Background: an optimization exercise with open tools, aiming at a short achievable clock period and few clock cycles. Do not read the settings as production practice. Function was checked by simulation only, so behaviour that the tests miss may differ from the original. Some runs may be left out. An edit can pass the tests and still lose a function that they never use. Power figures rest on the tool's default switching activity, not on a simulated workload.

--- flow/run.sh ---
#!/bin/bash
# synth_recipe.tcl (not shown) runs the flow's synth.tcl, then flattens the netlist and writes it again
# the make line also repeats each setting of config.mk as NAME=value (left out here)
make -C /OpenROAD-flow-scripts/flow DESIGN_CONFIG=/design/flow/config.mk WORK_HOME=/design/flow/orfs CLKGATE_MAP_FILE= SYNTH_SCRIPT=/design/flow/synth_recipe.tcl finish
--- flow/config.mk ---
export PLATFORM = sky130hd
export DESIGN_NAME = cpu
export DESIGN_NICKNAME = cpu
export VERILOG_FILES = /design/flow/design.v
export SDC_FILE = /design/flow/constraint.sdc
export NUM_CORES = 4
export LEC_CHECK = 0
export CAP_MARGIN = 20
export CORE_MARGIN = 2
export CORE_UTILIZATION = 40
export SLEW_MARGIN = 20
--- flow/constraint.sdc ---
create_clock -name core_clock -period 10.0 [get_ports {clk_in}]
set_input_delay 2.0000 -clock core_clock [delete_from_list [all_inputs] [get_ports {clk_in}]]
set_output_delay 2.0000 -clock core_clock [all_outputs]
set_load 0.01 [all_outputs]
--- flow/design.v ---
module pc_if(
    input wire clk,
    input wire rst,
    input wire rdy,
    input wire if_done_i,
    output wire if_o,
    output wire[31:0] pc_o,
    input wire mem_busy_i,
    input wire finish_i,
    input wire jump_i,
    input wire[31:0] pc_i
);
localparam S_REQ = 3'd0, S_FETCH = 3'd1, S_ID = 3'd2, S_EX = 3'd3, S_MEM = 3'd4;
reg[2:0] state;
reg[31:0] pc;
reg jump;
reg[31:0] pc_jump;
assign if_o = (state == S_REQ);
assign pc_o = pc;
    always@(posedge clk) begin
        if(rst == 1'b1) begin
            state <= S_REQ;
            pc <= 32'h0;
            jump <= 1'b0;
            pc_jump <= 32'h0;
        end else if(rdy == 1'b1) begin
            if(jump_i == 1'b1) begin
                jump <= 1'b1;
                pc_jump <= pc_i;
            end
            case(state)
            S_REQ: state <= S_FETCH;
            S_FETCH: if(if_done_i == 1'b1) state <= S_ID;
            S_ID: state <= S_EX;
            S_EX: state <= S_MEM;
            S_MEM: begin
                if(mem_busy_i == 1'b0 || finish_i == 1'b1) begin
                    state <= S_REQ;
                    jump <= 1'b0;
                    if(jump == 1'b1) begin
                        pc <= pc_jump;
                    end else begin
                        pc <= pc + 32'h4;
                    end
                end
            end
            default: state <= S_REQ;
            endcase
        end
    end
endmodule
module mem_controller(
    input wire clk,
    input wire rst,
    input wire rdy,
    input wire[7:0] mem_data_i,
    output reg[31:0] mem_addr_o,
    output reg[7:0] mem_data_o,
    output wire mem_wr_o,
    input wire if_i,
    input wire[31:0] if_addr_i,
    output reg if_done_o,
    output reg[31:0] if_data_o,
    input wire[2:0] read_i,          
    input wire[1:0] write_i,         
    input wire[31:0] addr_i,
    input wire[31:0] write_data_i,
    output reg finish,
    output reg[31:0] read_data_o
);
localparam IDLE = 2'd0, FETCH = 2'd1, READ = 2'd2, WRITE = 2'd3;
reg[1:0] op;
reg[2:0] cnt;        
reg[2:0] len;        
reg[31:0] base;
reg[31:0] data_reg;
reg wr_q;
assign mem_wr_o = wr_q & rdy;
wire[2:0] read_len = (read_i == 3'b001 || read_i == 3'b100) ? 3'd1 :
                     (read_i == 3'b010 || read_i == 3'b101) ? 3'd2 : 3'd4;
wire[2:0] write_len = (write_i == 2'b01) ? 3'd1 : (write_i == 2'b10) ? 3'd2 : 3'd4;
    always@(posedge clk) begin
        if(rst == 1'b1) begin
            op <= IDLE;
            cnt <= 3'd0;
            len <= 3'd0;
            base <= 32'h0;
            data_reg <= 32'h0;
            wr_q <= 1'b0;
            mem_addr_o <= 32'h0;
            mem_data_o <= 8'h0;
            if_done_o <= 1'b0;
            if_data_o <= 32'h0;
            finish <= 1'b0;
            read_data_o <= 32'h0;
        end else if(rdy == 1'b1) begin
            if_done_o <= 1'b0;
            finish <= 1'b0;
            case(op)
            IDLE: begin
                wr_q <= 1'b0;
                if(read_i != 3'b0) begin
                    op <= READ;
                    len <= read_len;
                    base <= addr_i;
                    mem_addr_o <= addr_i;
                    cnt <= 3'd1;
                    data_reg <= 32'h0;
                end else if(write_i != 2'b0) begin
                    op <= WRITE;
                    len <= write_len;
                    base <= addr_i;
                    data_reg <= write_data_i;
                    mem_addr_o <= addr_i;
                    mem_data_o <= write_data_i[7:0];
                    wr_q <= 1'b1;
                    cnt <= 3'd1;
                end else if(if_i == 1'b1) begin
                    op <= FETCH;
                    len <= 3'd4;
                    base <= if_addr_i;
                    mem_addr_o <= if_addr_i;
                    cnt <= 3'd1;
                    data_reg <= 32'h0;
                end
            end
            FETCH, READ: begin
                case(cnt)
                3'd2: data_reg[7:0] <= mem_data_i;
                3'd3: data_reg[15:8] <= mem_data_i;
                3'd4: data_reg[23:16] <= mem_data_i;
                default: ;
                endcase
                if(cnt < len) begin
                    mem_addr_o <= base + {29'h0, cnt};
                end
                if(cnt <= len) begin
                    cnt <= cnt + 3'd1;
                end else begin
                    op <= IDLE;
                    cnt <= 3'd0;
                    if(op == FETCH) begin
                        if_done_o <= 1'b1;
                        if_data_o <= {mem_data_i, data_reg[23:0]};
                    end else begin
                        finish <= 1'b1;
                        case(len)
                        3'd1: read_data_o <= {24'h0, mem_data_i};
                        3'd2: read_data_o <= {16'h0, mem_data_i, data_reg[7:0]};
                        default: read_data_o <= {mem_data_i, data_reg[23:0]};
                        endcase
                    end
                end
            end
            WRITE: begin
                if(cnt < len) begin
                    mem_addr_o <= base + {29'h0, cnt};
                    case(cnt)
                    3'd1: mem_data_o <= data_reg[15:8];
                    3'd2: mem_data_o <= data_reg[23:16];
                    default: mem_data_o <= data_reg[31:24];
                    endcase
                    cnt <= cnt + 3'd1;
                end else begin
                    wr_q <= 1'b0;
                    op <= IDLE;
                    cnt <= 3'd0;
                    finish <= 1'b1;
                end
            end
            endcase
        end
    end
endmodule
module if_id(
    input wire clk,
    input wire rst,
    input wire rdy,
    input wire if_done_i,
    input wire[31:0] if_pc,
    input wire[31:0] if_inst,
    output reg[31:0] id_pc,
    output reg[31:0] id_inst
);
    always@(posedge clk) begin
        if(rst == 1'b1) begin
            id_pc <= 32'h0;
            id_inst <= 32'h0;
        end else if(rdy == 1'b1) begin
            if(if_done_i == 1'b1) begin
                id_pc <= if_pc;
                id_inst <= if_inst;
            end else begin
                id_pc <= 32'h0;
                id_inst <= 32'h0;
            end
        end
    end
endmodule
module id(
    input wire rst,
    input wire[31:0] pc_i,
    input wire[31:0] inst_i,
    input wire[31:0] reg1_data_i,
    input wire[31:0] reg2_data_i,
    output reg reg1_read_o,
    output reg[4:0] reg1_addr_o,
    output reg reg2_read_o,
    output reg[4:0] reg2_addr_o,
    output reg[31:0] pc_o,
    output reg[31:0] reg1_o,
    output reg[31:0] reg2_o,
    output reg[6:0] opcode,
    output reg[2:0] funct,
    output reg wreg_o,
    output reg[4:0] wd_o,
    output reg[31:0] imm_o,
    input wire jump_i,
    output reg jump_o,
    output reg[31:0] jump_addr_o
);
integer i;
reg[31:0] imm_reg;
    always@(*) begin
        if(rst == 1'b1) begin
            reg1_read_o = 1'b0;
            reg1_addr_o = 5'h0;
            reg2_read_o = 1'b0;
            reg2_addr_o = 5'h0;
            opcode = 7'h0;
            funct = 3'h0;
            wreg_o = 1'b0;
            wd_o = 5'h0;
            imm_reg = 32'h0;
            imm_o = 32'h0;
        end else begin
            reg1_read_o = 1'b0;
            reg1_addr_o = inst_i[19:15];
            reg2_read_o = 1'b0;
            reg2_addr_o = inst_i[24:20];
            opcode = inst_i[6:0];
            funct = inst_i[14:12];
            wreg_o = 1'b0;
            wd_o = inst_i[11:7];
            imm_reg = 32'h0;
            imm_o = 32'h0;
            case(opcode)
            7'b0110111: begin
                reg1_read_o = 1'b0;
                reg2_read_o = 1'b0;
                wreg_o = 1'b1;
                imm_reg = {inst_i[31:12] , 12'h0};
            end
            7'b0010111: begin
                reg1_read_o = 1'b0;
                reg2_read_o = 1'b0;
                wreg_o = 1'b1;
                imm_reg = {inst_i[31:12] , 12'h0};
            end
            7'b1101111: begin 
                reg1_read_o = 1'b0;
                reg2_read_o = 1'b0;
                wreg_o = 1'b1;
                imm_reg = {{11{inst_i[31]}} , inst_i[31] , inst_i[19:12] , inst_i[20] , inst_i[30:21] , 1'b0};
            end
            7'b1100111: begin
                reg1_read_o = 1'b1;
                reg2_read_o = 1'b0;
                wreg_o = 1'b1;
                imm_reg = {{20{inst_i[31]}} , inst_i[31:20]};
            end
            7'b1100011: begin
                reg1_read_o = 1'b1;
                reg2_read_o = 1'b1;
                wreg_o = 1'b0;
                imm_reg = {{19{inst_i[31]}} , inst_i[31] , inst_i[7] , inst_i[30:25] , inst_i[11:8] , 1'b0};
            end
            7'b0000011: begin
                reg1_read_o = 1'b1;
                reg2_read_o = 1'b0;
                wreg_o = 1'b1;
                imm_reg = {{20{inst_i[31]}} , inst_i[31:20]};
            end
            7'b0100011: begin
                reg1_read_o = 1'b1;
                reg2_read_o = 1'b1;
                wreg_o = 1'b0;
                imm_reg = {{20{inst_i[31]}} , inst_i[31:25] , inst_i[11:7]};
            end
            7'b0010011: begin
                reg1_read_o = 1'b1;
                reg2_read_o = 1'b0;
                wreg_o = 1'b1;
                imm_reg = {{20{inst_i[31]}} , inst_i[31:20]};
            end
            7'b0110011: begin
                reg1_read_o = 1'b1;
                reg2_read_o = 1'b1;
                wreg_o = 1'b1;
                imm_reg = {25'h0 , inst_i[31:26]};
            end
            endcase
            imm_o = imm_reg;
        end
    end
    always@(*) begin
        if(rst == 1'b1) begin 
            jump_o = 1'b0;
            jump_addr_o = 32'h0;
            reg1_o = 32'h0;
            reg2_o = 32'h0;
            pc_o = 32'h0;
        end else begin
            jump_o = 1'b0;
            jump_addr_o = 32'h0;
            reg1_o = 32'h0;
            reg2_o = 32'h0;
            pc_o = pc_i;
            if(reg1_read_o == 1'b1) begin
                reg1_o = reg1_data_i;
            end
            if(reg2_read_o == 1'b1) begin
                reg2_o = reg2_data_i;
            end
            if(jump_i == 1'b1) begin 
                if(opcode == 7'b1101111) begin
                    jump_o = 1'b1;
                    jump_addr_o = pc_i + imm_reg;
                end
                if(opcode == 7'b1100111) begin
                    jump_o = 1'b1;
                    jump_addr_o = reg1_o + imm_reg;
                    jump_addr_o[0] = 1'b0;
                end
                if(opcode == 7'b1100011) begin
                    if(funct == 3'b000) begin
                        if(reg1_o == reg2_o) begin
                            jump_o = 1'b1;
                            jump_addr_o = pc_i + imm_reg;
                        end else begin
                            jump_o = 1'b0;
                            jump_addr_o = 32'h0;
                        end
                    end
                    if(funct == 3'b001) begin 
                        if(reg1_o != reg2_o) begin 
                            jump_o = 1'b1;
                            jump_addr_o = pc_i + imm_reg;
                        end else begin
                            jump_o = 1'b0;
                            jump_addr_o = 32'h0;
                        end
                    end
                    if(funct == 3'b100) begin
                       if($signed(reg1_o) < $signed(reg2_o)) begin
                            jump_o = 1'b1;
                            jump_addr_o = pc_i + imm_reg;
                        end else begin
                            jump_o = 1'b0;
                            jump_addr_o = 32'h0;
                        end
                    end
                    if(funct == 3'b110) begin
                        if(reg1_o < reg2_o) begin
                             jump_o = 1'b1;
                             jump_addr_o = pc_i + imm_reg;
                        end else begin
                             jump_o = 1'b0;
                             jump_addr_o = 32'h0;
                        end
                    end
                    if(funct == 3'b101) begin
                        if($signed(reg1_o) < $signed(reg2_o)) begin
                            jump_o = 1'b0;
                            jump_addr_o = 32'h0;
                        end else begin
                            jump_o = 1'b1;
                            jump_addr_o = pc_i + imm_reg;
                        end
                    end
                    if(funct == 3'b111) begin
                       if(reg1_o < reg2_o) begin
                            jump_o = 1'b0;
                            jump_addr_o = 32'h0;
                        end else begin
                            jump_o = 1'b1;
                            jump_addr_o = pc_i + imm_reg;
                        end
                    end
                end
            end else begin
                jump_o = 1'b0;
                jump_addr_o = 32'h0;
            end
        end
    end
endmodule
module regfile(
    input wire clk,
    input wire rst,
    input wire rdy,
    input wire we,
    input wire[4:0] waddr,
    input wire[31:0] wdata,
    input wire re1,
    input wire[4:0] raddr1,
    output reg[31:0] rdata1,
    input wire re2,
    input wire[4:0] raddr2,
    output reg[31:0] rdata2
);
integer i;
reg[31:0] regs[31:0];
    always@(posedge clk) begin
        if(rst == 1'b0) begin
            if(rdy == 1'b1 && we != 1'b0 && waddr != 5'b0) begin
                regs[waddr] <= wdata;
            end
        end else begin
            for(i = 0 ; i < 32 ; i = i + 1) begin
                regs[i] <= 32'h0;
            end
        end
    end
    always@(*) begin
        if(rst == 1'b1) begin
            rdata1 = 32'h0;
        end else if((raddr1 == waddr) && (re1 == 1'b1) && (we == 1'b1)) begin
            rdata1 = wdata;
        end else if(re1 == 1'b1) begin
            rdata1 = regs[raddr1];
        end else begin
            rdata1 = 32'h0;
        end
    end
    always@(*) begin
        if(rst == 1'b1) begin
            rdata2 = 32'h0;
        end else if((raddr2 == waddr) && (re2 == 1'b1) && (we == 1'b1)) begin
            rdata2 = wdata;
        end else if(re2 == 1'b1) begin
            rdata2 = regs[raddr2];
        end else begin
            rdata2 = 32'h0;
        end
    end
endmodule
module id_ex(
    input wire clk,
    input wire rst,
    input wire rdy,
    input wire[31:0] id_pc,
    input wire[31:0] id_reg1,
    input wire[31:0] id_reg2,
    input wire[6:0] id_opcode,
    input wire[2:0] id_funct,
    input wire[4:0] id_wd,
    input wire id_wreg,
    input wire[31:0] id_imm,
    output reg[31:0] ex_pc,
    output reg[31:0] ex_reg1,
    output reg[31:0] ex_reg2,
    output reg[6:0] ex_opcode,
    output reg[2:0] ex_funct,
    output reg[4:0] ex_wd,
    output reg ex_wreg,
    output reg[31:0] ex_imm
);
    always @(posedge clk) begin
        if(rst == 1'b1) begin
            ex_pc <= 32'h0;
            ex_reg1 <= 32'h0;
            ex_reg2 <= 32'h0;
            ex_opcode <= 7'b0;
            ex_funct <= 3'b0;
            ex_wd <= 5'b0;
            ex_wreg <= 1'b0;
            ex_imm <= 32'h0;
        end else if(rdy == 1'b1) begin
            ex_pc <= id_pc;
            ex_reg1 <= id_reg1;
            ex_reg2 <= id_reg2;
            ex_opcode <= id_opcode;
            ex_funct <= id_funct;
            ex_wd <= id_wd;
            ex_wreg <= id_wreg;
            ex_imm <= id_imm;
        end
    end
endmodule
module ex(
    input wire rst,
    input wire[31:0] pc_i,
    input wire[31:0] reg1_i,
    input wire[31:0] reg2_i,
    input wire[6:0] opcode_i,
    input wire[2:0] funct_i,
    input wire[4:0] wd_i,
    input wire wreg_i,
    input wire[31:0] imm_i,
    output reg[2:0] read_o, 
    output reg[1:0] write_o, 
    output reg[4:0] wd_o,
    output reg wreg_o,
    output reg[31:0] waddr_o, 
    output reg[31:0] wdata_o
);
    always@(*) begin
        if(rst == 1'b1) begin
            wd_o = 5'b0;
            wreg_o = 1'b0;
            waddr_o = 32'h0;
            wdata_o = 32'h0;
            read_o = 3'b0;
            write_o = 2'b0;
        end else begin
            wd_o = wd_i;
            wreg_o = wreg_i;
            waddr_o = 32'h0;
            wdata_o = 32'h0;
            read_o = 3'b0;
            write_o = 2'b0;
            case(opcode_i)
            7'b0110111:
                wdata_o = imm_i;
            7'b0010111:
                wdata_o = imm_i + pc_i;
            7'b1101111: 
                wdata_o = pc_i + 4'h4;
            7'b1100111: 
                wdata_o = pc_i + 4'h4;
            7'b0000011:begin
                waddr_o = imm_i + reg1_i;
                wdata_o = 32'h0;
                case(funct_i)
                3'b000:
                    read_o = 3'b001;
                3'b001:
                    read_o = 3'b010;
                3'b010:
                    read_o = 3'b011;
                3'b100:
                    read_o = 3'b100;
                3'b101:
                    read_o = 3'b101;
                endcase
            end
            7'b0100011:begin
                wdata_o = reg2_i;
                waddr_o = imm_i + reg1_i;
                case(funct_i)
                3'b000:
                    write_o = 2'b01;
                3'b001:
                    write_o = 2'b10;
                3'b010:
                    write_o = 2'b11;
                endcase
            end
            7'b0010011: begin
                case(funct_i)
                3'b000:
                    wdata_o = imm_i + reg1_i;
                3'b010:
                    if($signed(reg1_i) < $signed(imm_i)) begin
                        wdata_o = 32'h1;
                    end else begin 
                        wdata_o = 32'h0;
                    end
                3'b011:
                   if(reg1_i < imm_i) begin
                        wdata_o = 32'h1;
                    end else begin 
                        wdata_o = 32'h0;
                    end
                3'b100:
                    wdata_o = reg1_i ^ imm_i;
                3'b110:
                    wdata_o = reg1_i | imm_i;
                3'b111:
                    wdata_o = reg1_i & imm_i;
                3'b001:begin
                    wdata_o = reg1_i << imm_i[4:0];
                end
                3'b101: begin
                    if(imm_i[10] == 1'b1) begin
                        wdata_o = $signed(reg1_i) >>> imm_i[4:0];
                    end else begin
                        wdata_o = reg1_i >> imm_i[4:0];
                    end
                end
                endcase
            end
            7'b0110011:begin
                case(funct_i)
                3'b000: begin
                    if(imm_i == 7'b0) begin
                        wdata_o = reg1_i + reg2_i;
                    end
                    if(imm_i != 7'b0) begin
                        wdata_o = reg1_i - reg2_i;
                    end
                end
                3'b001: begin
                    wdata_o = reg1_i << reg2_i[4:0];
                end
                3'b010: begin
                    wdata_o = ($signed(reg1_i) < $signed(reg2_i));
                end
                3'b011: begin
                    wdata_o = (reg1_i < reg2_i);
                end
                3'b101: begin
                    if(imm_i[4] == 1'b1) begin
                        wdata_o = $signed(reg1_i) >>> reg2_i[4:0];
                    end else begin
                        wdata_o = reg1_i >> reg2_i[4:0];
                    end
                end
                3'b111:
                    wdata_o = reg1_i & reg2_i;
                3'b110:
                    wdata_o = reg1_i | reg2_i;
                3'b100:
                    wdata_o = reg1_i ^ reg2_i;
                endcase
            end
            endcase
        end
    end
endmodule
module ex_mem(
    input wire clk,
    input wire rst,
    input wire rdy,
    input wire[2:0] ex_read,
    input wire[1:0] ex_write,
    input wire[4:0] ex_wd,
    input wire ex_wreg,
    input wire[31:0] ex_waddr,
    input wire[31:0] ex_wdata,
    output reg[2:0] mem_read,
    output reg[1:0] mem_write,
    output reg[4:0] mem_wd,
    output reg mem_wreg,
    output reg[31:0] mem_waddr,
    output reg[31:0] mem_wdata
);
    always@(posedge clk) begin
        if(rst == 1'b1) begin
            mem_read <= 3'b0;
            mem_write <= 2'b0;
            mem_wd <= 5'h0;
            mem_wreg <= 1'b0;
            mem_waddr <= 32'h0;
            mem_wdata <= 32'h0;
        end else if(rdy == 1'b1) begin
            mem_read <= ex_read;
            mem_write <= ex_write;
            mem_wd <= ex_wd;
            mem_wreg <= ex_wreg;
            mem_waddr <= ex_waddr;
            mem_wdata <= ex_wdata;
        end
    end
endmodule
module mem(
    input wire clk,
    input wire rst,
    input wire rdy,
    input wire[2:0] read_i,
    input wire[1:0] write_i,
    input wire[4:0] wd_i,
    input wire wreg_i,
    input wire[31:0] waddr_i,
    input wire[31:0] wdata_i,
    output wire[2:0] read_o,
    output wire[1:0] write_o,
    output wire[31:0] addr_o,
    output wire[31:0] write_data_o,
    input wire finish,
    input wire[31:0] read_data_i,
    output wire busy_o,
    output reg[4:0] wd_o,
    output reg wreg_o,
    output reg[31:0] wdata_o
);
reg pending;
reg[2:0] rtype;
reg[4:0] wd_reg;
reg wreg_reg;
wire request = (pending == 1'b0) && (read_i != 3'b0 || write_i != 2'b0);
assign read_o = pending ? 3'b0 : read_i;
assign write_o = pending ? 2'b0 : write_i;
assign addr_o = waddr_i;
assign write_data_o = wdata_i;
assign busy_o = pending || request;
    always@(posedge clk) begin
        if(rst == 1'b1) begin
            pending <= 1'b0;
            rtype <= 3'b0;
            wd_reg <= 5'h0;
            wreg_reg <= 1'b0;
        end else if(rdy == 1'b1) begin
            if(request == 1'b1) begin
                pending <= 1'b1;
                rtype <= read_i;
                wd_reg <= wd_i;
                wreg_reg <= wreg_i && (read_i != 3'b0);
            end else if(finish == 1'b1) begin
                pending <= 1'b0;
            end
        end
    end
    always@(*) begin
        wd_o = 5'h0;
        wreg_o = 1'b0;
        wdata_o = 32'h0;
        if(pending == 1'b1) begin
            if(finish == 1'b1) begin
                wd_o = wd_reg;
                wreg_o = wreg_reg;
                case(rtype)
                3'b001: wdata_o = {{24{read_data_i[7]}}, read_data_i[7:0]};
                3'b010: wdata_o = {{16{read_data_i[15]}}, read_data_i[15:0]};
                default: wdata_o = read_data_i;
                endcase
            end
        end else if(request == 1'b0) begin
            wd_o = wd_i;
            wreg_o = wreg_i;
            wdata_o = wdata_i;
        end
    end
endmodule
module mem_wb(
    input wire clk,
    input wire rst,
    input wire rdy,
    input wire[4:0] mem_wd,
    input wire mem_wreg,
    input wire[31:0] mem_wdata,
    output reg wb_wreg,
    output reg[4:0] wb_wd,
    output reg[31:0] wb_wdata
);
    always@(posedge clk) begin
        if(rst == 1'b1) begin
            wb_wreg <= 1'b0;
            wb_wd <= 5'b0;
            wb_wdata <= 32'h0;
        end else if(rdy == 1'b1) begin
            wb_wd <= mem_wd;
            wb_wreg <= mem_wreg;
            wb_wdata <= mem_wdata;
        end
    end
endmodule
module wb(
    input wire rst,
    input wire[4:0] wd_i,
    input wire wreg_i,
    input wire[31:0] wdata_i,
    output reg[4:0] wd_o,
    output reg wreg_o,
    output reg[31:0] wdata_o
);
    always@(*) begin
        if(rst == 1'b1) begin
            wd_o = 5'b0;
            wreg_o = 1'b0;
            wdata_o = 32'h0;
        end else begin 
            wd_o = wd_i;
            wreg_o = wreg_i;
            wdata_o = wdata_i;
        end
    end
endmodule
module cpu(
    input  wire                 clk_in,			 
    input  wire                 rst_in,			 
    input  wire                 rdy_in,			 
    input  wire [ 7:0]          mem_din,		 
    output wire [ 7:0]          mem_dout,		 
    output wire [31:0]          mem_a,			 
    output wire                 mem_wr			 
);
wire if_en_wire;
wire [31:0] if_pc_wire;
wire jump_wire;
wire [31:0] jump_pc_wire;
wire if_done_wire;
wire [31:0] if_data_wire;
wire mem_busy_wire;
wire finish_wire;
pc_if pc_if_mod(
  .clk(clk_in),
  .rst(rst_in),
  .rdy(rdy_in),
  .if_done_i(if_done_wire),
  .if_o(if_en_wire),
  .pc_o(if_pc_wire),
  .mem_busy_i(mem_busy_wire),
  .finish_i(finish_wire),
  .jump_i(jump_wire),
  .pc_i(jump_pc_wire)
);
wire[2:0] read_en_wire;
wire[1:0] write_en_wire;
wire[31:0] mem_addr_wire;
wire[31:0] write_data_wire;
wire[31:0] read_data_wire;
mem_controller mem_controller_mod(
  .clk(clk_in),
  .rst(rst_in),
  .rdy(rdy_in),
  .mem_data_i(mem_din),
  .mem_addr_o(mem_a),
  .mem_data_o(mem_dout),
  .mem_wr_o(mem_wr),
  .if_i(if_en_wire),
  .if_addr_i(if_pc_wire),
  .if_done_o(if_done_wire),
  .if_data_o(if_data_wire),
  .read_i(read_en_wire),
  .write_i(write_en_wire),
  .addr_i(mem_addr_wire),
  .write_data_i(write_data_wire),
  .finish(finish_wire),
  .read_data_o(read_data_wire)
);
wire[31:0] ifid_pc_wire;
wire[31:0] ifid_inst_wire;
if_id if_id_mod(
  .clk(clk_in),
  .rst(rst_in),
  .rdy(rdy_in),
  .if_done_i(if_done_wire),
  .if_pc(if_pc_wire),
  .if_inst(if_data_wire),
  .id_pc(ifid_pc_wire),
  .id_inst(ifid_inst_wire)
);
wire[31:0] regfile_reg1_data_wire;
wire[31:0] regfile_reg2_data_wire;
wire regfile_reg1_en_wire;
wire regfile_reg2_en_wire;
wire[4:0] regfile_reg1_addr_wire;
wire[4:0] regfile_reg2_addr_wire;
wire[31:0] id_pc_wire;
wire[31:0] id_reg1_wire;
wire[31:0] id_reg2_wire;
wire[6:0] id_opcode_wire;
wire[2:0] id_funct_wire;
wire id_wreg_wire;
wire[4:0] id_wd_wire;
wire[31:0] id_imm_wire;
wire wb_en_wire;
wire[4:0] wb_addr_wire;
id id_mod(
  .rst(rst_in),
  .pc_i(ifid_pc_wire),
  .inst_i(ifid_inst_wire),
  .reg1_data_i(regfile_reg1_data_wire),
  .reg2_data_i(regfile_reg2_data_wire),
  .reg1_read_o(regfile_reg1_en_wire),
  .reg2_read_o(regfile_reg2_en_wire),
  .reg1_addr_o(regfile_reg1_addr_wire),
  .reg2_addr_o(regfile_reg2_addr_wire),
  .pc_o(id_pc_wire),
  .reg1_o(id_reg1_wire),
  .reg2_o(id_reg2_wire),
  .opcode(id_opcode_wire),
  .funct(id_funct_wire),
  .wreg_o(id_wreg_wire),
  .wd_o(id_wd_wire),
  .imm_o(id_imm_wire),
  .jump_o(jump_wire),
  .jump_addr_o(jump_pc_wire),
  .jump_i(1'b1)
);
wire[31:0] wb_data_wire;
regfile regfile_mod(
  .clk(clk_in),
  .rst(rst_in),
  .rdy(rdy_in),
  .we(wb_en_wire),
  .waddr(wb_addr_wire),
  .wdata(wb_data_wire),
  .re1(regfile_reg1_en_wire),
  .raddr1(regfile_reg1_addr_wire),
  .rdata1(regfile_reg1_data_wire),
  .re2(regfile_reg2_en_wire),
  .raddr2(regfile_reg2_addr_wire),
  .rdata2(regfile_reg2_data_wire)
);
wire[31:0] idex_pc_wire;
wire[31:0] idex_reg1_wire;
wire[31:0] idex_reg2_wire;
wire[6:0] idex_opcode_wire;
wire[2:0] idex_funct_wire;
wire[4:0] idex_wd_wire;
wire idex_wreg_wire;
wire[31:0] idex_imm_wire;
id_ex id_ex_mod(
  .clk(clk_in),
  .rst(rst_in),
  .rdy(rdy_in),
  .id_pc(id_pc_wire),
  .id_reg1(id_reg1_wire),
  .id_reg2(id_reg2_wire),
  .id_opcode(id_opcode_wire),
  .id_funct(id_funct_wire),
  .id_wd(id_wd_wire),
  .id_wreg(id_wreg_wire),
  .id_imm(id_imm_wire),
  .ex_pc(idex_pc_wire),
  .ex_reg1(idex_reg1_wire),
  .ex_reg2(idex_reg2_wire),
  .ex_opcode(idex_opcode_wire),
  .ex_funct(idex_funct_wire),
  .ex_wd(idex_wd_wire),
  .ex_wreg(idex_wreg_wire),
  .ex_imm(idex_imm_wire)
);
wire[2:0] ex_read_wire;
wire[1:0] ex_write_wire;
wire[4:0] ex_wd_wire;
wire ex_wreg_wire;
wire[31:0] ex_waddr_wire;
wire[31:0] ex_wdata_wire;
ex ex_mod(
  .rst(rst_in),
  .pc_i(idex_pc_wire),
  .reg1_i(idex_reg1_wire),
  .reg2_i(idex_reg2_wire),
  .opcode_i(idex_opcode_wire),
  .funct_i(idex_funct_wire),
  .wd_i(idex_wd_wire),
  .wreg_i(idex_wreg_wire),
  .imm_i(idex_imm_wire),
  .read_o(ex_read_wire),
  .write_o(ex_write_wire),
  .wd_o(ex_wd_wire),
  .wreg_o(ex_wreg_wire),
  .waddr_o(ex_waddr_wire),
  .wdata_o(ex_wdata_wire)
);
wire[2:0] exmem_read_wire;
wire[1:0] exmem_write_wire;
wire[4:0] exmem_wd_wire;
wire exmem_wreg_wire;
wire[31:0] exmem_waddr_wire;
wire[31:0] exmem_wdata_wire;
ex_mem ex_mem(
  .clk(clk_in),
  .rst(rst_in),
  .rdy(rdy_in),
  .ex_read(ex_read_wire),
  .ex_write(ex_write_wire),
  .ex_wd(ex_wd_wire),
  .ex_wreg(ex_wreg_wire),
  .ex_waddr(ex_waddr_wire),
  .ex_wdata(ex_wdata_wire),
  .mem_read(exmem_read_wire),
  .mem_write(exmem_write_wire),
  .mem_wd(exmem_wd_wire),
  .mem_wreg(exmem_wreg_wire),
  .mem_waddr(exmem_waddr_wire),
  .mem_wdata(exmem_wdata_wire)
);
wire[4:0] mem_wd_wire;
wire mem_wreg_wire;
wire[31:0] mem_wdata_wire;
mem mem_mod(
  .clk(clk_in),
  .rst(rst_in),
  .rdy(rdy_in),
  .read_i(exmem_read_wire),
  .write_i(exmem_write_wire),
  .wd_i(exmem_wd_wire),
  .wreg_i(exmem_wreg_wire),
  .waddr_i(exmem_waddr_wire),
  .wdata_i(exmem_wdata_wire),
  .read_o(read_en_wire),
  .write_o(write_en_wire),
  .addr_o(mem_addr_wire),
  .write_data_o(write_data_wire),
  .finish(finish_wire),
  .read_data_i(read_data_wire),
  .busy_o(mem_busy_wire),
  .wd_o(mem_wd_wire),
  .wreg_o(mem_wreg_wire),
  .wdata_o(mem_wdata_wire)
);
wire memwb_wreg_wire;
wire[4:0] memwb_wd_wire;
wire[31:0] memwb_wdata_wire;
mem_wb me_wb_mod(
  .clk(clk_in),
  .rst(rst_in),
  .rdy(rdy_in),
  .mem_wd(mem_wd_wire),
  .mem_wreg(mem_wreg_wire),
  .mem_wdata(mem_wdata_wire),
  .wb_wreg(memwb_wreg_wire),
  .wb_wd(memwb_wd_wire),
  .wb_wdata(memwb_wdata_wire)
);
wb wb_mod(
  .rst(rst_in),
  .wd_i(memwb_wd_wire),
  .wreg_i(memwb_wreg_wire),
  .wdata_i(memwb_wdata_wire),
  .wreg_o(wb_en_wire),
  .wd_o(wb_addr_wire),
  .wdata_o(wb_data_wire)
);
endmodule
Figure 1. Cell classes on the final placement (run 1).
Scale: 1 px per µm.
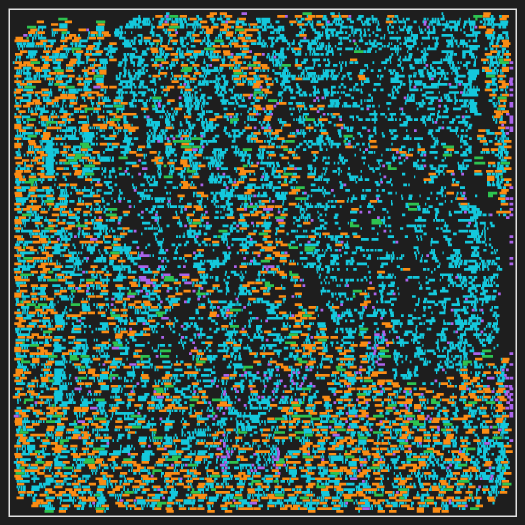
legend:
  purple:
    class: other buffers and delay cells
    cells: 496
  orange:
    class: flops
    cells: 1602
  green:
    class: clock drivers and dummy loads
    cells: 335
  cyan:
    class: combinational and other logic
    cells: 9954
Seq area share: 28.9%
final core occ: 44.4%

Figure 2. PDN straps and rails (run 1).
Scale: 1 px per µm. Pins as bars on the die edge. Tap cells in gray.
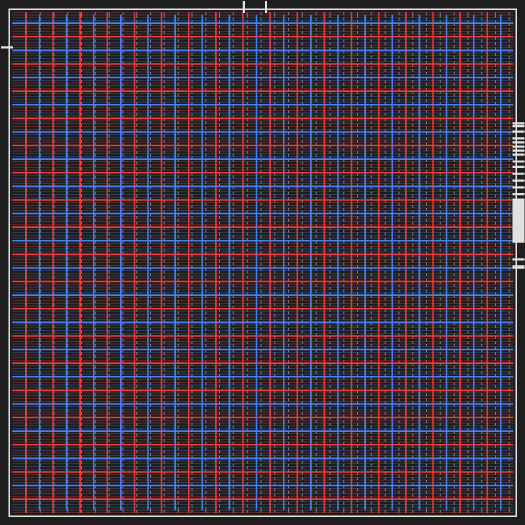
legend:
  blue:
    net: VDD
  red:
    net: VSS
signal pins: 52
rows: 184
met4 straps: 36
met5 straps: 36
Die H: 505 µm
CORE AREA: 251000 µm²
DIE WIDTH: 505 µm
IR drop worst, VDD: 176 µV

Figure 3. Placed standard cells (run 1).
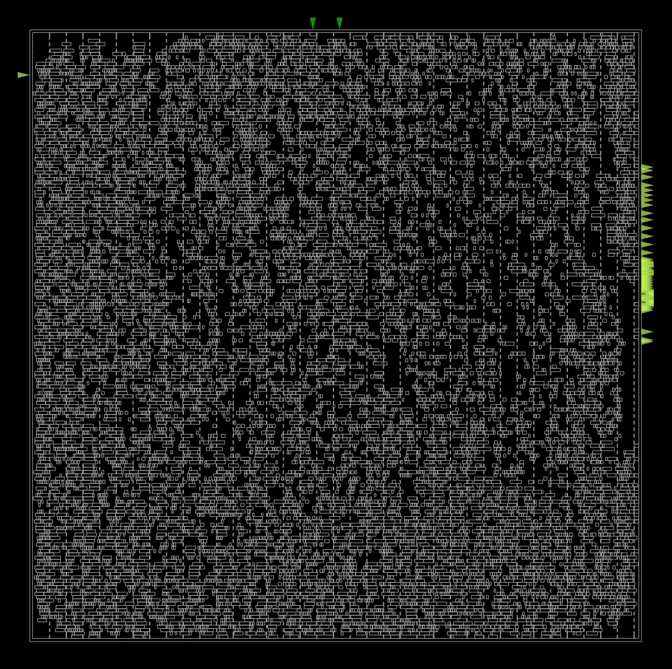
# Taps: 3348
fillers: 24900
count of flip-flops and latches: 1602
num rows: 184

Figure 4. Met1 routing (run 1).
Scale: 1.5 px per µm. Supply wires on this layer in gray.
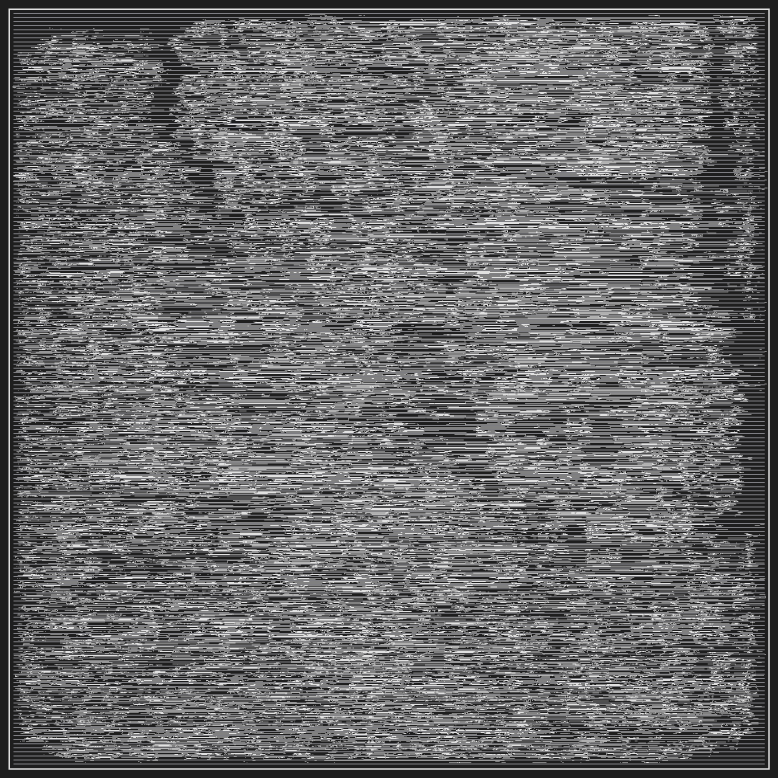
nets with wire on the layer: 11820
longest straight run: 145 µm
share of all routed wire: 37%
main direction: horizontal
wire length on this layer: 225 mm
met1 Usage GRT: 56.7%
DR vias: 105000
final WL: 604 mm

==> run summary, run 1 <==
GRT Total Usage - 45.5%
Post-synth EDFFs - 0
synthesized cell area - 101000 µm²
buffer share of cell area - 3.81%
worst-path cell chain - buf_16, nand2b_4, buf_12, mux4_2, nand2_1, nand3_1, a311oi_1, nor3_1, ha_1, nand4_1, nor4_1, nand2_1, nor3_1, nor2b_1, nor2_1, buf_4, o21ai_1, a21oi_2, buf_4, a221oi_1, nor3_1
CTS root buf - clkbuf_16
share of cells above drive strength 1 - 12.1%
GR Util met3 - 12.2%
cell count after synthesis - 12800
top sig layer - met5
global-route wire length before repair - 817 mm
DP Area - 105000 µm²
sequential cell area fraction in the yosys report - 31.9%
critical path data arrival time - 9030 ps
WHS - 453 ps
RR Startpoint - if_id_mod.id_inst[15]
Crit. End Element - flip-flop
cell with the most instances after synthesis - nand2_1
adder-cell share of the synthesized area - 4.28%
invs w/o clock - 202
metal3 WL - 67.9 mm
Layout clock area frac - 5.77%
first-pass iteration count of the detailed router - 7
vias per inst - 6.69
asr flop ratio synth - 0%
mux share of post-synthesis cell area - 15.6%
Synth Flop Type - dfxtp_1
# clk buffers - 257
critical setup path kind - in2reg
Ant. Diodes - 32
number of multi-input logic gates - 9752
wl on met1 - 225 mm
Reg2Reg Setup Slack - 2410 ps
CTS tree - done
Syn Area/Cell - 7.89 µm²
dominant kind of cell - multi-input combinational cells
Max Clock Freq - 0.121 GHz
pwr dens - 131 nW/µm²
final max-slew violation count - 0
status - timing/DRC/antenna clean
startpoint types - primary input
Post-Route Skew - 80.1 ps
Resized cells post-CTS - 0
post-route ant nets - 0
met2 wire length - 253 mm
placed cells - 15400
met2 global-route usage - 66.4%
Largest register FFs - 1024
Leak - 38.4 nW
fraction of area in multi-input gates - 57.0%
Synth Register Bits - 1602
Total Negative Setup Slacks - 0 ps
setup violators final - 0
period utilization - 82.8%
Ys Warns - 11
CTS max path bufs - 3
DR WL/cell - 38.3 µm
Clock group - 7.33 mW
post-synthesis compound-gate area fraction - 19.9%
Yosys top cell area share - 31.9%
area grow syn2layout - 10.7%
Initial DRC Count - 16400
dpl ws - 1260 ps
placer congestion estimate - 1.07
combinational power share - 5.3%
Final Hold Violating Endpoints - 0
total CTS buffers - 184
Worst Max-Slew Pin Slew - 1370 ps
Synth Area in Simple Gates - 21.1%
R2R cell count - 21
critical path's most frequent cell - nor3_1
worst hold stages - 2
# port buffers - 51
Reg-to-Reg End - pc_if_mod.pc_jump[8]
Main power group - the clock network
initial antenna violation count - 69
largest family of logic cells by synthesized area - simple AND/OR/NAND/NOR gates
buffers outside the clock class - 496
Testbench counts for the RTL of run 1, summed over its fixed seeds: cycles 3,339,551.
Figure 5. Sequential cells colored by netlist name (run 1).
Scale: 1 px per µm.
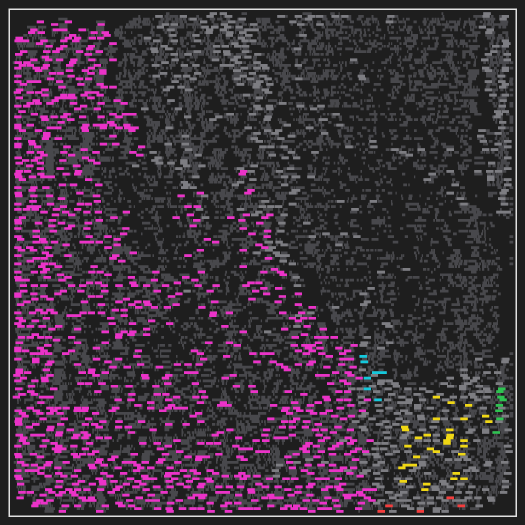

--- run 2 (changed files replaced; the others as in run 1) ---
==> flow/design.v <==
module cpu(
    input  wire                 clk_in,
    input  wire                 rst_in,
    input  wire                 rdy_in,
    input  wire [ 7:0]          mem_din,
    output wire [ 7:0]          mem_dout,
    output wire [31:0]          mem_a,
    output wire                 mem_wr
);
localparam IW = 6;               
localparam DW = 6;               
localparam IN = 1 << IW;
localparam DN = 1 << DW;
localparam ITW = 15 - IW;        
localparam DTW = 15 - DW;
localparam SBN = 4;              
localparam BW = 4;               
localparam BN = 1 << BW;
localparam BTW = 30 - BW;        
wire clk = clk_in;
wire rst = rst_in;
wire rdy = rdy_in;
reg  [31:0] pc_f;
reg         fd_v;
reg  [31:0] fd_pc;
reg  [31:0] fd_inst;
reg         fd_pred;       
reg         fd_bhit;       
reg  [1:0]  fd_ctr;
reg         de_v;
reg  [31:0] de_pc4;
reg  [31:0] de_target;
reg  [31:0] de_a;
reg  [31:0] de_b;
reg  [31:0] de_imm;
reg         de_bimm;
reg  [2:0]  de_f3;         
reg         de_sub;
reg         de_sra;
reg         de_link;       
reg         de_branch;
reg         de_jalr;
reg         de_pred;
reg  [31:0] de_pc;
reg         de_jal;
reg         de_bhit;
reg  [1:0]  de_ctr;
reg         de_load;
reg         de_store;
reg  [2:0]  de_mf3;        
reg  [4:0]  de_rd;
reg         de_wen;
reg         de_fa_m, de_fa_w, de_fb_m, de_fb_w;
reg         em_v;
reg  [31:0] em_pc;
reg  [31:0] em_addr;       
reg  [3:0]  em_bmask;      
reg         em_cross;      
reg  [DW-1:0] em_ai0, em_ai1, em_ai2, em_ai3, em_ait;
reg  [31:0] em_result;
reg  [31:0] em_sdata;
reg         em_load;
reg         em_store;
reg  [2:0]  em_f3;
reg  [4:0]  em_rd;
reg         em_wen;
reg         mw_v;
reg  [31:0] mw_result;
reg  [4:0]  mw_rd;
reg         mw_wen;
reg  [31:0] rf [1:31];
integer ri;
always @(posedge clk) begin
    if (rst) begin
        for (ri = 1; ri < 32; ri = ri + 1) rf[ri] <= 32'h0;
    end else if (mw_v && mw_wen && mw_rd != 5'd0) begin
        rf[mw_rd] <= mw_result;
    end
end
wire [32*IN-1:0]  idata;
wire [8*IN-1:0]   il0, il1, il2, il3;      
reg  [IW-1:0]     pci0, pci1, pci2, pci3;  
wire [ITW*IN-1:0] itag;
wire [IN-1:0]     ival;
wire [32*DN-1:0]  ddata;
wire [8*DN-1:0]   dl0, dl1, dl2, dl3;      
wire [DTW*DN-1:0] dtag;
wire [DN-1:0]     dval;
localparam B_IDLE = 2'd0, B_IF = 2'd1, B_LD = 2'd2, B_ST = 2'd3;
reg  [1:0]  bst;
reg  [31:0] b_base;
reg  [4:0]  b_iss;         
reg  [4:0]  b_len;         
reg  [3:0]  b_rcv;         
reg         b_v1;          
reg         b_v2;          
reg  [1:0]  b_v1i, b_v2i;  
reg  [23:0] b_buf;
reg         b_fill;        
reg         b_stale;       
reg  [31:0] mem_a_r;
reg  [7:0]  mem_dout_r;
reg         mem_wr_r;
assign mem_a = mem_a_r;
assign mem_dout = mem_dout_r;
assign mem_wr = mem_wr_r;
reg         ibuf_v;
reg  [31:0] ibuf;
reg         ldb_v;
reg  [31:0] ldb;
reg         dreq_r;        
reg  [31:0] dr_addr;
reg  [2:0]  dr_len;
reg         dr_fill;
wire        dwait = dreq_r || (bst == B_LD);
reg  [31:0] sb_addr [0:SBN-1];
reg  [31:0] sb_data [0:SBN-1];
reg  [2:0]  sb_len  [0:SBN-1];
reg  [1:0]  sb_head, sb_tail;
reg  [2:0]  sb_cnt;
wire        sb_empty = (sb_cnt == 3'd0);
wire        sb_full  = (sb_cnt == SBN);
wire [IW-1:0]  f_idx = pc_f[IW+1:2];
wire [ITW-1:0] f_tag = pc_f[16:IW+2];
wire [31:0]    f_cword = {il3[pci3*8 +: 8], il2[pci2*8 +: 8], il1[pci1*8 +: 8], il0[pci0*8 +: 8]};
wire [ITW-1:0] f_ctag = itag[f_idx*ITW +: ITW];
wire           f_chit = ival[f_idx] && (f_ctag == f_tag) && (pc_f[1:0] == 2'b00);
wire           f_hit = ibuf_v || f_chit;
wire [31:0]    f_inst = ibuf_v ? ibuf : f_cword;
reg            ireq;          
wire [BN-1:0]     bt_v;
wire [BTW*BN-1:0] bt_tag;
wire [32*BN-1:0]  bt_tgt;
wire [2*BN-1:0]   bt_ctr;
wire [BW-1:0]     fb_idx = pc_f[BW+1:2];
wire              f_bhit = bt_v[fb_idx] && (bt_tag[fb_idx*BTW +: BTW] == pc_f[31:BW+2]) && (pc_f[1:0] == 2'b00);
wire [1:0]        f_ctr = bt_ctr[fb_idx*2 +: 2];
wire              f_pred = f_bhit && f_ctr[1];
wire [31:0]       f_npc = f_pred ? bt_tgt[fb_idx*32 +: 32] : pc_f + 32'd4;
wire [31:0] inst = fd_inst;
wire [6:0]  d_op = inst[6:0];
wire [4:0]  d_rd = inst[11:7];
wire [2:0]  d_f3 = inst[14:12];
wire [4:0]  d_rs1 = inst[19:15];
wire [4:0]  d_rs2 = inst[24:20];
wire d_lui    = (d_op == 7'b0110111);
wire d_auipc  = (d_op == 7'b0010111);
wire d_jal    = (d_op == 7'b1101111);
wire d_jalr   = (d_op == 7'b1100111);
wire d_branch = (d_op == 7'b1100011);
wire d_load   = (d_op == 7'b0000011);
wire d_store  = (d_op == 7'b0100011);
wire d_opimm  = (d_op == 7'b0010011);
wire d_opreg  = (d_op == 7'b0110011);
wire d_use1 = d_jalr | d_branch | d_load | d_store | d_opimm | d_opreg;
wire d_use2 = d_branch | d_store | d_opreg;
wire d_wen  = (d_lui | d_auipc | d_jal | d_jalr | d_load | d_opimm | d_opreg) && (d_rd != 5'd0);
wire [31:0] imm_i = {{20{inst[31]}}, inst[31:20]};
wire [31:0] imm_s = {{20{inst[31]}}, inst[31:25], inst[11:7]};
wire [31:0] imm_b = {{19{inst[31]}}, inst[31], inst[7], inst[30:25], inst[11:8], 1'b0};
wire [31:0] imm_u = {inst[31:12], 12'h0};
wire [31:0] imm_j = {{11{inst[31]}}, inst[31], inst[19:12], inst[20], inst[30:21], 1'b0};
wire [31:0] d_imm = (d_lui | d_auipc) ? imm_u :
                    d_store ? imm_s : imm_i;
wire [31:0] d_target = fd_pc + (d_jal ? imm_j : imm_b);
wire        d_static = d_jal | (d_branch & inst[31] & !fd_bhit);
wire        d_pred = fd_pred ? (d_branch | d_jal) : d_static;
wire        d_fix = fd_pred ? !(d_branch | d_jal) : d_static;    
wire [31:0] d_pc4 = fd_pc + 32'd4;
wire [31:0] d_rtarget = fd_pred ? d_pc4 : d_target;
wire [31:0] rf1 = (d_rs1 == 5'd0) ? 32'h0 : rf[d_rs1];
wire [31:0] rf2 = (d_rs2 == 5'd0) ? 32'h0 : rf[d_rs2];
wire        wb1 = mw_v && mw_wen && (mw_rd == d_rs1);
wire        wb2 = mw_v && mw_wen && (mw_rd == d_rs2);
wire [31:0] r1 = wb1 ? mw_result : rf1;
wire [31:0] r2 = wb2 ? mw_result : rf2;
wire [31:0] d_a = d_lui ? 32'h0 : d_auipc ? fd_pc : r1;
wire        d_fa_m = d_use1 && de_v && de_wen && (de_rd == d_rs1);
wire        d_fa_w = d_use1 && em_v && em_wen && (em_rd == d_rs1);
wire        d_fb_m = d_use2 && de_v && de_wen && (de_rd == d_rs2);
wire        d_fb_w = d_use2 && em_v && em_wen && (em_rd == d_rs2);
wire        ld_use = fd_v && de_v && de_load && (d_fa_m || d_fb_m);
wire [31:0] e_a   = de_fa_m ? em_result : de_fa_w ? mw_result : de_a;
wire [31:0] e_rs2 = de_fb_m ? em_result : de_fb_w ? mw_result : de_b;
wire [31:0] e_b   = de_bimm ? de_imm : e_rs2;
function [32:0] ksadd;
    input [31:0] a;
    input [31:0] b;
    input        cin;
    reg   [31:0] p, gg, pp, ng, np;
    integer i, k;
    begin
        p = a ^ b;
        gg = a & b;
        gg[0] = gg[0] | (p[0] & cin);
        pp = p;
        for (k = 1; k < 32; k = k * 2) begin
            ng = gg;
            np = pp;
            for (i = k; i < 32; i = i + 1) begin
                ng[i] = gg[i] | (pp[i] & gg[i-k]);
                np[i] = pp[i] & pp[i-k];
            end
            gg = ng;
            pp = np;
        end
        ksadd[0] = p[0] ^ cin;
        for (i = 1; i < 32; i = i + 1) ksadd[i] = p[i] ^ gg[i-1];
        ksadd[32] = gg[31];
    end
endfunction
wire [32:0] e_add = ksadd(e_a, e_b ^ {32{de_sub}}, de_sub);
wire [31:0] e_sum = e_add[31:0];
wire [32:0] e_dif = ksadd(e_a, ~e_b, 1'b1);
wire        e_eq  = (e_a == e_b);
wire        e_ltu = !e_dif[32];
wire        e_lt  = (e_a[31] ^ e_b[31]) ? e_a[31] : e_dif[31];
wire [31:0] e_sll = e_a << e_b[4:0];
wire [31:0] e_srx = $signed({de_sra & e_a[31], e_a}) >>> e_b[4:0];
reg  [31:0] e_alu;
always @(*) begin
    case (de_f3)
    3'b000: e_alu = e_sum;
    3'b001: e_alu = e_sll;
    3'b010: e_alu = {31'h0, e_lt};
    3'b011: e_alu = {31'h0, e_ltu};
    3'b100: e_alu = e_a ^ e_b;
    3'b101: e_alu = e_srx;
    3'b110: e_alu = e_a | e_b;
    default: e_alu = e_a & e_b;
    endcase
end
reg e_taken;
always @(*) begin
    case (de_mf3)
    3'b000: e_taken = e_eq;
    3'b001: e_taken = !e_eq;
    3'b100: e_taken = e_lt;
    3'b101: e_taken = !e_lt;
    3'b110: e_taken = e_ltu;
    default: e_taken = !e_ltu;
    endcase
end
wire        e_redir = de_v && (de_jalr || (de_branch && (e_taken != de_pred)));
wire [31:0] e_target = de_jalr ? {e_sum[31:1], 1'b0} :
                       (e_taken ? de_target : de_pc4);
wire [31:0] e_result = de_link ? de_pc4 : e_alu;
wire [3:0]  e_bm0 = (de_mf3[1:0] == 2'b00) ? 4'b0001 : (de_mf3[1:0] == 2'b01) ? 4'b0011 : 4'b1111;
wire [3:0]  e_bmask = e_bm0 << e_sum[1:0];
wire        e_cross = (de_mf3[1:0] == 2'b01) ? (e_sum[1:0] == 2'b11) :
                      (de_mf3[1:0] == 2'b10) ? (e_sum[1:0] != 2'b00) : 1'b0;
wire [31:0]    m_addr = em_addr;
wire [DW-1:0]  m_idx = m_addr[DW+1:2];
wire [DTW-1:0] m_tag = m_addr[16:DW+2];
wire [7:0]     m_l0 = dl0[em_ai0*8 +: 8];
wire [7:0]     m_l1 = dl1[em_ai1*8 +: 8];
wire [7:0]     m_l2 = dl2[em_ai2*8 +: 8];
wire [7:0]     m_l3 = dl3[em_ai3*8 +: 8];
wire [31:0]    m_cword = {m_l3, m_l2, m_l1, m_l0};
wire [DTW-1:0] m_ctag = dtag[em_ait*DTW +: DTW];
wire           m_cable = (m_addr[17:16] != 2'b11);
wire [2:0]     m_len = (em_f3[1:0] == 2'b00) ? 3'd1 : (em_f3[1:0] == 2'b01) ? 3'd2 : 3'd4;
wire           m_cross = em_cross;
wire           m_hit = dval[em_ait] && (m_ctag == m_tag) && m_cable && !m_cross;
wire           m_ld_ok = ldb_v || m_hit;
wire           m_ld = em_v && em_load;
wire           m_miss = m_ld && !m_ld_ok;      
wire           m_stall = em_v && em_store && sb_full;
wire [1:0]     m_off = m_addr[1:0];
wire [7:0]     m_b0 = (m_off == 2'd0) ? m_l0 : (m_off == 2'd1) ? m_l1 :
                      (m_off == 2'd2) ? m_l2 : m_l3;
wire [7:0]     m_b1 = (m_off == 2'd0) ? m_l1 : (m_off == 2'd1) ? m_l2 : m_l3;
wire [7:0]     m_r0 = ldb_v ? ldb[7:0] : m_b0;
wire [7:0]     m_r1 = ldb_v ? ldb[15:8] : m_b1;
wire [15:0]    m_r23 = ldb_v ? ldb[31:16] : {m_l3, m_l2};
wire           m_isb = (em_f3[1:0] == 2'b00);
wire           m_ish = (em_f3[1:0] == 2'b01);
wire           m_sign = !em_f3[2] && (m_isb ? m_r0[7] : m_r1[7]);
wire [31:0]    m_ldata = {(m_isb || m_ish) ? {16{m_sign}} : m_r23,
                          m_isb ? {8{m_sign}} : m_r1,
                          m_r0};
wire [3:0]  m_bmask = em_bmask;
wire [31:0] m_sshift = em_sdata << {m_addr[1:0], 3'b000};
wire        m_st = em_v && em_store;
wire        m_st_upd = m_st && m_cable && !m_cross;    
wire        m_st_full = (em_f3[1:0] == 2'b10);
wire        m_st_flush = m_st && m_cross;
wire adv = !m_stall;                 
wire d_hold = ld_use || dwait;
wire d_redir = adv && !m_miss && !e_redir && !d_hold && fd_v && d_fix;
reg         rp_v;
reg  [31:0] rp_pc;
always @(posedge clk) begin
    if (rst) rp_v <= 1'b0;
    else rp_v <= m_miss;
    rp_pc <= em_pc;
end
wire [31:0] pc_nx = !adv ? pc_f :
                    rp_v ? rp_pc :
                    e_redir ? e_target :
                    d_hold ? pc_f :
                    d_redir ? d_rtarget :
                    f_hit ? f_npc : pc_f;
always @(posedge clk) begin
    pci0 <= rst ? {IW{1'b0}} : pc_nx[IW+1:2];
    pci1 <= rst ? {IW{1'b0}} : pc_nx[IW+1:2];
    pci2 <= rst ? {IW{1'b0}} : pc_nx[IW+1:2];
    pci3 <= rst ? {IW{1'b0}} : pc_nx[IW+1:2];
end
always @(posedge clk) begin
    if (rst) begin
        pc_f <= 32'h0;
        fd_v <= 1'b0;
        de_v <= 1'b0;
        em_v <= 1'b0;
        mw_v <= 1'b0;
    end else if (adv) begin
        mw_v <= em_v && !m_miss;
        em_v <= de_v && !m_miss;
        if (m_miss || rp_v) de_v <= 1'b0;
        else if (e_redir || d_hold) de_v <= 1'b0;
        else de_v <= fd_v;
        if (m_miss || rp_v || e_redir) fd_v <= 1'b0;
        else if (!d_hold) fd_v <= d_redir ? 1'b0 : f_hit;
        if (rp_v) pc_f <= rp_pc;
        else if (e_redir) pc_f <= e_target;
        else if (!d_hold) begin
            if (d_redir) pc_f <= d_rtarget;
            else if (f_hit) pc_f <= f_npc;
        end
    end
end
always @(posedge clk) begin
    if (adv) begin
        mw_result <= em_load ? m_ldata : em_result;
        mw_rd <= em_rd;
        mw_wen <= em_wen && !em_store;
        em_result <= e_result;
        em_pc <= de_pc;
        if (de_load || de_store) em_addr <= e_sum;
        em_bmask <= e_bmask;
        em_cross <= e_cross;
        if (de_load) em_ai0 <= e_sum[DW+1:2];
        em_ai1 <= e_sum[DW+1:2];
        if (de_load && de_v) em_ai2 <= e_sum[DW+1:2];
        if (de_load || de_branch) em_ai3 <= e_sum[DW+1:2];
        if (de_load || de_store || de_jalr) em_ait <= e_sum[DW+1:2];
        em_sdata <= e_rs2;
        em_load <= de_load;
        em_store <= de_store;
        em_f3 <= de_mf3;
        em_rd <= de_rd;
        em_wen <= de_wen;
        begin
            de_pc4 <= d_pc4;
            de_pc <= fd_pc;
            de_jal <= d_jal;
            de_bhit <= fd_bhit;
            de_ctr <= fd_ctr;
            de_target <= d_target;
            de_a <= d_a;
            de_b <= r2;
            de_imm <= d_imm;
            de_bimm <= !(d_opreg || d_branch);
            de_f3 <= (d_opimm || d_opreg) ? d_f3 : 3'b000;
            de_sub <= d_opreg && inst[30] && (d_f3 == 3'b000);
            de_sra <= inst[30];
            de_link <= d_jal || d_jalr;
            de_branch <= d_branch;
            de_jalr <= d_jalr;
            de_pred <= d_pred;
            de_load <= d_load;
            de_store <= d_store;
            de_mf3 <= d_f3;
            de_rd <= d_rd;
            de_wen <= d_wen;
            de_fa_m <= d_fa_m;
            de_fa_w <= d_fa_w && !d_fa_m;
            de_fb_m <= d_fb_m;
            de_fb_w <= d_fb_w && !d_fb_m;
            if (!d_hold) begin
                fd_pc <= pc_f;
                fd_inst <= f_inst;
                fd_pred <= f_pred;
                fd_bhit <= f_bhit;
                fd_ctr <= f_ctr;
            end
        end
    end
end
wire [31:0] sb_h_addr = sb_addr[sb_head];
wire [31:0] sb_h_data = sb_data[sb_head];
wire [2:0]  sb_h_len  = sb_len[sb_head];
wire        sb_push = !m_stall && m_st;
always @(posedge clk) begin
    if (rst) ireq <= 1'b0;
    else ireq <= !f_hit && (bst != B_IF) && !f_moves;
end
wire        b_pick_ld = dreq_r && sb_empty;
wire        b_pick_st = !b_pick_ld && !sb_empty && (dreq_r || sb_full || !ireq);
wire        b_pick_if = !b_pick_ld && !b_pick_st && ireq;
wire        sb_pop = rdy && (((bst == B_IDLE) && b_pick_st && sb_h_len == 3'd1) ||
                             ((bst == B_ST) && (b_iss + 5'd1 == b_len)));
wire        f_moves = adv && (rp_v || e_redir || (!d_hold && (d_redir || f_hit)));
wire        b_last_rx = b_v2 && ({1'b0, b_rcv} == b_len - 5'd1);
wire        b_wdone = b_v2 && (b_rcv[1:0] == 2'b11);    
wire [31:0] b_word = {mem_din, b_buf};
wire [31:0] b_word_sh;    
assign b_word_sh = (b_len == 5'd1) ? {24'h0, mem_din} :
                   (b_len == 5'd2) ? {16'h0, mem_din, b_buf[7:0]} :
                   {mem_din, b_buf};
wire        if_done = (bst == B_IF) && b_last_rx;
wire        ld_done = (bst == B_LD) && b_last_rx;
always @(posedge clk) begin
    if (rst) begin
        bst <= B_IDLE;
        b_iss <= 5'd0;
        b_len <= 5'd0;
        b_rcv <= 4'd0;
        b_v1 <= 1'b0;
        b_v2 <= 1'b0;
        b_fill <= 1'b0;
        mem_wr_r <= 1'b0;
        mem_a_r <= 32'h0;
        mem_dout_r <= 8'h0;
        sb_head <= 2'd0;
    end else if (rdy) begin
        b_v2 <= b_v1;
        b_v1 <= 1'b0;
        mem_wr_r <= 1'b0;
        if (b_v2) begin
            case (b_rcv[1:0])
            2'd0: b_buf[7:0] <= mem_din;
            2'd1: b_buf[15:8] <= mem_din;
            default: b_buf[23:16] <= mem_din;
            endcase
            b_rcv <= b_rcv + 4'd1;
        end
        case (bst)
        B_IDLE: begin
            b_rcv <= 4'd0;
            b_iss <= 5'd1;
            if (b_pick_ld) begin
                bst <= B_LD;
                b_fill <= dr_fill;
                if (dr_fill) begin
                    b_base <= {dr_addr[31:2], 2'b00};
                    mem_a_r <= {dr_addr[31:2], 2'b00};
                    b_len <= 5'd16 - {1'b0, dr_addr[3:2], 2'b00};
                end else begin
                    b_base <= dr_addr;
                    mem_a_r <= dr_addr;
                    b_len <= {2'b00, dr_len};
                end
                b_v1 <= 1'b1;
            end else if (b_pick_st) begin
                bst <= B_ST;
                b_base <= sb_h_addr;
                b_len <= {2'b00, sb_h_len};
                mem_a_r <= sb_h_addr;
                mem_dout_r <= sb_h_data[7:0];
                mem_wr_r <= 1'b1;
                if (sb_h_len == 3'd1) bst <= B_IDLE;
            end else if (b_pick_if) begin
                bst <= B_IF;
                b_base <= pc_f;
                b_len <= (pc_f[1:0] == 2'b00) ? 5'd16 - {1'b0, pc_f[3:2], 2'b00} : 5'd4;
                mem_a_r <= pc_f;
                b_v1 <= 1'b1;
            end
        end
        B_IF, B_LD: begin
            if (b_iss != b_len) begin
                mem_a_r <= b_base + {27'h0, b_iss};
                b_iss <= b_iss + 5'd1;
                b_v1 <= 1'b1;
            end
            if (b_last_rx) begin
                bst <= B_IDLE;
            end
        end
        default: begin  
            mem_a_r <= b_base + {27'h0, b_iss};
            case (b_iss[1:0])
            2'd1: mem_dout_r <= sb_h_data[15:8];
            2'd2: mem_dout_r <= sb_h_data[23:16];
            default: mem_dout_r <= sb_h_data[31:24];
            endcase
            mem_wr_r <= 1'b1;
            b_iss <= b_iss + 5'd1;
            if (b_iss + 5'd1 == b_len) bst <= B_IDLE;
        end
        endcase
        if (sb_pop) sb_head <= sb_head + 2'd1;
    end
end
always @(posedge clk) begin
    if (rst) begin
        b_stale <= 1'b0;
        ibuf_v <= 1'b0;
        ldb_v <= 1'b0;
        dreq_r <= 1'b0;
        sb_tail <= 2'd0;
        sb_cnt <= 3'd0;
    end else begin
        if (f_moves) begin
            b_stale <= 1'b1;
            ibuf_v <= 1'b0;
        end
        if (rdy && bst == B_IDLE && b_pick_if) b_stale <= f_moves;
        if (rdy && if_done && b_base[1:0] != 2'b00 && !b_stale && !f_moves) ibuf_v <= 1'b1;
        if (adv && m_ld) ldb_v <= 1'b0;
        if (rdy && ld_done && !b_fill) begin
            ldb_v <= 1'b1;
            ldb <= b_word_sh;
        end
        if (m_miss) dreq_r <= 1'b1;
        if (m_ld) begin
            dr_addr <= m_addr;
            dr_len <= m_len;
            dr_fill <= m_cable && !m_cross;
        end
        if (rdy && bst == B_IDLE && b_pick_ld) dreq_r <= 1'b0;
        if (sb_push) sb_tail <= sb_tail + 2'd1;
        sb_cnt <= sb_cnt + {2'd0, sb_push} - {2'd0, sb_pop};
    end
end
always @(posedge clk) begin
    if (rdy && if_done) ibuf <= b_word;
end
always @(posedge clk) begin
    if (sb_push) begin
        sb_addr[sb_tail] <= m_addr;
        sb_data[sb_tail] <= em_sdata;
        sb_len[sb_tail] <= m_len;
    end
end
wire [IW-1:0] if_widx = b_base[IW+1:2] + {{(IW-2){1'b0}}, b_rcv[3:2]};
wire          if_wr = (bst == B_IF) && b_wdone && (b_base[1:0] == 2'b00);
wire [DW-1:0] ld_widx = b_base[DW+1:2] + {{(DW-2){1'b0}}, b_rcv[3:2]};
wire          ld_wr = (bst == B_LD) && b_wdone && b_fill;
wire [1:0] e_ctr_inc = (de_ctr == 2'b11) ? 2'b11 : de_ctr + 2'd1;
wire [1:0] e_ctr_dec = (de_ctr == 2'b00) ? 2'b00 : de_ctr - 2'd1;
wire       bt_we_e = adv && de_v && (de_pc[1:0] == 2'b00) &&
                   (de_jal || (de_branch && (de_bhit || e_taken)));
wire [1:0] bt_wctr_e = de_jal ? 2'b11 : !de_bhit ? 2'b10 : e_taken ? e_ctr_inc : e_ctr_dec;
reg           bt_we;
reg  [1:0]    bt_wctr;
reg  [31:0]   bt_wpc;
reg  [31:0]   bt_wtgt;
always @(posedge clk) begin
    if (rst) bt_we <= 1'b0;
    else bt_we <= bt_we_e;
    bt_wctr <= bt_wctr_e;
    bt_wpc <= de_pc;
    bt_wtgt <= de_target;
end
wire [BW-1:0] bt_widx = bt_wpc[BW+1:2];
genvar g;
generate
for (g = 0; g < BN; g = g + 1) begin : btb
    reg           v;
    reg [BTW-1:0] t;
    reg [31:0]    a;
    reg [1:0]     c;
    assign bt_v[g] = v;
    assign bt_tag[g*BTW +: BTW] = t;
    assign bt_tgt[g*32 +: 32] = a;
    assign bt_ctr[g*2 +: 2] = c;
    always @(posedge clk) begin
        if (bt_we && bt_widx == g) begin
            t <= bt_wpc[31:BW+2];
            a <= bt_wtgt;
            c <= bt_wctr;
        end
    end
    always @(posedge clk) begin
        if (rst) v <= 1'b0;
        else if (bt_we && bt_widx == g) v <= 1'b1;
    end
end
for (g = 0; g < IN; g = g + 1) begin : icache
    reg [31:0]    d;
    reg [ITW-1:0] t;
    reg           v;
    assign idata[g*32 +: 32] = d;
    assign il0[g*8 +: 8] = d[7:0];
    assign il1[g*8 +: 8] = d[15:8];
    assign il2[g*8 +: 8] = d[23:16];
    assign il3[g*8 +: 8] = d[31:24];
    assign itag[g*ITW +: ITW] = t;
    assign ival[g] = v;
    always @(posedge clk) begin
        if (if_wr && if_widx == g) begin
            d <= b_word;
            t <= b_base[16:IW+2];
        end
    end
    always @(posedge clk) begin
        if (rst) v <= 1'b0;
        else if (if_wr && if_widx == g) v <= 1'b1;
    end
end
for (g = 0; g < DN; g = g + 1) begin : dcache
    reg [31:0]    d;
    reg [DTW-1:0] t;
    reg           v;
    assign ddata[g*32 +: 32] = d;
    assign dl0[g*8 +: 8] = d[7:0];
    assign dl1[g*8 +: 8] = d[15:8];
    assign dl2[g*8 +: 8] = d[23:16];
    assign dl3[g*8 +: 8] = d[31:24];
    assign dtag[g*DTW +: DTW] = t;
    assign dval[g] = v;
    wire fill_g = ld_wr && (ld_widx == g);
    wire st_g = m_st_upd && (m_idx == g);
    always @(posedge clk) begin
        if (fill_g) begin
            d <= b_word;
            t <= b_base[16:DW+2];
        end else if (st_g) begin
            if (m_bmask[0]) d[7:0]   <= m_sshift[7:0];
            if (m_bmask[1]) d[15:8]  <= m_sshift[15:8];
            if (m_bmask[2]) d[23:16] <= m_sshift[23:16];
            if (m_bmask[3]) d[31:24] <= m_sshift[31:24];
            if (m_st_full) t <= m_tag;
        end
    end
    always @(posedge clk) begin
        if (rst || m_st_flush) v <= 1'b0;
        else if (fill_g) v <= 1'b1;
        else if (st_g) v <= m_st_full || m_hit;
    end
end
endgenerate
endmodule
==> flow/config.mk <==
export PLATFORM = sky130hd
export DESIGN_NAME = cpu
export DESIGN_NICKNAME = cpu
export VERILOG_FILES = /design/flow/design.v
export SDC_FILE = /design/flow/constraint.sdc
export NUM_CORES = 4
export LEC_CHECK = 0
export ABC_CLOCK_PERIOD_IN_PS = 3500
export CAP_MARGIN = 20
export CORE_MARGIN = 2
export CORE_UTILIZATION = 40
export SETUP_SLACK_MARGIN = 4.5
export SLEW_MARGIN = 20
export TNS_END_PERCENT = 50
Figure 6. Sequential cells colored by netlist name (run 2).
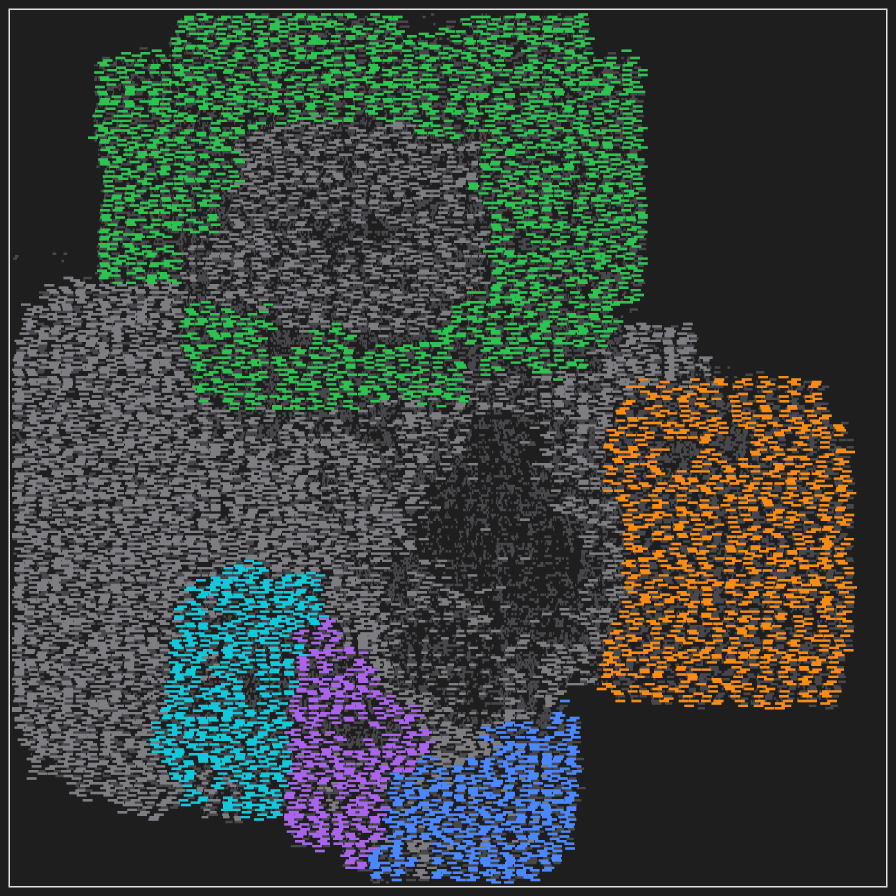
legend:
  orange:
    netlist_name: `rf`
    sequential_cells: 1024
  green:
    netlist_name: `dcache.d`
    sequential_cells: 2048
  purple:
    netlist_name: `btb.t`
    sequential_cells: 416
  cyan:
    netlist_name: `icache.t`
    sequential_cells: 576
    where: lower left
  blue:
    netlist_name: `btb.a`
    sequential_cells: 512
    where: bottom center
not colored: 3940
final core occ: 45.0%
sequential power: 39.1 mW
Seq area share: 58.3%
storage element area: 252000 µm²

Figure 7. Placed standard cells (run 2).
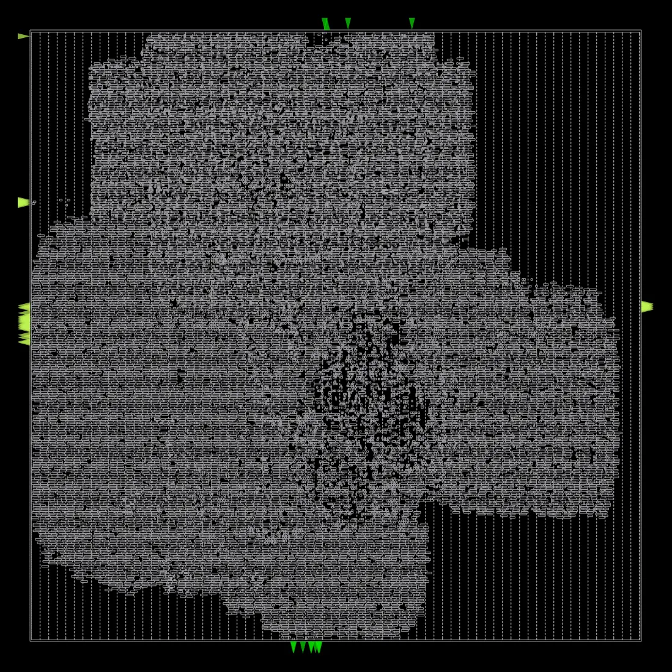
Layout Cells excl Fill: 39400
fillers: 83300
# Taps: 12900
num rows: 360

Figure 8. Met1 routing (run 2).
Supply wires on this layer in gray.
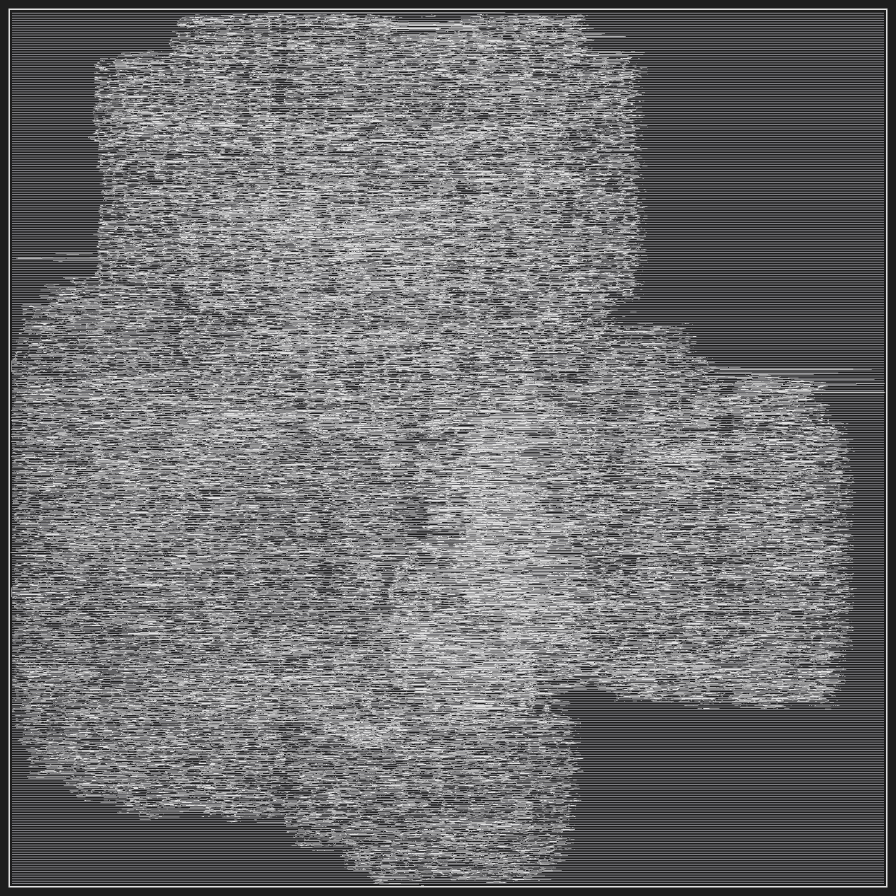
longest straight run: 271 µm
nets with wire on the layer: 25020
wire length on this layer: 514 mm
main direction: horizontal
share of all routed wire: 37%
met1 Usage GRT: 37.5%
DR vias: 243000
final WL: 1380 mm

==> run 2 against run 1 <==
  * Sequential cell count up 6914
  * Sequential power grew to 6.0 times the previous value
  * Synthesized area grew to 3.8 times the previous value
  * Still clean on timing, DRC and antenna
  * Critical endpoint is now pc_f[23]
  * Largest power group is now registers
  * Clock-buffer cell count grew 885
  * Total power grew to 5.0 times the previous value
==> run summary, run 2 <==
final max-slew violation count - 0
cell count after synthesis - 26000
critical setup path kind - reg2reg
CTS root buf - clkbuf_16
Setup crit start - em_ait[0]
count of flip-flops and latches - 8516
number of multi-input logic gates - 15000
CTS tree - done
worst-path cell chain - buf_4, buf_6, mux4_2, a22o_1, a221oi_1, xor2_1, o32a_1, o2111a_1, nand4_1, o21ai_4, buf_4, and2_2, buf_8, mux2_2, a2111o_1, a221oi_2
Resized cells post-CTS - 169
combinational power share - 2.3%
adder-cell share of the synthesized area - 0.631%
GR Util met3 - 7.40%
total CTS buffers - 886
top sig layer - met5
sequential cell area fraction in the yosys report - 65.4%
Final Hold Violating Endpoints - 0
invs w/o clock - 214
buffers outside the clock class - 1058
Post-synth EDFFs - 8154
global-route wire length before repair - 1880 mm
Synth Flop Type - edfxtp_1
Synth Area in Simple Gates - 8.15%
mux share of post-synthesis cell area - 16.7%
met2 global-route usage - 42.2%
Leak - 142 nW
# clk buffers - 1142
Reg-to-Reg End - pc_f[23]
cell with the most instances after synthesis - edfxtp_1
Clock group - 32.3 mW
IR drop worst, VDD - 173 µV
worst hold stages - 0
worst hold path class - reg2reg
first-pass iteration count of the detailed router - 8
# port buffers - 51
GRT Total Usage - 27.6%
WHS - 248 ps
buffer share of cell area - 2.22%
grt ovf - 0
dominant kind of cell - sequential cells
startpoint types - flip-flop
Initial DRC Count - 40100
Ys Warns - 1
asr flop ratio synth - 0%
Synth Area in XOR/XNOR - 0.609%
period utilization - 56.8%
Synth Register Bits - 8516
R2R cell count - 16
area grow syn2layout - 12.3%
Yosys top cell area share - 63.5%
Layout clock area frac - 6.38%
fraction of area in multi-input gates - 29.1%
Crit. End Element - flip-flop
largest family of logic cells by synthesized area - multiplexers
DIE WIDTH - 986 µm
metal3 WL - 172 mm
Ant. Diodes - 156
met2 wire length - 619 mm
Total Negative Setup Slacks - 0 ps
Post-Route Skew - 138 ps
initial antenna violation count - 150
CTS max path bufs - 5
synthesized cell area - 385000 µm²
post-route ant nets - 0
Max Clock Freq - 0.176 GHz
Reg2Reg Setup Slack - 4320 ps
DR WL/cell - 34.9 µm
post-synthesis compound-gate area fraction - 5.86%
RR Startpoint - em_ait[0]
placed cells - 37500
status - timing/DRC/antenna clean
vias per inst - 6.18
dpl ws - 2110 ps
setup violators final - 0
area leader, netlist - edfxtp_1
Syn Area/Cell - 14.8 µm²
Main power group - registers
critical path's most frequent cell - buf_4
critical path data arrival time - 6670 ps
Worst Max-Slew Pin Slew - 1290 ps
placer congestion estimate - 0.968
wl on met1 - 514 mm
CORE AREA - 961000 µm²
share of cells above drive strength 1 - 20.5%
Testbench counts for the RTL of run 2, summed over its fixed seeds: cycles 389,836.
Figure 9. PDN straps and rails (run 2).
Scale: 0.5 px per µm. Pins as bars on the die edge. Tap cells in gray.
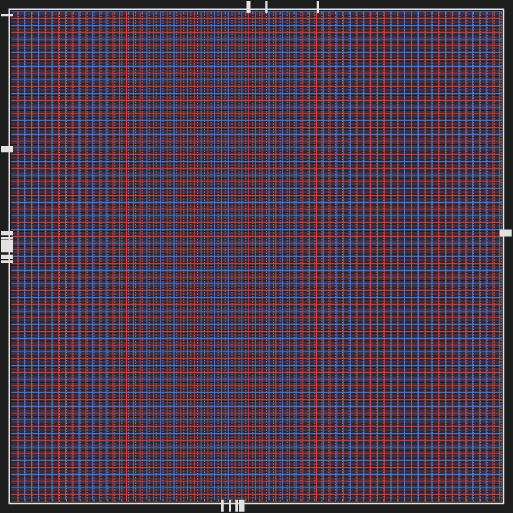

--- run 3 (diff from run 2) ---
--- a/flow/design.v
+++ b/flow/design.v
@@ -114,3 +114,5 @@
 reg         dr_fill;
-wire        dwait = dreq_r || (bst == B_LD);
+reg         b_w0;          
+reg         lwait;         
+wire        dwait = dreq_r || lwait || ((bst == B_LD) && (!b_fill || !b_w0));
 reg  [31:0] sb_addr [0:SBN-1];
@@ -267,3 +269,4 @@
 wire           m_miss = m_ld && !m_ld_ok;      
-wire           m_stall = em_v && em_store && sb_full;
+wire           m_stall = em_v && em_store && (sb_full || ((bst == B_LD) && b_fill));
+wire           m_line_busy = (bst == B_LD) && b_fill && (m_addr[16:4] == b_base[16:4]) && (m_addr[3:2] >= b_base[3:2]);
 wire [1:0]     m_off = m_addr[1:0];
@@ -422,2 +425,3 @@
         b_fill <= 1'b0;
+        b_w0 <= 1'b0;
         mem_wr_r <= 1'b0;
@@ -445,2 +449,3 @@
                 b_fill <= dr_fill;
+                b_w0 <= 1'b0;
                 if (dr_fill) begin
@@ -472,2 +477,3 @@
         B_IF, B_LD: begin
+            if (b_wdone) b_w0 <= 1'b1;
             if (b_iss != b_len) begin
@@ -502,2 +508,3 @@
         dreq_r <= 1'b0;
+        lwait <= 1'b0;
         sb_tail <= 2'd0;
@@ -516,3 +523,5 @@
         end
-        if (m_miss) dreq_r <= 1'b1;
+        if (m_miss && !m_line_busy) dreq_r <= 1'b1;
+        if (m_miss && m_line_busy) lwait <= 1'b1;
+        else if (bst != B_LD) lwait <= 1'b0;
         if (m_ld) begin
Figure 10. PDN straps and rails (run 3).
Scale: 0.5 px per µm. Pins as bars on the die edge. Tap cells in gray.
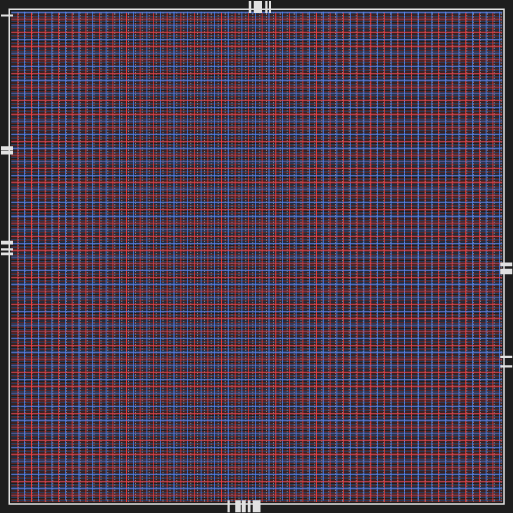
legend:
  blue:
    net: VDD
  red:
    net: VSS
tap cells: 12851
signal pins: 52
met1 rails: 361
IR drop worst, VDD: 159 µV
Die H: 986 µm
CORE AREA: 962000 µm²
DIE WIDTH: 986 µm

Figure 11. Placed standard cells (run 3).
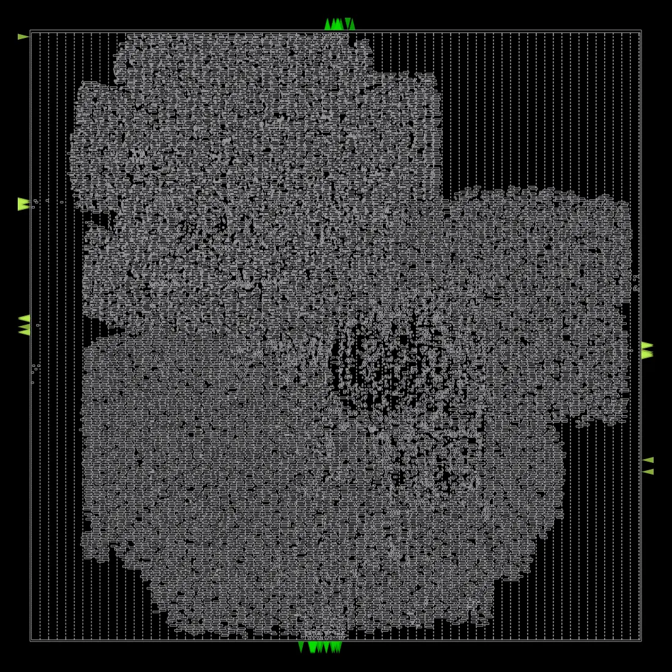
Layout Cells excl Fill: 39300
fillers: 82900

Figure 12. Sequential cells colored by netlist name (run 3).
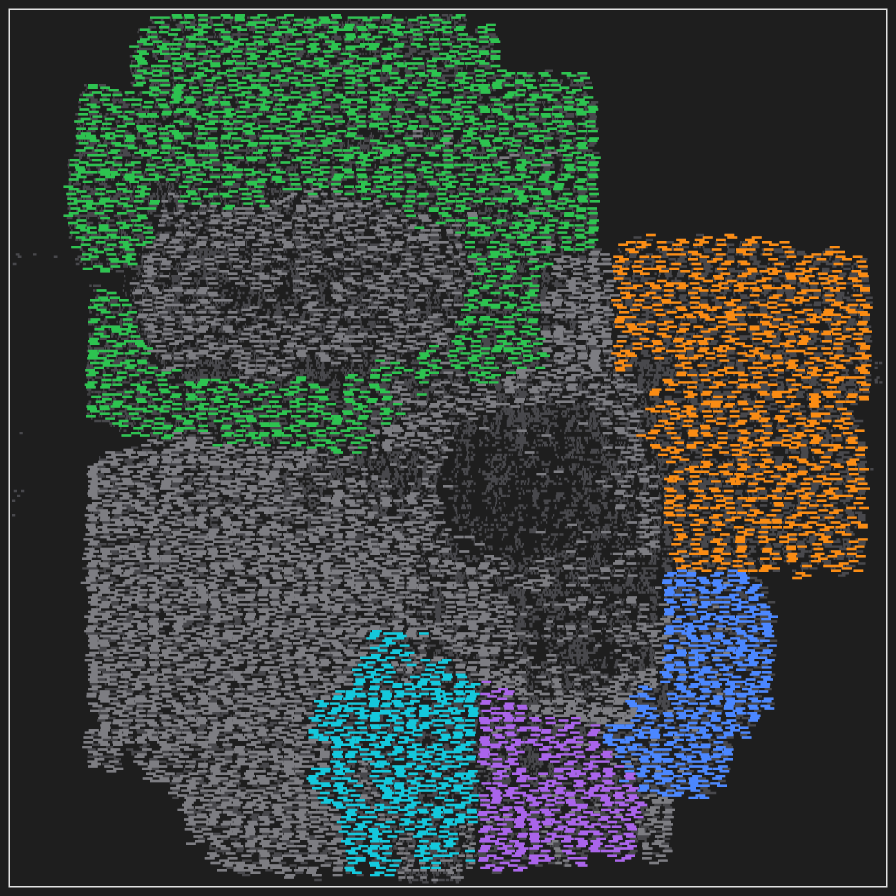
legend:
  purple:
    netlist_name: `btb.t`
    sequential_cells: 416
    where: bottom center
  green:
    netlist_name: `dcache.d`
    sequential_cells: 2048
  orange:
    netlist_name: `rf`
    sequential_cells: 1024
    where: middle right
  cyan:
    netlist_name: `icache.t`
    sequential_cells: 576
    where: bottom center
  blue:
    netlist_name: `btb.a`
    sequential_cells: 512
    where: lower right
Seq area share: 58.1%
storage element area: 252000 µm²
final core occ: 45.2%

==> run 3 against run 2 <==
  * Global-route usage grew 0.063 points
  * Via count shrank 0.60%
  * Clock skew grew 38 ps
  * Routed wire length shrank 0.10%
  * Worst hold slack gained 88 ps
  * Design area grew 0.37%
  * Synthesized cell count grew 0.48%
  * Die area grew 0.16%
  * Sequential cell count grew 2
  * Fmax shrank 3.8%
  * Critical path depth grew 14
  * Core utilization grew 0.13 points
  * Critical endpoint is now pc_f[6]
==> run summary, run 3 <==
sequential cell area fraction in the yosys report - 65.3%
Synth Flop Type - edfxtp_1
Setup crit start - de_fb_w
CTS tree - done
Crit. End Element - flip-flop
status - timing/DRC/antenna clean
setup violators final - 0
placed cells - 37600
final WL - 1370 mm
Yosys top cell area share - 63.4%
worst hold stages - 0
area grow syn2layout - 12.5%
first-pass iteration count of the detailed router - 7
Post-Route Skew - 177 ps
Reg2Reg Setup Slack - 4090 ps
Total Negative Setup Slacks - 0 ps
post-synthesis compound-gate area fraction - 5.68%
Layout clock area frac - 6.47%
# port buffers - 51
Synth Area in Simple Gates - 8.31%
GRT Total Usage - 27.7%
combinational power share - 2.4%
number of multi-input logic gates - 15000
global-route wire length before repair - 1880 mm
R2R cell count - 30
buffers outside the clock class - 1080
total CTS buffers - 895
Synth Area in XOR/XNOR - 0.649%
metal3 WL - 163 mm
WHS - 337 ps
met1 Usage GRT - 36.9%
startpoint types - flip-flop
placer congestion estimate - 0.990
sequential power - 39.1 mW
Main power group - registers
area leader, netlist - edfxtp_1
Initial DRC Count - 38600
Ant. Diodes - 68
CTS root buf - clkbuf_16
asr flop ratio synth - 0%
adder-cell share of the synthesized area - 0.637%
DP Area - 403000 µm²
Syn Area/Cell - 14.8 µm²
largest family of logic cells by synthesized area - multiplexers
dpl ws - 2450 ps
CTS max path bufs - 5
synthesized cell area - 386000 µm²
Leak - 143 nW
share of cells above drive strength 1 - 20.6%
cell count after synthesis - 26100
met2 wire length - 618 mm
Clock group - 32.9 mW
post-route ant nets - 0
DR WL/cell - 34.9 µm
Testbench counts for the RTL of run 3, summed over its fixed seeds: cycles 382,762.

## port drivers added, routing unchanged
No port has a modelled driver above. Below, the same layouts with a new extraction and two added sets of constraints.
Step 1: set_driving_cell puts a clkbuf_16 on clk_in and a buf_2 on each other input, an assumption about the parent block.
Step 2 times the ports against the registers' clock, not the clock port: input delays grow and output delays shrink by t, the midpoint of the rising clock arrivals with the driver on.
a / b / c = ideal ports / drivers / drivers and shift; a / b = the first two.
run	t, ns	slack for setup (ns)	worst register clock-pin slew, ns
run 1	0.965	1.717 / 1.589 / 0.624	0.09 / 0.09
run 2	1.267	4.316 / 4.316 / 4.091	0.07 / 0.07
run 3	1.325	4.088 / 4.088 / 4.088	0.07 / 0.07
After both steps every run listed still meets setup and hold. The setup slack of run 1, which loses most, moves by -0.128 ns with the drivers and by -1.093 ns with both steps.
